Background: an optimization exercise with open tools, aiming at a short achievable clock period and few clock cycles. Do not read the settings as production practice. RTL that was checked went through simulation tests only; none was proved equivalent to the original. Not every run is shown, and edits may drop behaviour that the tests do not exercise. For run 2, only the layout was checked, not whether the RTL still works.

run_1/metal_stack.png
Drawn at 1 px/µm.
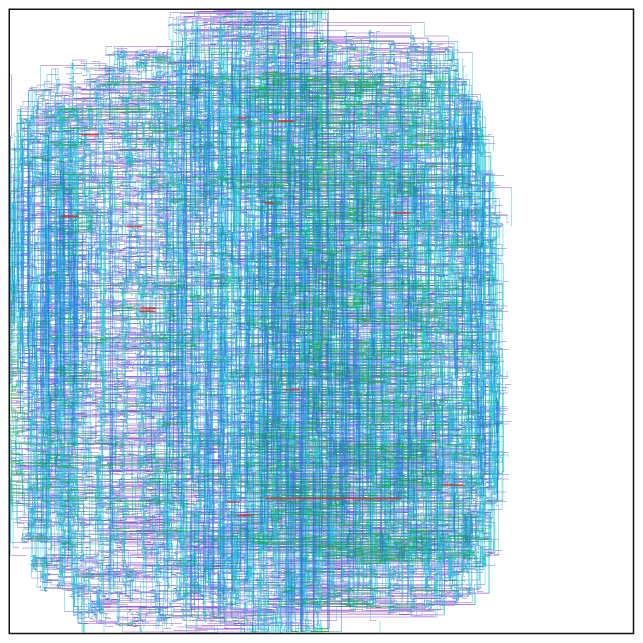
run_1/wire_density.png
Drawn at 0.5 px/µm. The die is cut into 31 by 31 equal tiles; white is low, dark blue is high, scaled to the fullest tile. Values are wire area over tile area, all layers added.
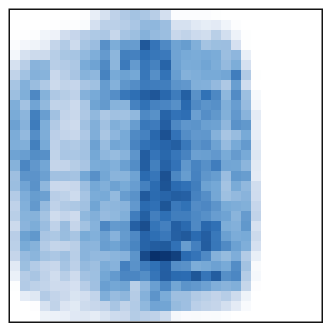
run_1/final_all.png
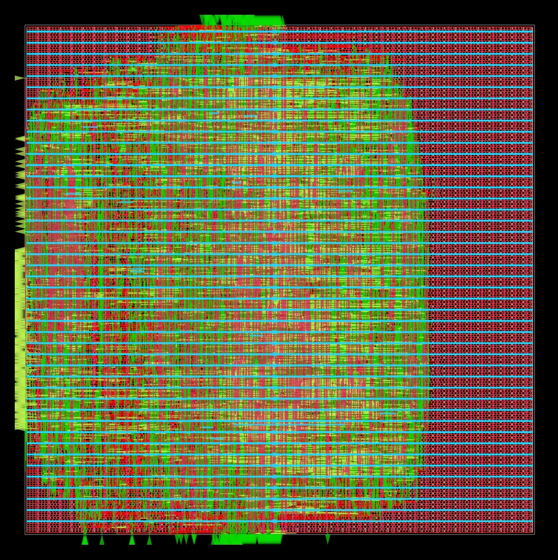
`design.v`:
```
module fetch(f_PC,imem_data,imem_error,f_icode,f_ifun,instr_valid,need_regids,need_valC,f_rA,f_rB,f_valC,f_valP,predPC,f_stat);
input [63:0]f_PC;
input [79:0]imem_data;
reg [63:0]Bytes18;
output reg imem_error;
output reg[3:0]f_icode,f_ifun;
output reg  instr_valid,need_regids,need_valC;
output reg [3:0]f_rA,f_rB;
output reg[63:0]f_valC;
output reg [63:0] f_valP;
reg halt;
output reg [63:0]predPC;
output reg [2:0] f_stat;
wire [7:0] byte0 = imem_data[7:0];
wire [7:0] byte1 = imem_data[15:8];
always@(*)begin
halt = 0;
imem_error=0;
f_icode=4'h1;
f_ifun=4'h0;
f_rA=4'hF;
f_rB=4'hF;
f_valC=64'd0;
f_valP=f_PC+1;
Bytes18=64'd0;
need_valC=1'b0;
need_regids=1'b0;
instr_valid=1'b1;
if(f_PC>64'd1023)begin
    imem_error=1;
end
else begin
f_icode=byte0[7:4];
f_ifun=byte0[3:0];
if(f_icode==4'h0)begin   
    halt=1;
    f_valP=f_PC+1;
end
if(f_icode==4'h1)begin  
    f_valP=f_PC+1;
end
if(f_icode==4'h2)begin  
    f_rA=byte1[7:4];
    f_rB=byte1[3:0];
    f_valP=f_PC+2;
end
if(f_icode==4'h3 || f_icode==4'h4 || f_icode==4'h5)begin  
    f_rA=byte1[7:4];
    f_rB=byte1[3:0];
    Bytes18 = imem_data[79:16];
    f_valC=Bytes18;
    f_valP=f_PC+10;
end
if(f_icode==4'h6)begin 
    f_rA=byte1[7:4];
    f_rB=byte1[3:0];
    f_valP=f_PC+2;
end
if(f_icode==4'h7 || f_icode==4'h8)begin  
    Bytes18 = imem_data[71:8];
    f_valC=Bytes18;
    f_valP=f_PC+9;
end
if(f_icode==4'h9)begin 
    f_valP=f_PC+1;
end
if(f_icode==4'hA || f_icode==4'hB)begin 
    f_rA=byte1[7:4];
    f_rB=byte1[3:0];
    f_valP=f_PC+2;
end
if((f_icode)==4'h3 || (f_icode)==4'h4 || (f_icode)==4'h5 || (f_icode)==4'h7 || (f_icode)==4'h8 )
begin
     need_valC=1'b1;
end
else begin
     need_valC=1'b0;
end
if((f_icode==4'h2) || (f_icode==4'h3) || (f_icode==4'h4) || (f_icode==4'h5) || (f_icode==4'h6) || (f_icode==4'hA) || (f_icode==4'hB) )begin
     need_regids=1'b1;
end
else begin
     need_regids=1'b0;
end
if(f_icode ==4'h0 || f_icode==4'h1 || f_icode==4'h2 || f_icode==4'h3 ||f_icode==4'h4 ||f_icode==4'h5 ||f_icode==4'h6 ||f_icode==4'h7 ||f_icode==4'h8 ||f_icode==4'h9 ||f_icode==4'hA ||f_icode==4'hB)begin
     instr_valid = 1'b1;
end
else begin
     instr_valid = 1'b0;
end
end
end
always@(*)begin
if(f_icode==4'h7)begin 
    predPC=f_valC;
end
else if(f_icode==4'h8) 
begin
    predPC=f_valC;
end
else begin
    predPC=f_valP;
end
end
always@(*)begin
    if(imem_error==1)begin
        f_stat=3'h2;
    end
    else if(instr_valid==0)begin
        f_stat=3'h3;
    end
    else if(halt==1)begin
        f_stat=3'h4;
    end
    else begin
        f_stat=3'h1;
    end
end
endmodule
module selectPC(F_predPC,W_valM,M_valA,M_Cnd,M_icode,W_icode,updatedPC);
input [63:0]F_predPC,W_valM,M_valA;
input M_Cnd;
input [3:0]M_icode,W_icode;
output reg[63:0]updatedPC;
always@(*)begin
    if(W_icode==4'h9)begin
        updatedPC=W_valM; 
    end
    else if(M_icode==4'h7 && M_Cnd==0)begin
        updatedPC=M_valA;
    end
    else begin
        updatedPC=F_predPC;
    end
end
endmodule
module f_reg(clk,rst,F_stall,f_PC,predPC,F_predPC);
input clk,rst;
input F_stall;
input[63:0]predPC,f_PC;
output reg [63:0]F_predPC;
always@(posedge clk)begin
  if(rst==1)begin
    F_predPC <= 64'd0;
  end
  else if(F_stall==1)begin
    F_predPC <= f_PC;
  end
  else begin
    F_predPC <= predPC;
  end
end
endmodule
module D_register(clk, rst, f_stat, f_icode, f_ifun, f_rA, f_rB, f_valC, f_valP, D_stat, D_stall, D_bubble, D_icode, D_ifun,D_rA,D_rB,D_valC,D_valP);
input clk,rst, D_bubble, D_stall;
input [3:0] f_rA, f_rB, f_icode,f_ifun;
input [63:0] f_valC, f_valP;
input [2:0] f_stat;
output reg [3:0] D_rA, D_rB, D_icode, D_ifun;
output reg [63:0] D_valC, D_valP;
output reg [2:0] D_stat;
always @(posedge(clk)) begin
    if (rst == 1'b1) begin
        D_icode <= 4'h1;
        D_ifun <= 4'h0;
        D_rA <= 4'hF;
        D_rB <= 4'hF;
        D_stat <= 3'd1;
    end
    else if (D_stall == 1'b0)  
    begin
        if (D_bubble == 1'b0) begin
            D_icode <= f_icode;
            D_ifun <= f_ifun;
            D_rA <= f_rA;
            D_rB <= f_rB;
            D_valC <= f_valC;
            D_valP <= f_valP;
            D_stat <= f_stat;
        end
        else begin  
            D_icode <= 4'h1;
            D_ifun <= 4'h0;
            D_rA <= 4'hF;
            D_rB <= 4'hF;
            D_stat <= 3'd1;
        end
    end
end
endmodule
module decode(D_stat,D_icode,D_ifun,D_rA,D_rB,D_valC,D_valP,
e_dstE,e_valE,M_dstE,M_valE,M_dstM,m_valM,W_dstM, W_valM,W_dstE,W_valE,
d_icode, d_ifun, d_valA, d_valB, d_valC, d_dstE,d_dstM, d_srcA,d_srcB, d_stat,
rax, rcx, rdx, rbx, rsp, rbp, rsi, rdi, r8, r9, r10, r11, r12, r13, r14);
input [2:0] D_stat;
input [3:0] D_icode, D_ifun;
input [3:0] D_rA,D_rB;
input [63:0] e_valE, M_valE, m_valM,W_valM,W_valE, D_valC, D_valP;
input [3:0] e_dstE, M_dstE, M_dstM, W_dstM, W_dstE;
input [63:0] rax;
input [63:0] rcx;
input [63:0] rdx;
input [63:0] rbx;
input [63:0] rsp;
input [63:0] rbp;
input [63:0] rsi;
input [63:0] rdi;
input [63:0] r8;
input [63:0] r9;
input [63:0] r10;
input [63:0] r11;
input [63:0] r12;
input [63:0] r13;
input [63:0] r14;
output reg [2:0] d_stat;
output reg [3:0] d_icode, d_ifun;
output reg [63:0] d_valA,d_valB, d_valC;
output reg [3:0] d_dstE, d_dstM, d_srcA, d_srcB;
reg [63:0] register_file[0:14];
always@(*) begin
register_file[0] = rax;
register_file[1] = rcx;
register_file[2] = rdx;
register_file[3] = rbx;
register_file[4] = rsp;
register_file[5] = rbp;
register_file[6] = rsi;
register_file[7] = rdi;
register_file[8] = r8;
register_file[9] = r9;
register_file[10] = r10;
register_file[11] = r11;
register_file[12] = r12;
register_file[13] = r13;
register_file[14] = r14;
d_icode = D_icode;
d_ifun = D_ifun;
d_valC = D_valC;
d_stat = D_stat;
case(D_icode)
    4'h2,4'h4,4'h6,4'hA : d_srcA = D_rA;
    4'h9,4'hB : d_srcA = 4'h4;
    default : d_srcA = 4'hF;
endcase
case(D_icode)
    4'h4,4'h6,4'h5 : d_srcB = D_rB;
    4'hA,4'hB,4'h8, 4'h9 : d_srcB = 4'h4;
    default : d_srcB = 4'hF;
endcase
case(D_icode)
    4'h2,4'h3, 4'h6 : d_dstE = D_rB;
    4'hA,4'hB,4'h8,4'h9 : d_dstE = 4'h4;
    default : d_dstE = 4'hF;
endcase
case(D_icode)
    4'h5,4'hB: d_dstM = D_rA;
    default : d_dstM = 4'hF;
endcase
end
always@(*) begin
    d_valA = 64'd0;
    if (D_icode == 4'h8 ||D_icode == 4'h7)
    d_valA = D_valP;  
    if (d_srcA != 15) begin
    if (d_srcA == e_dstE)
    d_valA = e_valE;  
    else if(d_srcA == M_dstM)
    d_valA = m_valM;  
    else if(d_srcA == M_dstE)
    d_valA = M_valE;  
    else if(d_srcA == W_dstM)
    d_valA = W_valM;  
    else if(d_srcA == W_dstE)
    d_valA = W_valE;  
    else
    d_valA = register_file[d_srcA]; 
    end
end
always @(*) begin
    d_valB = 64'd0;
    if (d_srcB != 15) begin
    if(d_srcB == e_dstE)
    d_valB = e_valE;  
    else if(d_srcB == M_dstM)
    d_valB = m_valM;  
    else if(d_srcB == M_dstE)
    d_valB = M_valE;  
    else if(d_srcB == W_dstM)
    d_valB = W_valM;  
    else if(d_srcB == W_dstE)
    d_valB = W_valE;  
    else
    d_valB = register_file[d_srcB];
    end
end
endmodule
module e_reg(clk,rst,E_bubble,D_icode,D_ifun,D_valC,d_valA,d_valB,d_dstE,d_dstM,D_stat,E_stat,E_icode,E_ifun,E_valC,E_valA,E_valB,E_dstE,E_dstM);
input clk,rst,E_bubble;
input [2:0] D_stat;
input [3:0] D_icode,D_ifun,d_dstE,d_dstM;
input [63:0] D_valC,d_valA,d_valB;
output reg [2:0]E_stat;
output reg [3:0]E_icode,E_ifun;
output reg [63:0]E_valC,E_valB,E_valA;
output reg[3:0]  E_dstE ,E_dstM;
always@(posedge(clk))begin
    if(rst == 1 || E_bubble == 1)begin
        E_icode<=4'h1;
        E_ifun<=4'h0;
        E_dstE<=4'hF;
        E_dstM<=4'hF;
        E_stat<=3'd1;
    end
    else begin  
        E_stat <= D_stat ;
        E_icode<=D_icode;
        E_ifun<=D_ifun;
        E_dstE<=d_dstE;
        E_dstM<=d_dstM;
        E_valA <= d_valA ;
        E_valB <=d_valB ;
        E_valC <= D_valC ;
    end
end
endmodule
module full_adder_1bit(A,B,Cin,Sum,Carry);
input A,B,Cin;
output Sum,Carry;
wire temp1,temp2,temp3,temp4;
xor(temp1,A,B);
xor(Sum,temp1,Cin);
and(temp2,temp1,Cin);
and(temp3,A,B);
or(Carry,temp2,temp3);
endmodule
module adder_64bit(A,B,Sum,carry_overflow);
input [63:0]A;
input [63:0]B;
output [63:0] Sum;
output carry_overflow;
wire [64:0] Cin;
assign Cin[0]=1'b0;
genvar iterator_add;
generate
    for(iterator_add=0;iterator_add<64;iterator_add=iterator_add+1)begin
      full_adder_1bit inst3(A[iterator_add],B[iterator_add],Cin[iterator_add],Sum[iterator_add],Cin[iterator_add+1]);
    end
endgenerate
assign carry_overflow=Cin[64];
endmodule
module and_1bit(A,B,Y);
input A,B;
output Y;
wire temp;
and(temp,A,B);
assign Y=temp;
endmodule
module and_64bit(A,B,Y);
input [63:0] A;
input [63:0] B;
output[63:0] Y;
genvar iterator_and;
generate
    for(iterator_and=0;iterator_and<64;iterator_and=iterator_and+1)begin
      and_1bit inst1(A[iterator_and],B[iterator_and],Y[iterator_and]);
    end
endgenerate
endmodule
module full_subtractor_1bit(A,B,Cin,M,Sum,Carry);
input A,B,Cin,M;
output Sum,Carry;
wire temp1,temp2,temp3,temp4;
wire bxorM;
xor(bxorM,B,M);
xor(temp1,A,bxorM);
xor(Sum,temp1,Cin);
and(temp2,temp1,Cin);
and(temp3,A,bxorM);
or(Carry,temp2,temp3);
endmodule
module subtractor_64bit(A,B,Sum,carry_overflow);
input [63:0]A;
input [63:0]B;
output [63:0] Sum;
output carry_overflow;
wire M;
assign M=1'b1;
wire [64:0] Cin;
assign Cin[0]=1'b1;
genvar iterator_sub;
generate
    for(iterator_sub=0;iterator_sub<64;iterator_sub=iterator_sub+1)begin
      full_subtractor_1bit inst3(A[iterator_sub],B[iterator_sub],Cin[iterator_sub],M,Sum[iterator_sub],Cin[iterator_sub+1]);
    end
endgenerate
assign carry_overflow=Cin[64];
endmodule
module xor_1bit(A,B,Y);
input A,B;
output Y;
wire temp;
xor(temp,A,B);
assign Y=temp;
endmodule
module xor_64bit(A,B,Y);
input [63:0] A;
input [63:0] B;
output[63:0] Y;
genvar iterator_xor;
generate
    for(iterator_xor=0;iterator_xor<64;iterator_xor=iterator_xor+1)begin
      xor_1bit inst2(A[iterator_xor],B[iterator_xor],Y[iterator_xor]);
    end
endgenerate
endmodule
module alu_64bit(Control,X,Y,Result,carry,Zero_flag,Sign_flag,Overflow_flag);
input [63:0]X;
input [63:0]Y;
input [1:0] Control;
output reg [63:0] Result;
output reg carry;
output reg Zero_flag,Sign_flag,Overflow_flag;
wire[63:0]adder_out;
wire adder_overflow;
wire[63:0]subtractor_out;
wire subtractor_overflow;
wire[63:0]and_out;
wire[63:0]xor_out;
adder_64bit inst10(X,Y,adder_out,adder_overflow);
subtractor_64bit inst1(X,Y,subtractor_out,subtractor_overflow);
and_64bit inst2(X,Y,and_out);
xor_64bit inst3(X,Y,xor_out);
always@(*)
begin
    Result=64'd0;
    carry=1'b0;
    Zero_flag=1'b0;
    Sign_flag=1'b0;
    Overflow_flag=1'b0;
    case(Control)
    2'b00:begin
        Result=adder_out;
        carry=adder_overflow;
        Overflow_flag=(X[63]==Y[63]) && (Result[63]!=X[63]);
    end
    2'b01:begin
        Result=subtractor_out;
        carry=subtractor_overflow;
        Overflow_flag=(X[63]!=Y[63]) && (Result[63]!=X[63]);
    end
    2'b10:begin
        Result=and_out;
    end
    2'b11:begin
        Result=xor_out;
    end
    endcase
    Zero_flag=(Result==64'd0);
    Sign_flag=Result[63];
end
endmodule
module ALU_A(E_icode,E_valA,E_valC,alu_A);
input [3:0]E_icode;
input [63:0]E_valA,E_valC;
output reg [63:0] alu_A;
always @(*)begin
alu_A=64'd0;
if(E_icode==4'h2 || E_icode==4'h6)
begin
     alu_A=E_valA;
end
else if(E_icode==4'h3|| E_icode==4'h4||E_icode==4'h5)
begin
     alu_A=E_valC;
end
else if(E_icode==4'h8||E_icode==4'hA)
begin
     alu_A=-64'd8;
end
else if(E_icode==4'h9||E_icode==4'hB)
begin
     alu_A=64'd8;
end
end
endmodule
module ALU_B(E_icode,E_valB,alu_B);
input [3:0]E_icode;
input [63:0]E_valB;
output reg[63:0]alu_B;
always @(*)begin
alu_B=64'b0;
if(E_icode==4'h4||E_icode==4'h5|| E_icode==4'h6|| E_icode==4'h8||E_icode==4'h9|| E_icode==4'hA||E_icode==4'hB)begin
     alu_B=E_valB;
end
else if(E_icode==4'h2||E_icode==4'h3)begin
   alu_B=64'b0;
end
end
endmodule
module alu_exe(clk,rst,set_cc,E_icode,E_ifun,alu_A,alu_B,e_valE,e_Cnd,ZF,SF,OF,alu_fn,carry);
input clk,rst;
input [3:0]E_icode,E_ifun;
input[63:0]alu_A,alu_B;
output reg [63:0]e_valE;
output reg e_Cnd,ZF,SF,OF;
input set_cc;
wire tempzf,tempsf,tempof;
output reg [1:0]alu_fn;
wire[63:0] tempvale;
output reg carry;
wire carrytemp;
always @(*)begin
if(E_icode==4'h6)begin
     alu_fn[0]=E_ifun[0];
     alu_fn[1]=E_ifun[1];
end
else
begin
     alu_fn=2'b0;
end
end
alu_64bit inst(alu_fn,alu_B,alu_A,tempvale,carrytemp,tempzf,tempsf,tempof);
always @(posedge clk)begin
if(rst==1)begin
    ZF<=1'b1;
    SF<=1'b0;
    OF<=1'b0;
end
else if(set_cc==1)begin
    ZF<=tempzf;
    SF<=tempsf;
    OF<=tempof;
end
end
always @(*)begin
    e_valE=tempvale;
    carry=carrytemp;
e_Cnd=0;
if(E_icode==4'h7||E_icode==4'h2)begin
    if(E_ifun==4'h0)begin  
        e_Cnd=1;
    end
    else if (E_ifun==4'h1)begin 
        e_Cnd=(SF^OF)|ZF;
    end
     else if(E_ifun==4'h2)begin 
        e_Cnd=SF^OF;
     end
    else if(E_ifun==4'h3)begin 
        e_Cnd=ZF;
    end
    else if(E_ifun==4'h4)begin 
        e_Cnd=~ZF;
    end
    else if(E_ifun==4'h5)begin 
        e_Cnd=~(SF^OF);
    end
    else if(E_ifun==4'h6)begin 
        e_Cnd=~(SF^OF) & ~ZF;
    end
end
end
endmodule
module execute(clk,rst,E_stat,set_cc,E_icode,E_ifun,E_valC,E_valA,E_valB,E_dstE,E_dstM,e_stat ,e_icode ,e_Cnd ,e_valE ,e_valA ,e_dstE ,e_dstM);
input clk,rst;
input [3:0]E_icode,E_ifun;
input set_cc;
input [2:0] E_stat;
input [63:0]E_valA,E_valC,E_valB;
input [3:0] E_dstE,E_dstM;
wire ZF,SF,OF;
wire[1:0]alu_fn;
wire [63:0] alu_A;
wire [63:0] alu_B;
wire carry;
output reg [63:0] e_valA ;
output wire[63:0] e_valE;
output reg [3:0] e_dstE ,e_dstM;
output reg [3:0]  e_icode;
output reg [2:0]  e_stat ;
output wire e_Cnd;
ALU_A inst1(E_icode,E_valA,E_valC,alu_A);
ALU_B inst2(E_icode,E_valB,alu_B);
alu_exe inst3(clk,rst,set_cc,E_icode,E_ifun,alu_A,alu_B,e_valE,e_Cnd,ZF,SF,OF,alu_fn,carry);
always @(*) begin
    e_icode = E_icode;
    e_stat  = E_stat ;
    e_valA  = E_valA ;
    e_dstM  = E_dstM ;
    if(E_icode==4'h2 && !e_Cnd)
    e_dstE = 4'hF;
    else
    e_dstE = E_dstE;
end
endmodule
module M_register(clk, rst, E_stat, E_icode, e_dstE, E_dstM, E_valA, e_valE, e_Cnd, M_bubble, M_stat, M_icode, M_Cnd, M_valE, M_valA, M_dstE, M_dstM);
input clk, rst;
input [2:0] E_stat;
input [3:0] E_icode;
input [3:0] e_dstE, E_dstM;
input [63:0] E_valA, e_valE;
input e_Cnd, M_bubble;
output reg [2:0] M_stat;
output reg [3:0] M_icode;
output reg [3:0] M_dstE, M_dstM;
output reg [63:0] M_valA, M_valE;
output reg M_Cnd;
always@(posedge clk)
    begin
        if(rst == 1'b1 || M_bubble == 1'b1) 
        begin
            M_icode <= 4'b1;
            M_dstE <= 4'hF;
            M_dstM <= 4'hF;
            M_stat <= 3'd1;
        end
        else begin
            M_icode <= E_icode;
            M_dstE <= e_dstE;
            M_dstM <= E_dstM;
            M_valA <= E_valA;
            M_valE <= e_valE;
            M_Cnd <= e_Cnd;
            M_stat <= E_stat;
        end
    end
endmodule
module memory(M_icode, M_stat, M_valE, M_dstE, M_dstM, M_valA, m_stat, m_icode, m_valE, m_valM,m_dstE, m_dstM,mem_read, mem_write, mem_addr, dmem_error, dmem_rdata, dmem_we);
input [3:0] M_icode;
input [2:0] M_stat;
input [63:0] M_valE, M_valA;
input [3:0] M_dstE, M_dstM;
input [63:0] dmem_rdata;
output reg[2:0] m_stat;
output reg [3:0] m_icode;
output reg [63:0] m_valE, m_valM;
output reg [3:0] m_dstE, m_dstM;
output reg dmem_error;
output reg mem_read,mem_write;
output reg [63:0] mem_addr;
output reg dmem_we;
always@(*) begin
    dmem_error = 0;
    mem_read = 0;
    mem_write= 0;
    mem_addr = 64'd0;
    if (M_icode == 4'h5 || M_icode == 4'hB || M_icode == 4'h9) begin
        mem_read = 1'b1;
    end
    if (M_icode == 4'h4|| M_icode == 4'hA || M_icode == 4'h8) begin
        mem_write = 1'b1;
    end
    if(M_icode == 4'h4 || M_icode == 4'hA || M_icode == 4'h8 || M_icode == 4'h5) begin
        mem_addr = M_valE;
    end
    else if (M_icode == 4'hB || M_icode == 4'h9) begin
        mem_addr = M_valA;
    end
    if ((mem_read || mem_write) && mem_addr > 64'd2000)
    begin
        dmem_error = 1;
    end
    dmem_we = mem_write && !dmem_error;
    m_valM = dmem_rdata;
end
always@(*) begin
    if(dmem_error == 1'b1)
    m_stat = 3'd2;  
    else
    m_stat = M_stat;
end
always@(*) begin
    m_icode = M_icode;
    m_dstE = M_dstE;
    m_dstM = M_dstM;
    m_valE = M_valE;
end
endmodule
module W_register(clk,rst,m_stat,M_icode,M_valE,m_valM, M_dstE, M_dstM,W_stall, W_stat,W_icode, W_valE, W_valM,W_dstE,W_dstM);
input clk,rst;
input [2:0] m_stat;
input [3:0] M_icode;
input [63:0] M_valE, m_valM;
input [3:0] M_dstE, M_dstM;
input W_stall;
output reg [2:0] W_stat;
output reg [3:0] W_icode;
output reg [63:0] W_valE, W_valM;
output reg [3:0] W_dstE, W_dstM;
always @(posedge clk)begin
    if(rst == 1'b1)begin
        W_stat <= 3'd1;
        W_icode <= 4'h1;
        W_dstE <= 4'hF;
        W_dstM <= 4'hF;
    end
    else if(W_stall == 1'b0)begin
        W_stat <= m_stat;
        W_icode <= M_icode;
        W_valE <= M_valE;
        W_valM <= m_valM;
        W_dstE <= M_dstE;
        W_dstM <= M_dstM;
    end
end
endmodule
module writeBack(clk,rst,W_icode, W_stat,W_valE, W_valM, W_dstE, W_dstM, stat, wbe_en, wbm_en, rax, rcx, rdx, rbx, rsp, rbp, rsi, rdi, r8, r9, r10, r11, r12, r13, r14);
input clk,rst;
input [2:0] W_stat;
input [3:0] W_icode;
input [63:0] W_valE,W_valM;
input [3:0] W_dstE, W_dstM;
output reg [2:0] stat;
output reg wbe_en, wbm_en;
output reg [63:0] rax;
output reg [63:0] rcx;
output reg [63:0] rdx;
output reg [63:0] rbx;
output reg [63:0] rsp;
output reg [63:0] rbp;
output reg [63:0] rsi;
output reg [63:0] rdi;
output reg [63:0] r8;
output reg [63:0] r9;
output reg [63:0] r10;
output reg [63:0] r11;
output reg [63:0] r12;
output reg [63:0] r13;
output reg [63:0] r14;
reg [63:0] register_file[0:14];
always @(*) begin
    wbe_en = (W_stat == 3'd1) && (W_dstE != 4'hF);
    wbm_en = (W_stat == 3'd1) && (W_dstM != 4'hF);
end
always@(posedge clk)begin
    if(rst == 1'b1) begin
        register_file[0] <= 64'h1;
        register_file[1] <= 64'h8;
        register_file[2] <= 64'h6;
        register_file[3] <= 64'h5;
        register_file[4] <= 64'h100;
        register_file[5] <= 64'h6;
        register_file[6] <= 64'h7;
        register_file[7] <= 64'h5;
        register_file[8] <= 64'h9;
        register_file[9] <= 64'ha;
        register_file[10] <= 64'hb;
        register_file[11] <= 64'h1;
        register_file[12] <= 64'h2;
        register_file[13] <= 64'h3;
        register_file[14] <= 64'h4;
    end
    else begin
        if(wbe_en)
        register_file[W_dstE] <= W_valE;
        if(wbm_en)
        register_file[W_dstM] <= W_valM;
    end
end
always @(*) begin
    stat = W_stat;
    rax = register_file[0];
    rcx = register_file[1];
    rdx = register_file[2];
    rbx = register_file[3];
    rsp = register_file[4];
    rbp = register_file[5];
    rsi = register_file[6];
    rdi = register_file[7];
    r8 = register_file[8];
    r9 = register_file[9];
    r10 = register_file[10];
    r11 = register_file[11];
    r12 = register_file[12];
    r13 = register_file[13];
    r14 = register_file[14];
end
endmodule
module control(W_stat,m_stat,M_icode,e_Cnd,E_dstM,E_icode,d_srcA,d_srcB,D_icode,W_stall,M_bubble,set_cc,E_bubble,D_bubble,D_stall,F_stall);
input [2:0] W_stat,m_stat;
input [3:0] M_icode,E_icode,D_icode;
input e_Cnd;
input [3:0] E_dstM,d_srcA,d_srcB;
output reg W_stall, M_bubble, set_cc, E_bubble, D_bubble, D_stall, F_stall;
always @(*)begin
    if((E_icode == 4'h5 || E_icode == 4'hB) &&(E_dstM == d_srcA || E_dstM == d_srcB) || (D_icode == 4'h9 || E_icode == 4'h9 ||M_icode == 4'h9))
    F_stall = 1'b1;
    else
    F_stall = 1'b0;
    if((E_icode == 4'h5 || E_icode == 4'hB) &&(E_dstM == d_srcA || E_dstM == d_srcB))
    D_stall= 1'b1;
    else
    D_stall = 1'b0;
    if (((E_icode == 4'h7) && !e_Cnd) || (!((E_icode == 4'h5 || E_icode == 4'hb) && (E_dstM == d_srcA || E_dstM == d_srcB)) && (D_icode == 4'h9 || E_icode == 4'h9 || M_icode == 4'h9)))
    D_bubble =1'b1;
    else
    D_bubble = 1'b0;
    if (((E_icode == 4'h7) && !e_Cnd) || ((E_icode == 4'h5 || E_icode == 4'hb) && (E_dstM == d_srcA || E_dstM == d_srcB)))
    E_bubble =1'b1;
    else
    E_bubble = 1'b0;
    if(E_icode == 4'h6 && !(m_stat==3'd2 || m_stat == 3'd3 || m_stat==3'd4) && !(W_stat==3'd2 || W_stat == 3'd3 || W_stat==3'd4))
    set_cc = 1'b1;
    else
    set_cc=1'b0;
    if(m_stat != 3'd1 || W_stat != 3'd1 )
    M_bubble = 1'b1;
    else
    M_bubble=1'b0;
    if(W_stat != 3'd1)
    W_stall = 1'b1;
    else
    W_stall=1'b0;
end
endmodule
module y86_pipe(clk, rst, imem_addr, imem_data, dmem_addr, dmem_wdata, dmem_we, dmem_rdata,
stat, wbe_en, wbe_dst, wbe_val, wbm_en, wbm_dst, wbm_val);
input clk;
input rst;
output [9:0] imem_addr;
input [79:0] imem_data;
output [10:0] dmem_addr;
output [63:0] dmem_wdata;
output dmem_we;
input [63:0] dmem_rdata;
output [2:0] stat;
output wbe_en;
output [3:0] wbe_dst;
output [63:0] wbe_val;
output wbm_en;
output [3:0] wbm_dst;
output [63:0] wbm_val;
wire [63:0] f_PC;
wire imem_error;
wire[3:0]f_icode,f_ifun;
wire  instr_valid,need_regids,need_f_valC;
wire [3:0]f_rA,f_rB;
wire[63:0]f_valC;
wire [63:0] f_valP;
wire [63:0]predPC;
wire [2:0] f_stat;
wire F_stall;
wire [63:0]F_predPC;
wire [63:0] updatedPC;
wire D_bubble, D_stall;
wire [3:0] D_rA, D_rB, D_icode, D_ifun;
wire [63:0] D_valC, D_valP;
wire [2:0] D_stat;
wire [63:0] rax;
wire [63:0] rcx;
wire [63:0] rdx;
wire [63:0] rbx;
wire [63:0] rsp;
wire [63:0] rbp;
wire [63:0] rsi;
wire [63:0] rdi;
wire [63:0] r8;
wire [63:0] r9;
wire [63:0] r10;
wire [63:0] r11;
wire [63:0] r12;
wire [63:0] r13;
wire [63:0] r14;
wire [2:0] d_stat;
wire [3:0] d_icode, d_ifun;
wire [63:0] d_valA,d_valB, d_valC;
wire [3:0] d_dstE, d_dstM, d_srcA, d_srcB;
wire E_bubble;
wire [2:0]E_stat;
wire [3:0]E_icode,E_ifun;
wire [63:0]E_valC,E_valB,E_valA;
wire[3:0]  E_dstE ,E_dstM;
wire set_cc;
wire [63:0] e_valA ;
wire[63:0] e_valE;
wire [3:0] e_dstE ,e_dstM;
wire [3:0]  e_icode;
wire [2:0]  e_stat ;
wire e_Cnd;
wire M_bubble;
wire [2:0] M_stat;
wire [3:0] M_icode;
wire [3:0] M_dstE, M_dstM;
wire [63:0] M_valA, M_valE;
wire M_Cnd;
wire[2:0] m_stat;
wire [3:0] m_icode;
wire [63:0] m_valE, m_valM;
wire [3:0] m_dstE, m_dstM;
wire dmem_error;
wire mem_read,mem_write;
wire [63:0] mem_addr;
wire W_stall;
wire [2:0] W_stat;
wire [3:0] W_icode;
wire [63:0] W_valE, W_valM;
wire [3:0] W_dstE, W_dstM;
selectPC inst0(F_predPC,W_valM,M_valA,M_Cnd,M_icode,W_icode,updatedPC);
assign f_PC = updatedPC;
f_reg inst1(clk,rst,F_stall,f_PC,predPC,F_predPC);
fetch inst2(f_PC,imem_data,imem_error,f_icode,f_ifun,instr_valid,need_regids,need_f_valC,f_rA,f_rB,f_valC,f_valP,predPC,f_stat);
D_register inst3(clk, rst, f_stat, f_icode, f_ifun, f_rA, f_rB, f_valC, f_valP, D_stat, D_stall, D_bubble, D_icode, D_ifun,D_rA,D_rB,D_valC,D_valP);
decode inst4(D_stat,D_icode,D_ifun,D_rA,D_rB,D_valC,D_valP,
e_dstE,e_valE,M_dstE,M_valE,M_dstM,m_valM,W_dstM, W_valM,W_dstE,W_valE,
d_icode, d_ifun, d_valA, d_valB, d_valC, d_dstE,d_dstM, d_srcA,d_srcB, d_stat,
rax, rcx, rdx, rbx, rsp, rbp, rsi, rdi, r8, r9, r10, r11, r12, r13, r14);
e_reg inst5(clk,rst,E_bubble,D_icode,D_ifun,D_valC,d_valA,d_valB,d_dstE,d_dstM,D_stat,E_stat,E_icode,E_ifun,E_valC,E_valA,E_valB,E_dstE,E_dstM);
execute inst6(clk,rst,E_stat,set_cc,E_icode,E_ifun,E_valC,E_valA,E_valB,E_dstE,E_dstM,e_stat ,e_icode ,e_Cnd ,e_valE ,e_valA ,e_dstE ,e_dstM);
M_register inst7(clk, rst, E_stat, E_icode, e_dstE, E_dstM, E_valA, e_valE, e_Cnd, M_bubble, M_stat, M_icode, M_Cnd, M_valE, M_valA, M_dstE, M_dstM);
memory inst8(M_icode, M_stat, M_valE, M_dstE, M_dstM, M_valA, m_stat, m_icode, m_valE, m_valM,m_dstE, m_dstM,mem_read, mem_write, mem_addr, dmem_error, dmem_rdata, dmem_we);
W_register inst9(clk,rst,m_stat,M_icode,M_valE,m_valM, M_dstE, M_dstM,W_stall, W_stat,W_icode, W_valE, W_valM,W_dstE,W_dstM);
writeBack inst10(clk,rst,W_icode, W_stat,W_valE, W_valM, W_dstE, W_dstM, stat, wbe_en, wbm_en, rax, rcx, rdx, rbx, rsp, rbp, rsi, rdi, r8, r9, r10, r11, r12, r13, r14);
control inst11(W_stat,m_stat,M_icode,e_Cnd,E_dstM,E_icode,d_srcA,d_srcB,D_icode,W_stall,M_bubble,set_cc,E_bubble,D_bubble,D_stall,F_stall);
assign imem_addr = f_PC[9:0];
assign dmem_addr = mem_addr[10:0];
assign dmem_wdata = M_valA;
assign wbe_dst = W_dstE;
assign wbe_val = W_valE;
assign wbm_dst = W_dstM;
assign wbm_val = W_valM;
endmodule
```
`run.sh`:
```
#!/bin/bash
# synth_recipe.tcl (not shown) runs the flow's synth.tcl, then flattens the netlist and writes it again
# the make line also repeats each setting of config.mk as NAME=value (left out here)
make -C /OpenROAD-flow-scripts/flow DESIGN_CONFIG=/design/flow/config.mk WORK_HOME=/design/flow/orfs CLKGATE_MAP_FILE= SYNTH_SCRIPT=/design/flow/synth_recipe.tcl finish
```
`config.mk`:
```
export PLATFORM = sky130hd
export DESIGN_NAME = y86_pipe
export DESIGN_NICKNAME = y86_pipe
export VERILOG_FILES = /design/flow/design.v
export SDC_FILE = /design/flow/constraint.sdc
export NUM_CORES = 4
export LEC_CHECK = 0
export CAP_MARGIN = 20
export CORE_MARGIN = 2
export CORE_UTILIZATION = 25
export GPL_ROUTABILITY_DRIVEN = 1
export PLACE_DENSITY = 0.4
export SLEW_MARGIN = 20
```
`constraint.sdc`:
```
create_clock -name core_clock -period 33.0 [get_ports {clk}]
set_input_delay 6.6000 -clock core_clock [delete_from_list [all_inputs] [get_ports {clk}]]
set_output_delay 6.6000 -clock core_clock [all_outputs]
set_load 0.01 [all_outputs]
```
==> flow_metrics.env, run 1 <==
export IMPL_finalHoldViolCount=0
export IMPL_rows=227
export IMPL_drv_slew=0
export IMPL_wire_per_inst_um=44.8
export IMPL_routed_wl_mm=648
export IMPL_grt_util_all_layers_pct=32.1
export IMPL_rr_worst_depth=80
export IMPL_remaining_drc_errors=0
export IMPL_crit_type="register to register"
export IMPL_cts_resized=0
export IMPL_finalNetCount=9553
export IMPL_crit_arrival_ns=32.83
export IMPL_hold_path_end="inst5.E_valC[44]"
export IMPL_status="no timing/DRC/antenna violations"
export IMPL_maxCapViolCount=0
export IMPL_vias=93400
export IMPL_synthSimpleGateAreaFrac_pct=12.3
export IMPL_overflow=0
export IMPL_netlist_instances=9239
export IMPL_post_cts_buffers=0
export IMPL_synth_top_area_share_pct=48.2
export IMPL_path_common_cell="fa_1"
export IMPL_fp_coreArea_mm2=0.382
export IMPL_post_route_period_util_pct=97.0
export IMPL_netlist_top_cells_count="edfxtp_1 (1537), nand2_1 (1110), clkbuf_1 (845)"
export IMPL_clkSinkCount=1672
export IMPL_synth_area_top_cells="edfxtp_1 (48%), a22o_1 (7.0%), a22oi_1 (5.2%)"
export IMPL_end_kind="register"
export IMPL_max_freq_mhz=31.3
export IMPL_setup_ws_ns=1.00
export IMPL_hold_depth=0
export IMPL_ys_ff_latch=1672
export IMPL_synthAdderAreaFrac_pct=3.49
export IMPL_fin_area_mm2=0.113
export IMPL_fin_setup_tns_ns=0
export IMPL_rsz0062_at_grt="no"
export IMPL_synth_most_common_cell="edfxtp_1"
export IMPL_place_congestion=1.01
export IMPL_fillers=39300
export IMPL_hold_buffers=0
export IMPL_area_growth_pct=17.8
export IMPL_skew_ns=0.0499
export IMPL_holdWs_ns=0.414
Testbench counts for the RTL of run 1, summed over its fixed seeds: cycles 37,549.
Notes on metal_stack.png above:
Key: cyan = met2 [wire length 275 mm]; purple = met1 [wire length 243 mm]; red = met5 [wire length 309 µm]; blue = met4 [wire length 58.5 mm]; green = met3 [wire length 71.3 mm]

Notes on wire_density.png above:
The fullest tile reaches 0.85. The emptiest ninth of the die: top right. The mean over all tiles is 0.30. The densest ninth of the die: middle.

Notes on final_all.png above:
Finished Core Util: 29.5%
DIE AREA: 0.388 mm²
io pins: 373
Layout Cells excl Fill: 14500
Die H: 623 µm

run 1: critical path, delay by kind of cell, from the launching register on:
kind	cells	cell delay (ns)
buf+inv	5	0.52
simple gates	7	1.21
flops	1	0.35
fa+ha+maj	63	29.08
mux	1	0.12
compound gates	4	0.69
run 1: flip-flops by register name (all words and copies together) (netlist names), 64 cells and up:
name / count
inst1.F_predPC: 64
inst10.register_file: 960
inst3.D_valC: 64
inst3.D_valP: 64
inst5.E_valA: 64
inst5.E_valB: 64
inst5.E_valC: 64
inst7.M_valA: 64
inst7.M_valE: 64
inst9.W_valE: 64
inst9.W_valM: 64
run 1: layout make-up:
type / count / area (µm²) / area share, %
Multi-Input combinational cell: 6296 / 42900 / 38.1
Tap cell: 5038 / 6300 / 5.59
Antenna cell: 43 / 108 / 0.0954
Clock inverter: 98 / 777 / 0.689
Sequential cell: 1672 / 48900 / 43.3
Clock buffer: 267 / 5610 / 4.98
Timing Repair Buffer: 844 / 7460 / 6.61
Inverter: 196 / 746 / 0.661
run 1: metal layers:
metal	track usage [%]	up-vias	part of all wire (%)
met4	23.7	28	9.0
met1	39.6	47500	38
li1	-	36000	-
met5	0.235	-	0.048
met3	8.59	2131	11
met2	48.0	7727	42
run_1/zoom.png
Window x 301 to 321, y 177 to 197 µm. Cells in grey, sequential cells in the stronger grey; small squares are vias.
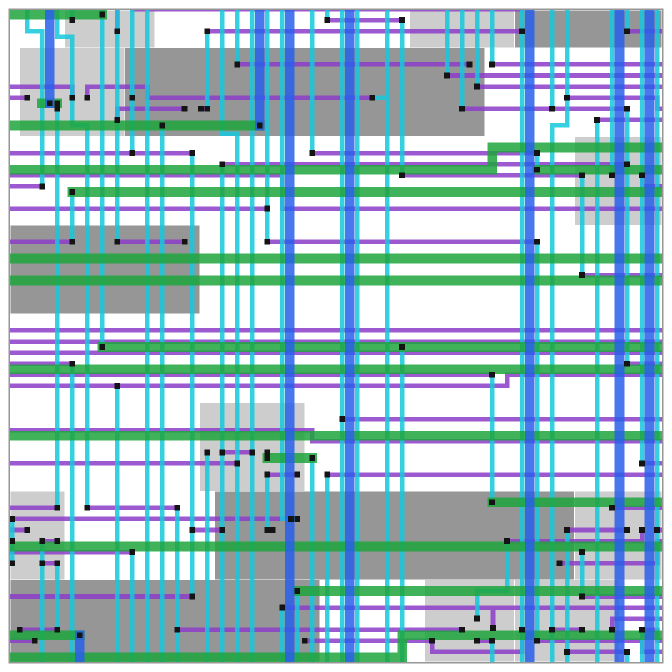

--- run 2 (changed files replaced; the others as in run 1) ---
==> design.v <==
module y86_pipe(clk, rst, imem_addr, imem_data, dmem_addr, dmem_wdata, dmem_we, dmem_rdata,
stat, wbe_en, wbe_dst, wbe_val, wbm_en, wbm_dst, wbm_val);
input clk;
input rst;
output [9:0] imem_addr;
input [79:0] imem_data;
output [10:0] dmem_addr;
output [63:0] dmem_wdata;
output dmem_we;
input [63:0] dmem_rdata;
output [2:0] stat;
output wbe_en;
output [3:0] wbe_dst;
output [63:0] wbe_val;
output wbm_en;
output [3:0] wbm_dst;
output [63:0] wbm_val;
localparam [2:0] S_AOK = 3'd1, S_ADR = 3'd2, S_INS = 3'd3, S_HLT = 3'd4;
localparam [3:0] RNONE = 4'hF;
function cond;
    input [3:0] fn;
    input zf, sf, of;
    begin
        case (fn)
            4'h0: cond = 1'b1;
            4'h1: cond = (sf ^ of) | zf;
            4'h2: cond = sf ^ of;
            4'h3: cond = zf;
            4'h4: cond = ~zf;
            4'h5: cond = ~(sf ^ of);
            4'h6: cond = ~(sf ^ of) & ~zf;
            default: cond = 1'b0;
        endcase
    end
endfunction
reg [10:0] pc;
reg        D_valid;
reg [79:0] D_bytes;
reg [10:0] D_valP;
reg [2:0]  D_stat;
reg [10:0] D_pred;
reg        M_valid;
reg [2:0]  M_stat;
reg [3:0]  M_dstE, M_dstM;      
reg [63:0] M_valE, M_valA;
reg [10:0] M_addr;
reg        M_we;
reg        M_ret;
reg [10:0] M_pred;
reg [2:0]  W_stat;
reg        W_en_e, W_en_m;
reg [3:0]  W_dstE, W_dstM;
reg [63:0] W_valE, W_valM;
reg ZF, SF, OF;
reg [10:0] ras [0:7];
reg [2:0]  ras_ptr;
reg [63:0] rf [0:14];
wire halted = (W_stat != S_AOK);
wire [3:0] d_icode = D_bytes[7:4];
wire [3:0] d_ifun  = D_bytes[3:0];
wire [3:0] d_rA    = D_bytes[15:12];
wire [3:0] d_rB    = D_bytes[11:8];
wire [63:0] d_valC = D_bytes[79:16];
wire d_ok = D_valid && (D_stat == S_AOK);
reg [3:0] srcA, srcB, dstE, dstM;
always @(*) begin
    case (d_icode)
        4'h2, 4'h4, 4'h6, 4'hA: srcA = d_rA;
        4'h9, 4'hB: srcA = 4'h4;
        default: srcA = RNONE;
    endcase
    case (d_icode)
        4'h4, 4'h5, 4'h6: srcB = d_rB;
        4'h8, 4'h9, 4'hA, 4'hB: srcB = 4'h4;
        default: srcB = RNONE;
    endcase
    case (d_icode)
        4'h2, 4'h3, 4'h6: dstE = d_rB;
        4'h8, 4'h9, 4'hA, 4'hB: dstE = 4'h4;
        default: dstE = RNONE;
    endcase
    case (d_icode)
        4'h5, 4'hB: dstM = d_rA;
        default: dstM = RNONE;
    endcase
    if (!d_ok) begin
        srcA = RNONE; srcB = RNONE; dstE = RNONE; dstM = RNONE;
    end
end
wire is_store = (d_icode == 4'h4) || (d_icode == 4'hA);
wire hazA = (srcA != RNONE) && (srcA == M_dstM);
wire hazB = (srcB != RNONE) && (srcB == M_dstM);
wire bypassA = hazA && is_store;
wire stall = (hazA && !is_store) || hazB;
wire [63:0] rdA = (srcA == RNONE) ? 64'd0 :
                  (srcA == M_dstE) ? M_valE : rf[srcA];
wire [63:0] rdB = (srcB == RNONE) ? 64'd0 :
                  (srcB == M_dstE) ? M_valE : rf[srcB];
wire [63:0] d_valA = (d_icode == 4'h7 || d_icode == 4'h8) ? {53'd0, D_valP} : rdA;
reg [63:0] aluA, aluB;
always @(*) begin
    case (d_icode)
        4'h2, 4'h6: aluA = rdA;
        4'h3, 4'h4, 4'h5: aluA = d_valC;
        4'h8, 4'hA: aluA = -64'd8;
        4'h9, 4'hB: aluA = 64'd8;
        default: aluA = 64'd0;
    endcase
    case (d_icode)
        4'h4, 4'h5, 4'h6, 4'h8, 4'h9, 4'hA, 4'hB: aluB = rdB;
        default: aluB = 64'd0;
    endcase
end
wire [1:0] alufn = (d_icode == 4'h6) ? d_ifun[1:0] : 2'd0;
wire [63:0] sum  = aluB + aluA;
wire [63:0] diff = aluB - aluA;
reg [63:0] valE;
reg a_of;
always @(*) begin
    case (alufn)
        2'd0: valE = sum;
        2'd1: valE = diff;
        2'd2: valE = aluB & aluA;
        default: valE = aluB ^ aluA;
    endcase
    case (alufn)
        2'd0: a_of = (aluB[63] == aluA[63]) && (sum[63] != aluB[63]);
        2'd1: a_of = (aluB[63] != aluA[63]) && (diff[63] != aluB[63]);
        default: a_of = 1'b0;
    endcase
end
wire a_zf = (valE == 64'd0);
wire a_sf = valE[63];
wire d_cnd = cond(d_ifun, ZF, SF, OF);
wire [3:0] e_dstE = (d_icode == 4'h2 && !d_cnd) ? RNONE : dstE;
wire mem_rd = (d_icode == 4'h5) || (d_icode == 4'hB) || (d_icode == 4'h9);
wire mem_wr = (d_icode == 4'h4) || (d_icode == 4'hA) || (d_icode == 4'h8);
wire [63:0] addr = (d_icode == 4'hB || d_icode == 4'h9) ? rdA : valE;
wire addr_err = d_ok && (mem_rd || mem_wr) && (addr > 64'd2000);
assign dmem_addr  = M_addr;
assign dmem_wdata = M_valA;
assign dmem_we    = M_we;
wire [10:0] ret_tgt = {(|dmem_rdata[63:10]), dmem_rdata[9:0]};
wire redirect = M_ret && (ret_tgt != M_pred);
wire m_err = M_valid && (M_stat != S_AOK);
wire kill = redirect || m_err || halted;
wire de_go = D_valid && !stall && !kill;
wire de_wr = de_go && d_ok && !addr_err;
wire set_cc = de_wr && (d_icode == 4'h6);
wire [3:0] f_icode = imem_data[7:4];
wire [3:0] f_ifun  = imem_data[3:0];
wire f_bad = pc[10];
wire [10:0] pc1  = {1'b0, pc[9:0]} + 11'd1;
wire [10:0] pc2  = {1'b0, pc[9:0]} + 11'd2;
wire [10:0] pc9  = {1'b0, pc[9:0]} + 11'd9;
wire [10:0] pc10 = {1'b0, pc[9:0]} + 11'd10;
reg [10:0] f_valP;
always @(*) begin
    case (f_icode)
        4'h2, 4'h6, 4'hA, 4'hB: f_valP = pc2;
        4'h3, 4'h4, 4'h5: f_valP = pc10;
        4'h7, 4'h8: f_valP = pc9;
        default: f_valP = pc1;
    endcase
end
wire [10:0] f_tgt = {(|imem_data[71:18]), imem_data[17:8]};
wire de_op = d_ok && (d_icode == 4'h6);
wire f_zf = de_op ? a_zf : ZF;
wire f_sf = de_op ? a_sf : SF;
wire f_of = de_op ? a_of : OF;
wire f_cnd = cond(f_ifun, f_zf, f_sf, f_of);
wire [2:0] ras_top = ras_ptr - 3'd1;
wire [10:0] f_pred = ras[ras_top];
reg [10:0] f_next;
always @(*) begin
    if (f_bad) f_next = pc;
    else case (f_icode)
        4'h7: f_next = f_cnd ? f_tgt : pc9;
        4'h8: f_next = f_tgt;
        4'h9: f_next = f_pred;
        default: f_next = f_valP;
    endcase
end
reg [2:0] f_stat;
always @(*) begin
    if (f_bad) f_stat = S_ADR;
    else if (f_icode >= 4'hC) f_stat = S_INS;
    else if (f_icode == 4'h0) f_stat = S_HLT;
    else f_stat = S_AOK;
end
wire f_go = !stall && !redirect;
integer i;
always @(posedge clk) begin
    if (rst) begin
        pc <= 11'd0;
        D_valid <= 1'b0;
        ras_ptr <= 3'd0;
        for (i = 0; i < 8; i = i + 1) ras[i] <= 11'd0;
    end else begin
        if (redirect) begin
            pc <= ret_tgt;
            D_valid <= 1'b0;
        end else if (!stall) begin
            pc <= f_next;
            D_valid <= 1'b1;
            D_bytes <= imem_data;
            D_valP <= f_valP;
            D_stat <= f_stat;
            D_pred <= f_pred;
            if (!f_bad && f_icode == 4'h8) begin
                ras[ras_ptr] <= pc9;
                ras_ptr <= ras_ptr + 3'd1;
            end else if (!f_bad && f_icode == 4'h9) begin
                ras_ptr <= ras_top;
            end
        end
    end
end
always @(posedge clk) begin
    if (rst) begin
        M_valid <= 1'b0;
        M_stat <= S_AOK;
        M_dstE <= RNONE;
        M_dstM <= RNONE;
        M_we <= 1'b0;
        M_ret <= 1'b0;
    end else begin
        M_valid <= de_go;
        M_stat <= !d_ok ? D_stat : (addr_err ? S_ADR : S_AOK);
        M_dstE <= de_wr ? e_dstE : RNONE;
        M_dstM <= de_wr ? dstM : RNONE;
        M_we <= de_wr && mem_wr;
        M_ret <= de_wr && (d_icode == 4'h9);
        M_valE <= valE;
        M_valA <= bypassA ? dmem_rdata : d_valA;
        M_addr <= addr[10:0];
        M_pred <= D_pred;
    end
end
always @(posedge clk) begin
    if (rst) begin
        ZF <= 1'b1; SF <= 1'b0; OF <= 1'b0;
    end else if (set_cc) begin
        ZF <= a_zf; SF <= a_sf; OF <= a_of;
    end
end
always @(posedge clk) begin
    if (rst) begin
        W_stat <= S_AOK;
        W_en_e <= 1'b0;
        W_en_m <= 1'b0;
    end else if (!halted) begin
        W_stat <= M_valid ? M_stat : S_AOK;
        W_en_e <= (M_dstE != RNONE);
        W_en_m <= (M_dstM != RNONE);
        W_dstE <= M_dstE;
        W_dstM <= M_dstM;
        W_valE <= M_valE;
        W_valM <= dmem_rdata;
    end
end
always @(posedge clk) begin
    if (rst) begin
        rf[0] <= 64'h1;   rf[1] <= 64'h8;   rf[2] <= 64'h6;   rf[3] <= 64'h5;
        rf[4] <= 64'h100; rf[5] <= 64'h6;   rf[6] <= 64'h7;   rf[7] <= 64'h5;
        rf[8] <= 64'h9;   rf[9] <= 64'ha;   rf[10] <= 64'hb;  rf[11] <= 64'h1;
        rf[12] <= 64'h2;  rf[13] <= 64'h3;  rf[14] <= 64'h4;
    end else begin
        for (i = 0; i < 15; i = i + 1) begin
            if (M_dstM == i) rf[i] <= dmem_rdata;
            else if (M_dstE == i) rf[i] <= M_valE;
        end
    end
end
assign imem_addr = pc[9:0];
assign stat = W_stat;
assign wbe_en = W_en_e;
assign wbe_dst = W_dstE;
assign wbe_val = W_valE;
assign wbm_en = W_en_m;
assign wbm_dst = W_dstM;
assign wbm_val = W_valM;
endmodule
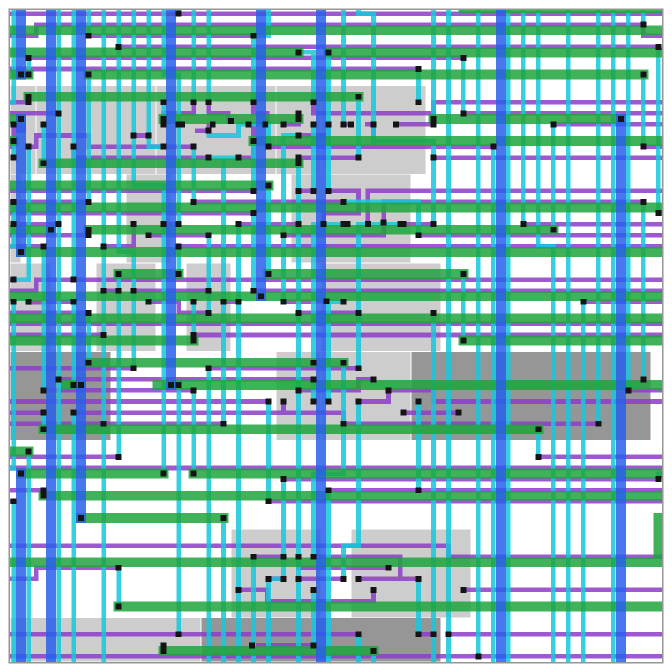
run_2/zoom.png
Window x 289 to 309, y 170 to 190 µm. Cells in grey, sequential cells in the stronger grey; small squares are vias.
Key: purple = met1; blue = met4; cyan = met2; green = met3
Netlist names of flops here include rf (2). Sequential cells in the window: 2. Most frequent: nand2_1 (3), mux2i_1 (3). 16 logic cells have their middle in the window.

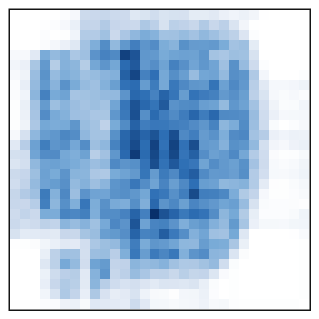
run_2/wire_density.png
Drawn at 0.5 px/µm. The die is cut into 30 by 30 equal tiles; white is low, dark blue is high, scaled to the fullest tile. Values are wire area over tile area, all layers added.
The emptiest ninth of the die: bottom right. The fullest tile reaches 0.83. 34% of the tiles are over half the peak.

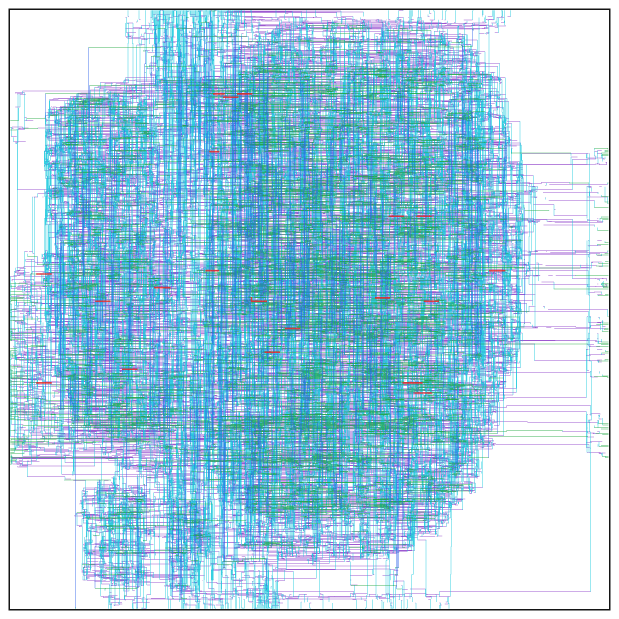
run_2/metal_stack.png
Drawn at 1 px/µm.
Key: red = met5 [wire length 278 µm]; purple = met1 [wire length 232 mm]; cyan = met2 [wire length 242 mm]; blue = met4 [wire length 41.6 mm]; green = met3 [wire length 69.9 mm]

==> run 2 against run 1 <==
Net effect:
- utilization increased by 0.14 points
- critical path type unchanged
- non-clock buffer count fell by 47
- critical path depth decreased by 49
- design area decreased by 7.2%
- maximum frequency up 150%
- synthesized cell count is 9.8% higher
- via count grew 0.63%
- final cell count is 3.2% higher
- sequential cell count down 196
- clock skew grew 0.037 ns
==> flow_metrics.env, run 2 <==
export IMPL_wl_met1_mm=232
export IMPL_rsz0062_at_grt="no"
export IMPL_cp_depth=31
export IMPL_die_y_um=599
export IMPL_cts_resized=0
export IMPL_layout_cells_non_filler=14900
export IMPL_ys_ff_latch=1476
export IMPL_postLayoutCoreUtil_pct=29.7
export IMPL_skew_ns=0.0864
export IMPL_hold_buffers=0
export IMPL_area_growth_pct=18.2
export IMPL_maxCapViolCount=0
export IMPL_met2_wirelength_mm=242
export IMPL_synth_area_top_cells="dfxtp_1 (23%), edfxtp_1 (16%), mux2i_1 (12%)"
export IMPL_clkSinkCount=1476
export IMPL_setup_ws_ns=20.18
export IMPL_wire_per_inst_um=39.3
export IMPL_top_register="rf"
export IMPL_drv_slew=0
export IMPL_vias=93900
export IMPL_grt_util_all_layers_pct=31.1
export IMPL_highest_layer="met5"
export IMPL_fin_area_mm2=0.105
export IMPL_remaining_drc_errors=0
export IMPL_crit_buf_inv=4
export IMPL_largest_reg_flops=960
export IMPL_synth_top_area_share_pct=22.6
export IMPL_max_freq_mhz=78.0
export IMPL_fin_setup_tns_ns=0
export IMPL_synth_most_common_cell="nor2_1"
export IMPL_synthAdderAreaFrac_pct=2.00
export IMPL_multi_input_area_mm2=0.0501
export IMPL_top_regs="rf x960, ras x88, D_bytes x80"
export IMPL_crit_type="register to register"
export IMPL_place_congestion=0.979
export IMPL_status="no timing/DRC/antenna violations"
export IMPL_finalHoldViolCount=0
-- run 2: changes by cell type in the layout (fill, tap and decap cells not counted), sizes merged, moves of 127 or more --
cell,delta
nor2,+1020
edfxtp,-1058
nand2,-466
a221oi,+127
o21ai,-291
dfxtp,+862
a211oi,+918
mux2i,+1012
a21oi,+168
a22o,-702
a22oi,-498
-- run 2: area by class of cell --
cell class,count,share of cell area (%)
flip-flops and latches,1476,32.8
repair buffers,797,6.85
clock buffers,289,5.46
clock inverters,63,0.560
inverters,201,0.728
well taps,4730,5.66
diodes,35,0.0837
multi-input cells,7321,47.8
-- run 2: per-layer routing --
metal | GRT usage, % | vias up
met2 | 45.4 | 7321
met4 | 18.8 | 40
li1 | - | 38100
met1 | 40.2 | 46600
met5 | 0.0134 | -
met3 | 9.41 | 1870
-- run 2: worst min-delay path by stage --
stage                            to  slack [ns]      start
after floorplan           M_pred[0]        0.40  D_pred[0]
final                     M_pred[2]        0.42  D_pred[2]
after CTS                 M_pred[0]        0.42  D_pred[0]
after global routing      M_pred[4]        0.43  D_pred[4]
after detailed placement  M_pred[2]        0.40  D_pred[2]
after global placement    M_pred[5]        0.40  D_pred[5]
run_2/final_all.png
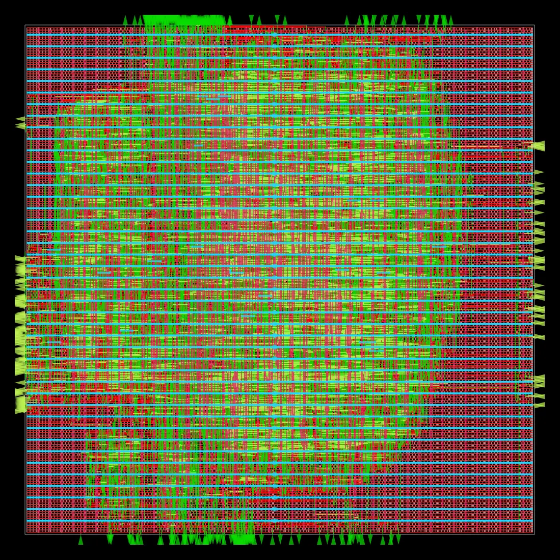

==> run 2 -> run 3 <==
--- a/design.v
+++ b/design.v
@@ -147,4 +147,5 @@
 wire de_go = D_valid && !stall && !kill;
 wire de_wr = de_go && d_ok && !addr_err;
+wire de_err = D_valid && !stall && !redirect && !m_err && (!d_ok || addr_err);
 wire set_cc = de_wr && (d_icode == 4'h6);
 wire [3:0] f_icode = imem_data[7:4];
@@ -250,6 +251,11 @@
         W_en_e <= 1'b0;
         W_en_m <= 1'b0;
-    end else if (!halted) begin
-        W_stat <= M_valid ? M_stat : S_AOK;
+    end else if (halted) begin
+        W_en_e <= 1'b0;
+        W_en_m <= 1'b0;
+    end else begin
+        if (m_err) W_stat <= M_stat;
+        else if (de_err) W_stat <= d_ok ? S_ADR : D_stat;
+        else W_stat <= S_AOK;
         W_en_e <= (M_dstE != RNONE);
         W_en_m <= (M_dstM != RNONE);
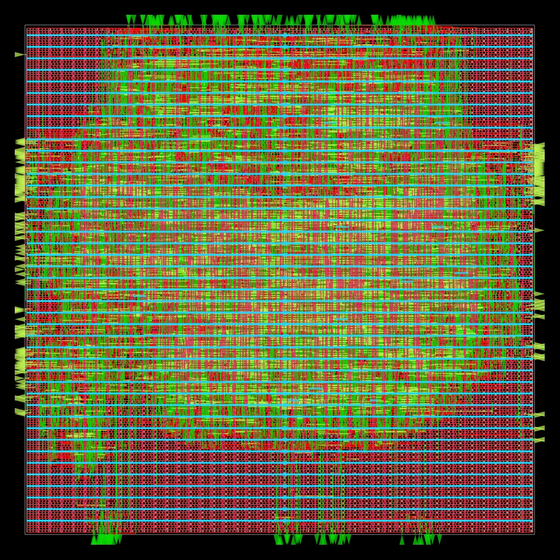
run_3/final_all.png
FP Rows: 218
routed wire length: 600 mm
Finished Core Util: 29.8%
Die W: 600 µm
cell area after layout: 0.105 mm²

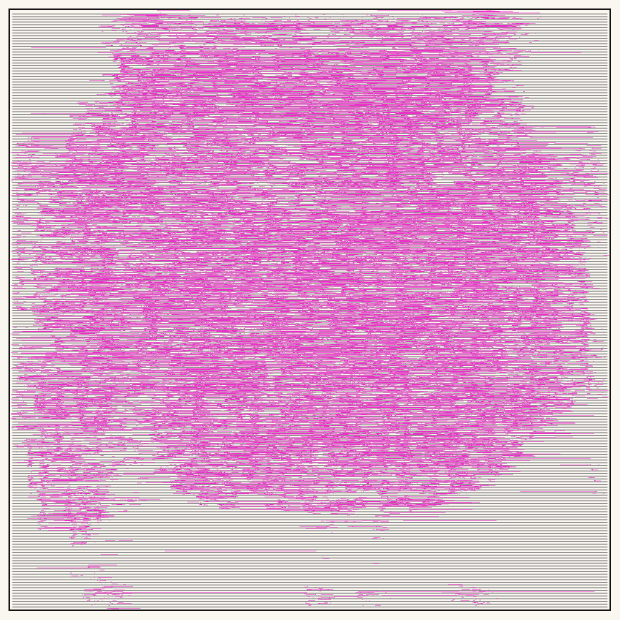
run_3/met1.png
Drawn at 1 px/µm. Supply wires on this layer in grey.
The longest straight run is 184 µm. The layer holds 42% of the routed length. The wires run mostly horizontal.

==> run 3 against run 2 <==
Net effect:
- clock-buffer cell count shrank 33
- register-to-register slack lost 0.28 ns
- non-clock buffer count up 28
- synthesized cell count decreased by 1.2%
- still clean
- clock skew increased by 0.027 ns
- first-iteration DRC count up 0.56%
==> flow_metrics.env, run 3 <==
export IMPL_area_growth_pct=18.7
export IMPL_hold_buffers=0
export IMPL_drv_slew=0
export IMPL_cp_depth=24
export IMPL_vias=93900
export IMPL_place_congestion=0.987
export IMPL_maxCapViolCount=0
export IMPL_synth_most_common_cell="nor2_1"
export IMPL_skew_ns=0.114
export IMPL_crit_type="register to register"
export IMPL_ys_ff_latch=1476
export IMPL_synth_area_top_cells="dfxtp_1 (23%), edfxtp_1 (16%), mux2i_1 (12%)"
export IMPL_synth_top_area_share_pct=22.5
export IMPL_setup_ws_ns=19.90
export IMPL_top_register="rf"
export IMPL_highest_layer="met5"
export IMPL_status="no timing/DRC/antenna violations"
export IMPL_finalHoldViolCount=0
export IMPL_grtUsageMet2_pct=44.3
export IMPL_hold_start="D_pred[4]"
export IMPL_remaining_drc_errors=0
export IMPL_busiest_layer="met2"
export IMPL_rsz0062_at_grt="no"
export IMPL_hold_path_end="M_pred[4]"
export IMPL_largest_reg_flops=960
export IMPL_cts_resized=0
Testbench counts for the RTL of run 3, summed over its fixed seeds: cycles 28,848.
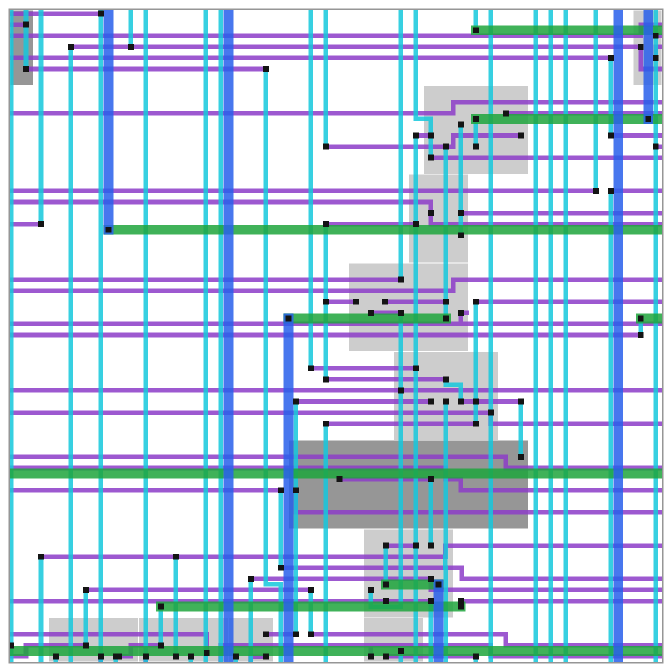
run_3/zoom.png
Window x 290 to 310, y 170 to 190 µm. Cells in grey, sequential cells in the stronger grey; small squares are vias.
Key: purple = met1; blue = met4; cyan = met2; green = met3
Netlist names of flops here include rf (1). Sequential cells in the window: 1. 11 logic cells have their middle in the window. Most frequent: a22oi_1 (2), o21ai_0 (2).

run 3: changes by cell type after synthesis, sizes merged, moves of 27 or more:
cell     delta
a22oi     +305
clkbuf    -125
a222oi    -120
nand2     -107
buf       +104
a21oi      -75
a221oi     -72
a22o       +58
nor2       -55
mux2i      -40
a2111oi    +30
nand3      -27
run 3: area by class of cell:
type / instances / area, µm² / area share [%]
inverters: 179 / 687 / 0.652
multi-input cells: 7244 / 50200 / 47.7
diodes: 33 / 82.6 / 0.0784
clock inverters: 95 / 1300 / 1.23
repair buffers: 825 / 7370 / 7.00
well taps: 4730 / 5920 / 5.62
flip-flops and latches: 1476 / 34300 / 32.6
clock buffers: 256 / 5390 / 5.12
run 3: logic make-up after synthesis:
group	count (synthesis)	synth area share, %
compound gates	3272	26.8
xor+xnor	58	0.573
fa+ha+maj	139	1.98
buf+inv	1304	5.79
flops	1476	38.7
mux	1084	12.6
simple gates	2691	13.5
--- run 4 (changed files replaced; the others as in run 3) ---
==> design.v <==
module y86_pipe(clk, rst, imem_addr, imem_data, dmem_addr, dmem_wdata, dmem_we, dmem_rdata,
stat, wbe_en, wbe_dst, wbe_val, wbm_en, wbm_dst, wbm_val);
input clk;
input rst;
output [9:0] imem_addr;
input [79:0] imem_data;
output [10:0] dmem_addr;
output [63:0] dmem_wdata;
output dmem_we;
input [63:0] dmem_rdata;
output [2:0] stat;
output wbe_en;
output [3:0] wbe_dst;
output [63:0] wbe_val;
output wbm_en;
output [3:0] wbm_dst;
output [63:0] wbm_val;
localparam [2:0] S_AOK = 3'd1, S_ADR = 3'd2, S_INS = 3'd3, S_HLT = 3'd4;
localparam [3:0] RNONE = 4'hF;
function cond;
    input [3:0] fn;
    input zf, sf, of;
    begin
        case (fn)
            4'h0: cond = 1'b1;
            4'h1: cond = (sf ^ of) | zf;
            4'h2: cond = sf ^ of;
            4'h3: cond = zf;
            4'h4: cond = ~zf;
            4'h5: cond = ~(sf ^ of);
            4'h6: cond = ~(sf ^ of) & ~zf;
            default: cond = 1'b0;
        endcase
    end
endfunction
reg [10:0] pc;
reg [52:0] pc_hi;               
reg        D_valid;
reg        D_ok;         
reg [2:0]  D_stat;
reg [3:0]  D_ifun;
reg [63:0] D_valC;
reg [10:0] D_valP;
reg [10:0] D_pred;
reg [3:0]  D_srcA, D_srcB, D_dstE, D_dstM;
reg [14:0] D_selA, D_selB;     
reg        D_fwdA, D_fwdB;     
reg        D_fmA, D_fmB;       
reg        D_hzA, D_hzB;       
reg        D_cmov, D_op, D_store, D_call, D_ret, D_jmp;
reg        D_rd, D_wr, D_addrA, D_stk;   
reg [2:0]  D_aA;               
reg        D_aB;               
reg [1:0]  D_fn;
reg        E_valid;
reg        E_split;            
reg [3:0]  E_ifun;
reg [3:0]  E_srcA, E_srcB, E_dstE;
reg [14:0] E_selA, E_selB;
reg        E_fwdA, E_fwdB, E_fmA, E_fmB, E_hzA, E_hzB;
reg        E_cmov, E_op, E_push;
reg [2:0]  E_aA;
reg        E_aB;
reg [1:0]  E_fn;
reg        M_valid;
reg [2:0]  M_stat;
reg [3:0]  M_dstE, M_dstM;      
reg        M_okE, M_okM;        
reg        M_mALU;              
reg [63:0] M_valE, M_valM2, M_valA;
reg [10:0] M_addr;
reg        M_we;
reg        M_ret;
reg [10:0] M_pred;
reg [2:0]  W_stat;
reg        W_en_e, W_en_m;
reg [3:0]  W_dstE, W_dstM;
reg [63:0] W_valE, W_valM;
reg ZF, SF, OF;
reg [10:0] ras [0:7];
reg [2:0]  ras_ptr;
reg [63:0] rf [0:14];
wire halted = (W_stat != S_AOK);
wire pexec = E_valid && !E_split;      
wire split = D_valid && E_valid && E_split;
wire stall = D_valid && (((D_hzA && !D_store) || D_hzB) || (pexec && (E_hzA || E_hzB)) ||
                         (M_ret && (D_wr || (E_valid && E_push))));
wire bypassA = D_hzA && D_store;
reg [63:0] rfA, rfB, rfA1, rfB1;
integer k;
always @(*) begin
    rfA = 64'd0;
    rfB = 64'd0;
    rfA1 = 64'd0;
    rfB1 = 64'd0;
    for (k = 0; k < 15; k = k + 1) begin
        rfA = rfA | (rf[k] & {64{D_selA[k]}});
        rfB = rfB | (rf[k] & {64{D_selB[k]}});
        rfA1 = rfA1 | (rf[k] & {64{E_selA[k]}});
        rfB1 = rfB1 | (rf[k] & {64{E_selB[k]}});
    end
end
wire [63:0] rdA = D_fmA ? M_valM2 : D_fwdA ? M_valE : rfA;
wire [63:0] rdB = D_fmB ? M_valM2 : D_fwdB ? M_valE : rfB;
wire [63:0] rdA1 = E_fmA ? M_valM2 : E_fwdA ? M_valE : rfA1;
wire [63:0] rdB1 = E_fmB ? M_valM2 : E_fwdB ? M_valE : rfB1;
wire [63:0] d_valA = (D_call || D_jmp) ? {53'd0, D_valP} : rdA;
reg [63:0] aluA, aluA1;
always @(*) begin
    case (D_aA)
        3'd1: aluA = rdA;
        3'd2: aluA = D_valC;
        3'd3: aluA = -64'd8;
        3'd4: aluA = 64'd8;
        default: aluA = 64'd0;
    endcase
    case (E_aA)
        3'd1: aluA1 = rdA1;
        3'd3: aluA1 = -64'd8;
        default: aluA1 = 64'd0;
    endcase
end
wire [63:0] aluB = D_aB ? rdB : 64'd0;
wire [63:0] aluB1 = E_aB ? rdB1 : 64'd0;
wire [63:0] valE, valE1;
wire a_zf, a_sf, a_of, b_zf, b_sf, b_of;
y86_alu alu0(.fn(D_fn), .a(aluA), .b(aluB), .r(valE), .zf(a_zf), .sf(a_sf), .of(a_of));
y86_alu alu1(.fn(E_fn), .a(aluA1), .b(aluB1), .r(valE1), .zf(b_zf), .sf(b_sf), .of(b_of));
wire d_cnd = cond(D_ifun, ZF, SF, OF);
wire [3:0] e_dstE = (D_cmov && !d_cnd) ? RNONE : D_dstE;
wire c_zf = D_op ? a_zf : ZF;
wire c_sf = D_op ? a_sf : SF;
wire c_of = D_op ? a_of : OF;
wire e_cnd = cond(E_ifun, c_zf, c_sf, c_of);
wire [3:0] e_dstE1 = (E_cmov && !e_cnd) ? RNONE : E_dstE;
wire [63:0] addr = D_addrA ? rdA : valE;
wire stk_err = (rdB > 64'd2008) || (rdB < 64'd8);
wire addr_err = D_ok && (D_rd || D_wr) &&
                (D_addrA ? (rdA > 64'd2000) : D_stk ? stk_err : (valE > 64'd2000));
wire addr_err1 = E_push && ((rdB1 > 64'd2008) || (rdB1 < 64'd8));
assign dmem_addr  = M_addr;
assign dmem_wdata = M_valA;
assign dmem_we    = M_we;
reg squash;
reg ZFb, SFb, OFb;       
wire redirect = M_ret && !squash && (dmem_rdata != {53'd0, M_pred});
wire m_valid = M_valid && !squash;
wire m_err = m_valid && (M_stat != S_AOK);
wire kill = squash || m_err || halted;
wire de_go = D_valid && !stall && !kill;
wire de_wr = de_go && D_ok;
wire de_err = D_valid && !stall && !kill && !D_ok;
wire set_cc = de_wr && (D_op || (pexec && E_op && !(D_stk && stk_err)));
wire [63:0] lane_m = M_mALU ? M_valM2 : dmem_rdata;
wire [3:0] f_icode = imem_data[7:4];
wire [3:0] f_ifun  = imem_data[3:0];
wire [3:0] f_rA    = imem_data[15:12];
wire [3:0] f_rB    = imem_data[11:8];
wire [3:0] g_icode = imem_data[23:20];
wire [3:0] g_ifun  = imem_data[19:16];
wire [3:0] g_rA    = imem_data[31:28];
wire [3:0] g_rB    = imem_data[27:24];
wire f_bad = pc[10] || (|pc_hi);
wire f_s0 = (f_icode == 4'h2) || (f_icode == 4'h6) || (f_icode == 4'hA);
wire g_s1 = (g_icode == 4'h2) || (g_icode == 4'h6) || (g_icode == 4'hA);
wire f_pair = !f_bad && f_s0 && g_s1 && !(f_icode == 4'hA && g_icode == 4'hA);
wire f_skip = !f_bad && (f_s0 || f_icode == 4'hB) && (g_icode == 4'h1);
wire [10:0] pc1  = {1'b0, pc[9:0]} + 11'd1;
wire [10:0] pc2  = {1'b0, pc[9:0]} + 11'd2;
wire [10:0] pc3  = {1'b0, pc[9:0]} + 11'd3;
wire [10:0] pc4  = {1'b0, pc[9:0]} + 11'd4;
wire [10:0] pc9  = {1'b0, pc[9:0]} + 11'd9;
wire [10:0] pc10 = {1'b0, pc[9:0]} + 11'd10;
reg [10:0] f_valP;
always @(*) begin
    case (f_icode)
        4'h2, 4'h6, 4'hA, 4'hB: f_valP = pc2;
        4'h3, 4'h4, 4'h5: f_valP = pc10;
        4'h7, 4'h8: f_valP = pc9;
        default: f_valP = pc1;
    endcase
end
wire [10:0] f_tgt = imem_data[18:8];
wire [52:0] f_tgt_hi = imem_data[71:19];
wire f_zf = (D_ok && E_valid && E_op) ? b_zf : (D_ok && D_op) ? a_zf : ZF;
wire f_sf = (D_ok && E_valid && E_op) ? b_sf : (D_ok && D_op) ? a_sf : SF;
wire f_of = (D_ok && E_valid && E_op) ? b_of : (D_ok && D_op) ? a_of : OF;
wire f_cnd = cond(f_ifun, f_zf, f_sf, f_of);
wire [2:0] ras_top = ras_ptr - 3'd1;
wire [10:0] f_pred = ras[ras_top];
reg [10:0] f_next;
reg f_far;       
always @(*) begin
    f_far = 1'b0;
    if (f_bad) f_next = pc;
    else if (f_pair) f_next = pc4;
    else if (f_skip) f_next = pc3;
    else case (f_icode)
        4'h7: begin f_next = f_cnd ? f_tgt : pc9; f_far = f_cnd; end
        4'h8: begin f_next = f_tgt; f_far = 1'b1; end
        4'h9: f_next = f_pred;
        default: f_next = f_valP;
    endcase
end
reg [2:0] f_stat;
always @(*) begin
    if (f_bad) f_stat = S_ADR;
    else if (f_icode >= 4'hC) f_stat = S_INS;
    else if (f_icode == 4'h0) f_stat = S_HLT;
    else f_stat = S_AOK;
end
wire f_ok = (f_stat == S_AOK);
reg [3:0] f_srcA, f_srcB, f_dstE, f_dstM;
reg [2:0] f_aA;
reg f_aB;
always @(*) begin
    case (f_icode)
        4'h2, 4'h4, 4'h6, 4'hA: f_srcA = f_rA;
        4'h9, 4'hB: f_srcA = 4'h4;
        default: f_srcA = RNONE;
    endcase
    case (f_icode)
        4'h4, 4'h5, 4'h6: f_srcB = f_rB;
        4'h8, 4'h9, 4'hA, 4'hB: f_srcB = 4'h4;
        default: f_srcB = RNONE;
    endcase
    case (f_icode)
        4'h2, 4'h3, 4'h6: f_dstE = f_rB;
        4'h8, 4'h9, 4'hA, 4'hB: f_dstE = 4'h4;
        default: f_dstE = RNONE;
    endcase
    case (f_icode)
        4'h5, 4'hB: f_dstM = f_rA;
        default: f_dstM = RNONE;
    endcase
    if (!f_ok) begin
        f_srcA = RNONE; f_srcB = RNONE; f_dstE = RNONE; f_dstM = RNONE;
    end
    case (f_icode)
        4'h2, 4'h6: f_aA = 3'd1;
        4'h3, 4'h4, 4'h5: f_aA = 3'd2;
        4'h8, 4'hA: f_aA = 3'd3;
        4'h9, 4'hB: f_aA = 3'd4;
        default: f_aA = 3'd0;
    endcase
    case (f_icode)
        4'h4, 4'h5, 4'h6, 4'h8, 4'h9, 4'hA, 4'hB: f_aB = 1'b1;
        default: f_aB = 1'b0;
    endcase
end
wire [3:0] g_srcA = g_rA;
wire [3:0] g_srcB = (g_icode == 4'h6) ? g_rB : (g_icode == 4'hA) ? 4'h4 : RNONE;
wire [3:0] g_dstE = (g_icode == 4'hA) ? 4'h4 : g_rB;
wire [3:0] n_dstE = D_ok ? e_dstE : RNONE;
wire [3:0] n_dstM = !D_ok ? RNONE : pexec ? e_dstE1 : D_dstM;
wire n_mALU = pexec;
function [14:0] onehot;
    input [3:0] r;
    integer j;
    begin
        for (j = 0; j < 15; j = j + 1) onehot[j] = (r == j);
    end
endfunction
wire f_fwdA = (f_srcA != RNONE) && (f_srcA == n_dstE) && (f_srcA != n_dstM);
wire f_fwdB = (f_srcB != RNONE) && (f_srcB == n_dstE) && (f_srcB != n_dstM);
wire f_mA = (f_srcA != RNONE) && (f_srcA == n_dstM);
wire f_mB = (f_srcB != RNONE) && (f_srcB == n_dstM);
wire g_fwdA = (g_srcA != RNONE) && (g_srcA == n_dstE) && (g_srcA != n_dstM);
wire g_fwdB = (g_srcB != RNONE) && (g_srcB == n_dstE) && (g_srcB != n_dstM);
wire g_mA = (g_srcA != RNONE) && (g_srcA == n_dstM);
wire g_mB = (g_srcB != RNONE) && (g_srcB == n_dstM);
wire g_dep = (f_dstE != RNONE) &&
             (((g_srcA != RNONE) && (g_srcA == f_dstE)) || ((g_srcB != RNONE) && (g_srcB == f_dstE)));
integer i;
always @(posedge clk) begin
    if (rst) begin
        pc <= 11'd0;
        pc_hi <= 53'd0;
        D_valid <= 1'b0;
        D_ok <= 1'b0;
        E_valid <= 1'b0;
    end else if (squash) begin
        pc <= W_valM[10:0];
        pc_hi <= W_valM[63:11];
        D_valid <= 1'b0;
        D_ok <= 1'b0;
        E_valid <= 1'b0;
    end else if (stall) begin
    end else if (split) begin
        E_valid <= 1'b0;
    end else begin
        pc <= f_next;
        if (!f_bad) pc_hi <= f_far ? f_tgt_hi : 53'd0;
        D_valid <= 1'b1;
        D_ok <= f_ok;
        E_valid <= f_pair;
    end
end
always @(posedge clk) begin
    begin
        if (stall) begin
            D_hzA <= 1'b0;
            D_hzB <= 1'b0;
            D_fwdA <= 1'b0;
            D_fwdB <= 1'b0;
            D_fmA <= 1'b0;
            D_fmB <= 1'b0;
            E_hzA <= 1'b0;
            E_hzB <= 1'b0;
            E_fwdA <= 1'b0;
            E_fwdB <= 1'b0;
            E_fmA <= 1'b0;
            E_fmB <= 1'b0;
        end else if (split) begin
            D_ifun <= E_ifun;
            D_srcA <= E_srcA;
            D_srcB <= E_srcB;
            D_dstE <= E_dstE;
            D_dstM <= RNONE;
            D_selA <= E_selA;
            D_selB <= E_selB;
            D_fwdA <= (E_srcA != RNONE) && (E_srcA == n_dstE);
            D_fwdB <= (E_srcB != RNONE) && (E_srcB == n_dstE);
            D_fmA <= 1'b0;
            D_fmB <= 1'b0;
            D_hzA <= 1'b0;
            D_hzB <= 1'b0;
            D_cmov <= E_cmov;
            D_op <= E_op;
            D_store <= E_push;
            D_call <= 1'b0;
            D_jmp <= 1'b0;
            D_ret <= 1'b0;
            D_rd <= 1'b0;
            D_wr <= E_push;
            D_addrA <= 1'b0;
            D_stk <= E_push;
            D_aA <= E_aA;
            D_aB <= E_aB;
            D_fn <= E_fn;
            E_hzA <= 1'b0;
            E_hzB <= 1'b0;
        end else begin
            D_stat <= f_stat;
            D_ifun <= f_ifun;
            D_valC <= imem_data[79:16];
            D_valP <= f_valP;
            D_pred <= f_pred;
            D_srcA <= f_srcA;
            D_srcB <= f_srcB;
            D_dstE <= f_dstE;
            D_dstM <= f_dstM;
            D_selA <= onehot(f_srcA);
            D_selB <= onehot(f_srcB);
            D_fwdA <= f_fwdA;
            D_fwdB <= f_fwdB;
            D_fmA <= f_mA && n_mALU;
            D_fmB <= f_mB && n_mALU;
            D_hzA <= f_mA && !n_mALU;
            D_hzB <= f_mB && !n_mALU;
            D_cmov <= (f_icode == 4'h2);
            D_op <= (f_icode == 4'h6);
            D_store <= (f_icode == 4'h4) || (f_icode == 4'hA);
            D_call <= (f_icode == 4'h8);
            D_jmp <= (f_icode == 4'h7);
            D_ret <= (f_icode == 4'h9);
            D_rd <= (f_icode == 4'h5) || (f_icode == 4'hB) || (f_icode == 4'h9);
            D_wr <= (f_icode == 4'h4) || (f_icode == 4'hA) || (f_icode == 4'h8);
            D_addrA <= (f_icode == 4'hB) || (f_icode == 4'h9);
            D_stk <= (f_icode == 4'hA) || (f_icode == 4'h8);
            D_aA <= f_aA;
            D_aB <= f_aB;
            D_fn <= (f_icode == 4'h6) ? f_ifun[1:0] : 2'd0;
            E_split <= g_dep;
            E_ifun <= g_ifun;
            E_srcA <= g_srcA;
            E_srcB <= g_srcB;
            E_dstE <= g_dstE;
            E_selA <= onehot(g_srcA);
            E_selB <= onehot(g_srcB);
            E_fwdA <= g_fwdA;
            E_fwdB <= g_fwdB;
            E_fmA <= g_mA && n_mALU;
            E_fmB <= g_mB && n_mALU;
            E_hzA <= f_pair && g_mA && !n_mALU;
            E_hzB <= f_pair && g_mB && !n_mALU;
            E_cmov <= (g_icode == 4'h2);
            E_op <= (g_icode == 4'h6);
            E_push <= (g_icode == 4'hA);
            E_aA <= (g_icode == 4'hA) ? 3'd3 : 3'd1;
            E_aB <= (g_icode != 4'h2);
            E_fn <= (g_icode == 4'h6) ? g_ifun[1:0] : 2'd0;
        end
    end
end
always @(posedge clk) begin
    if (rst) begin
        ras_ptr <= 3'd0;
        for (i = 0; i < 8; i = i + 1) ras[i] <= 11'd0;
    end else begin
        if (!stall && !split && !f_bad && f_icode == 4'h8) begin
            ras[ras_ptr] <= pc9;
            ras_ptr <= ras_ptr + 3'd1;
        end else if (!stall && !split && !f_bad && f_icode == 4'h9) begin
            ras_ptr <= ras_top;
        end
    end
end
always @(posedge clk) begin
        M_mALU <= pexec;
        M_valE <= valE;
        M_valM2 <= valE1;
        M_valA <= (pexec && E_push) ? rdA1 : bypassA ? dmem_rdata : d_valA;
        M_addr <= (pexec && E_push) ? valE1[10:0] : addr[10:0];
        M_pred <= D_pred;
end
always @(posedge clk) begin
    if (rst) begin
        M_valid <= 1'b0;
        M_stat <= S_AOK;
        M_dstE <= RNONE;
        M_okE <= 1'b0;
        M_okM <= 1'b0;
        M_dstM <= RNONE;
        M_we <= 1'b0;
        M_ret <= 1'b0;
    end else begin
        M_valid <= de_go;
        M_stat <= !D_ok ? D_stat : (addr_err || (pexec && addr_err1)) ? S_ADR : S_AOK;
        M_dstE <= de_wr ? e_dstE : RNONE;
        M_dstM <= !de_wr ? RNONE : pexec ? e_dstE1 : D_dstM;
        M_okE <= !addr_err;
        M_okM <= !addr_err && !(pexec && addr_err1);
        M_we <= de_wr && !addr_err && (D_wr || (pexec && E_push && !addr_err1));
        M_ret <= de_wr && D_ret && !addr_err;
    end
end
always @(posedge clk) begin
    if (rst) squash <= 1'b0;
    else squash <= redirect;
    ZFb <= ZF; SFb <= SF; OFb <= OF;
end
always @(posedge clk) begin
    if (rst) begin
        ZF <= 1'b1; SF <= 1'b0; OF <= 1'b0;
    end else if (squash) begin
        ZF <= ZFb; SF <= SFb; OF <= OFb;
    end else if (set_cc) begin
        ZF <= (pexec && E_op) ? b_zf : a_zf;
        SF <= (pexec && E_op) ? b_sf : a_sf;
        OF <= (pexec && E_op) ? b_of : a_of;
    end
end
always @(posedge clk) begin
    if (rst) begin
        W_stat <= S_AOK;
        W_en_e <= 1'b0;
        W_en_m <= 1'b0;
    end else if (halted) begin
        W_en_e <= 1'b0;
        W_en_m <= 1'b0;
    end else begin
        if (m_err) W_stat <= M_stat;
        else if (de_err && !M_ret) W_stat <= D_stat;
        else W_stat <= S_AOK;
        W_en_e <= (M_dstE != RNONE) && M_okE && !squash;
        W_en_m <= (M_dstM != RNONE) && M_okM && !squash;
    end
end
always @(posedge clk) begin
    W_dstE <= M_dstE;
    W_dstM <= M_dstM;
    W_valE <= M_valE;
    W_valM <= lane_m;
end
always @(posedge clk) begin
    if (rst) begin
        rf[0] <= 64'h1;   rf[1] <= 64'h8;   rf[2] <= 64'h6;   rf[3] <= 64'h5;
        rf[4] <= 64'h100; rf[5] <= 64'h6;   rf[6] <= 64'h7;   rf[7] <= 64'h5;
        rf[8] <= 64'h9;   rf[9] <= 64'ha;   rf[10] <= 64'hb;  rf[11] <= 64'h1;
        rf[12] <= 64'h2;  rf[13] <= 64'h3;  rf[14] <= 64'h4;
    end else begin
        for (i = 0; i < 15; i = i + 1) begin
            if (M_dstM == i && M_okM && !squash) rf[i] <= lane_m;
            else if (M_dstE == i && M_okE && !squash) rf[i] <= M_valE;
        end
    end
end
assign imem_addr = pc[9:0];
assign stat = W_stat;
assign wbe_en = W_en_e;
assign wbe_dst = W_dstE;
assign wbe_val = W_valE;
assign wbm_en = W_en_m;
assign wbm_dst = W_dstM;
assign wbm_val = W_valM;
endmodule
module y86_alu(fn, a, b, r, zf, sf, of);
input [1:0] fn;
input [63:0] a, b;
output reg [63:0] r;
output reg zf, of;
output sf;
wire [63:0] sum  = b + a;
wire [63:0] diff = b - a;
wire [63:0] zp_add = b ^ a;
wire [63:0] zk_add = b | a;
wire [63:0] zp_sub = ~(b ^ a);
wire [63:0] zk_sub = b | ~a;
wire zf_add = &(~(zp_add ^ {zk_add[62:0], 1'b0}));
wire zf_sub = &(~(zp_sub ^ {zk_sub[62:0], 1'b1}));
always @(*) begin
    case (fn)
        2'd0: r = sum;
        2'd1: r = diff;
        2'd2: r = b & a;
        default: r = b ^ a;
    endcase
    case (fn)
        2'd0: of = (b[63] == a[63]) && (sum[63] != b[63]);
        2'd1: of = (b[63] != a[63]) && (diff[63] != b[63]);
        default: of = 1'b0;
    endcase
    case (fn)
        2'd0: zf = zf_add;
        2'd1: zf = zf_sub;
        2'd2: zf = ((b & a) == 64'd0);
        default: zf = (b == a);
    endcase
end
assign sf = r[63];
endmodule
==> run 4 against run 3 <==
Net effect:
- sequential cell count up 225
- clock-buffer cell count grew 33
- final cell count grew 44%
- non-clock buffer count up 91
- synthesized cell count increased by 51%
- area after synthesis up 38%
- hold slack got worse by 0.070 ns
- setup slack gained 0.69 ns
- critical path depth up 3
==> flow_metrics.env, run 4 <==
export IMPL_rsz0062_at_grt="no"
export IMPL_drive_above_1_share_pct=8.27
export IMPL_h_tree_depth=4
export IMPL_post_route_min_period_ns=12.41
export IMPL_hold_depth=0
export IMPL_postLayoutCoreUtil_pct=28.8
export IMPL_yosys_area_top_type="dfxtp_1"
export IMPL_die_width_um=703
export IMPL_final_antenna_net_count=0
export IMPL_highest_layer="met5"
export IMPL_fin_area_mm2=0.140
export IMPL_maxCapViolCount=0
export IMPL_drv_slew=0
export IMPL_hold_path_end="M_pred[8]"
export IMPL_fp_dieArea_mm2=0.494
export IMPL_status="no timing/DRC/antenna violations"
export IMPL_ys_ff_latch=1701
export IMPL_synth_area_top_cells="dfxtp_1 (23%), a22oi_1 (10%), mux2i_1 (8.5%)"
export IMPL_seq_area_frac_synth_pct=30.2
export IMPL_hold_buffers=0
export IMPL_finalNetCount=15400
export IMPL_cts_buffers=211
export IMPL_remaining_drc_errors=0
export IMPL_top_register="rf"
export IMPL_finalHoldViolCount=0
export IMPL_cts_resized=0
export IMPL_synth_top_area_share_pct=23.3
export IMPL_setup_ws_ns=20.59
export IMPL_dr_pass1_iters=15
export IMPL_end_kind="register"
export IMPL_cp_depth=27
export IMPL_area_growth_pct=14.5
export IMPL_synth_most_common_cell="a22oi_1"
export IMPL_initial_core_util_pct=25.1
export IMPL_crit_arrival_ns=13.28
export IMPL_insertion_delay_ns=1.02
export IMPL_skew_ns=0.0852
export IMPL_ys_types=91
export IMPL_largest_reg_flops=960
export IMPL_hpwl_mm=634
export IMPL_hold_start="D_pred[8]"
export IMPL_cp_max_fo=28
export IMPL_pin_count=373
export IMPL_overflow=0
export IMPL_rows=256
export IMPL_setup_viol=0
export IMPL_cp_endpoint="pc_hi[35]"
export IMPL_crit_type="register to register"
export IMPL_place_congestion=1.03
Testbench counts for the RTL of run 4, summed over its fixed seeds: cycles 26,995.
==> run 4: per-layer routing <==
metal  up-vias  GRT usage [%]
met5         -           1.14
met4        85           24.6
met3      3594           14.9
met2     12200           49.3
met1     69100           45.8
li1      56100              -
==> run 4: cells by family after synthesis <==
kind of cell	share of synthesized area, %
flops	30.2
fa+ha+maj	5.40
xor+xnor	2.66
simple gates	15.9
buf+inv	6.50
mux	9.83
compound gates	29.5
==> run 4: layout make-up <==
cell class	instances	area [µm²]	area share, %
sequential	1701	36900	26.4
clock buffer	289	6000	4.29
inverter	452	1710	1.22
tap	6450	8070	5.77
clock inverter	91	952	0.681
antenna	75	188	0.134
timing repair buffer	916	8170	5.84
multi-input combinational	11400	77800	55.7
==> run 4: through the flow <==
stage	std cells	hold slack, ns
6_report	21400	0.339
5_1_grt	21300	0.346
4_1_cts	21300	0.341
3_5_place_dp	20900	0.329
3_3_place_gp	20900	0.326
2_1_floorplan	15100	0.323
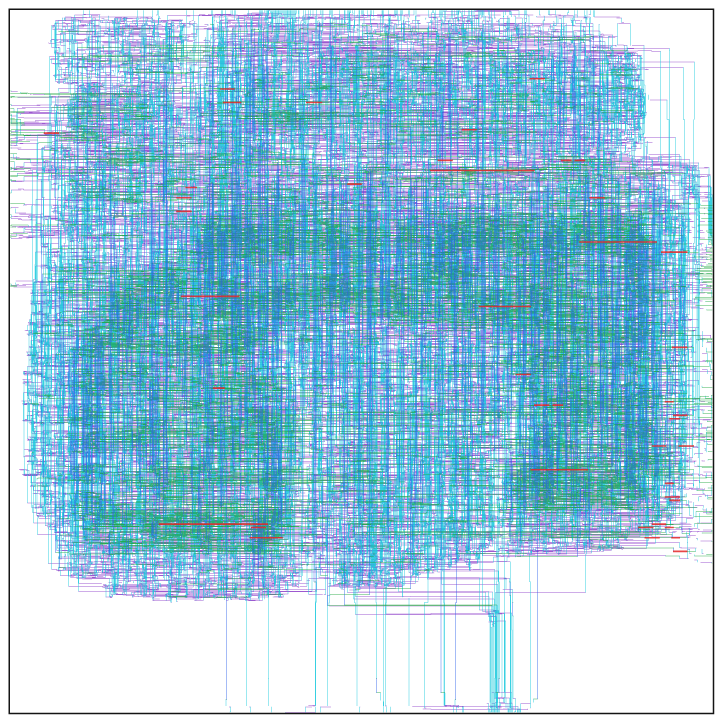
run_4/metal_stack.png
Drawn at 1 px/µm.
Key: green = met3 [wire length 126 mm]; blue = met4 [wire length 82.0 mm]; purple = met1 [wire length 368 mm]; red = met5 [wire length 918 µm]; cyan = met2 [wire length 362 mm]

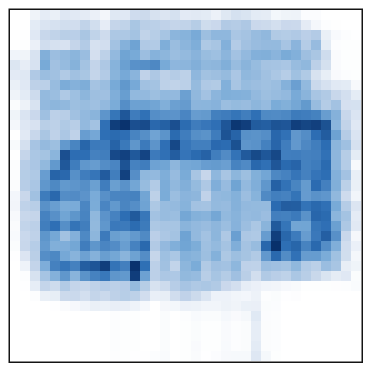
run_4/wire_density.png
Drawn at 0.5 px/µm. The die is cut into 35 by 35 equal tiles; white is low, dark blue is high, scaled to the fullest tile. Values are wire area over tile area, all layers added.
The mean over all tiles is 0.35. 18% of the tiles are nearly empty. The emptiest ninth of the die: bottom right. 28% of the tiles are over half the peak.
via count of the routed design: 141000
routed wire length: 939 mm
Total GRT Usage: 36.2%

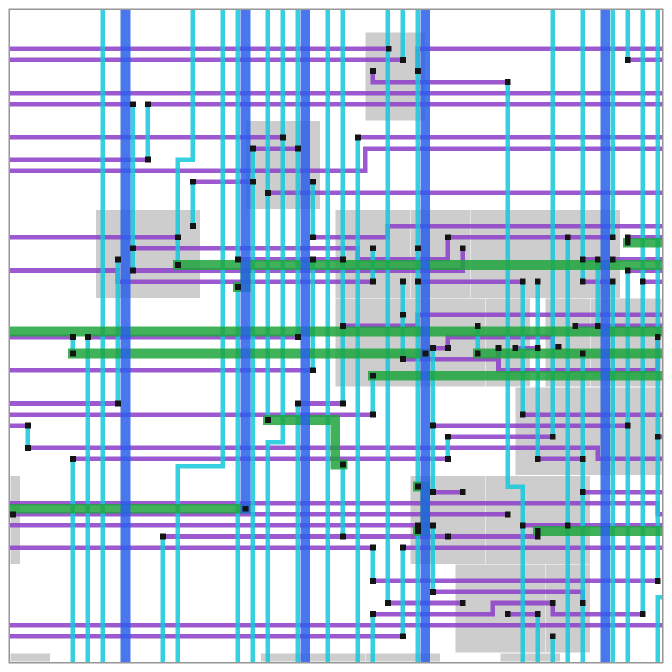
run_4/zoom.png
Window x 341 to 361, y 201 to 221 µm. Cells in grey, sequential cells in the stronger grey; small squares are vias.
Key: purple = met1; green = met3; cyan = met2; blue = met4
Most frequent: ha_1 (3), inv_1 (2), a21oi_1 (2). 14 logic cells have their middle in the window. Sequential cells in the window: 0.


## Gallery

Signal wires on met1.
Drawn at 1 px/µm. Supply wires on this layer in grey.
panel A
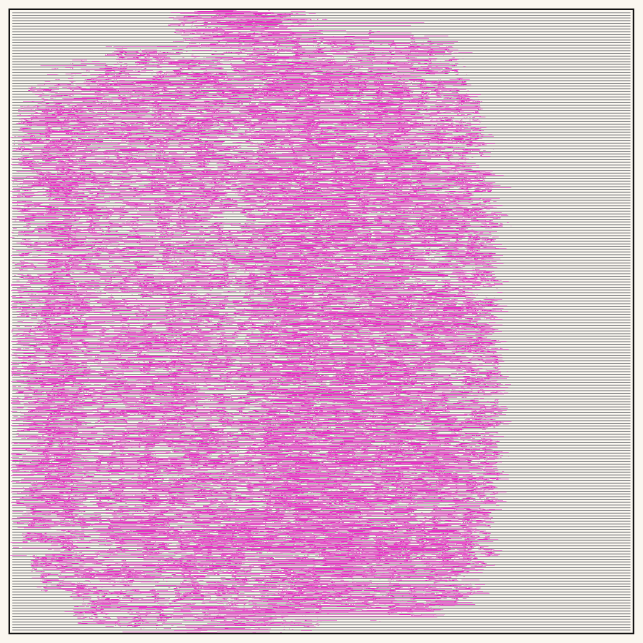
panel B
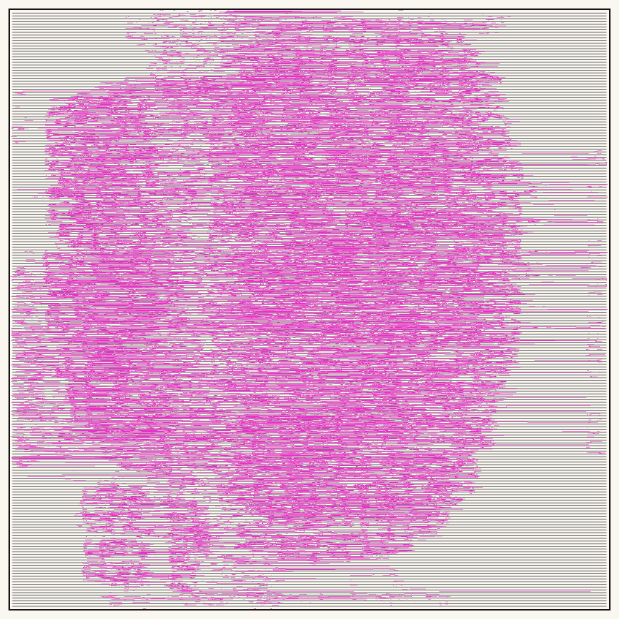
panel C
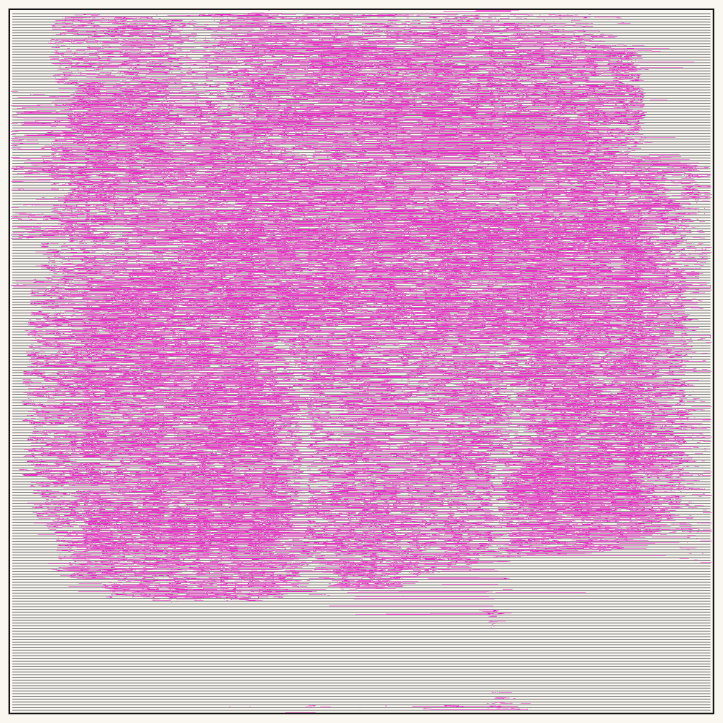
Panel C comes from run 4.
Panel A comes from run 1.
Panel B comes from run 2.

port drivers added, routing unchanged:
The results above use ideal ports. As a check the final layouts listed here were re-extracted and re-timed, cells and wires unchanged.
Step 1 sets driving cells, clkbuf_16 on the clock port and buf_2 on the other inputs (assumed; they add their load-dependent delay and slew).
Step 2 adds t to the input delays and takes it off the output delays; t is the mean of the earliest and latest rising clock arrival at the registers after step 1. Input paths then give back, and output paths get back, about the clock's delay inside the block.
Slacks: ideal / step 1 / step 2; pairs: ideal / step 1.
run	t, ns	setup slack, ns	latest minus earliest clock arrival (ns)
run 1	1.013	1.001 / 1.001 / 1.001	0.057 / 0.058
run 2	1.040	20.183 / 20.183 / 19.456	0.087 / 0.086
run 3	1.042	19.903 / 19.903 / 19.327	0.133 / 0.133
run 4	1.090	20.592 / 20.592 / 20.592	0.086 / 0.086
After both steps every run listed still meets setup and hold. For run 2, which loses most, drivers alone change the setup slack by 0.000 ns; drivers and shift together by -0.727 ns.
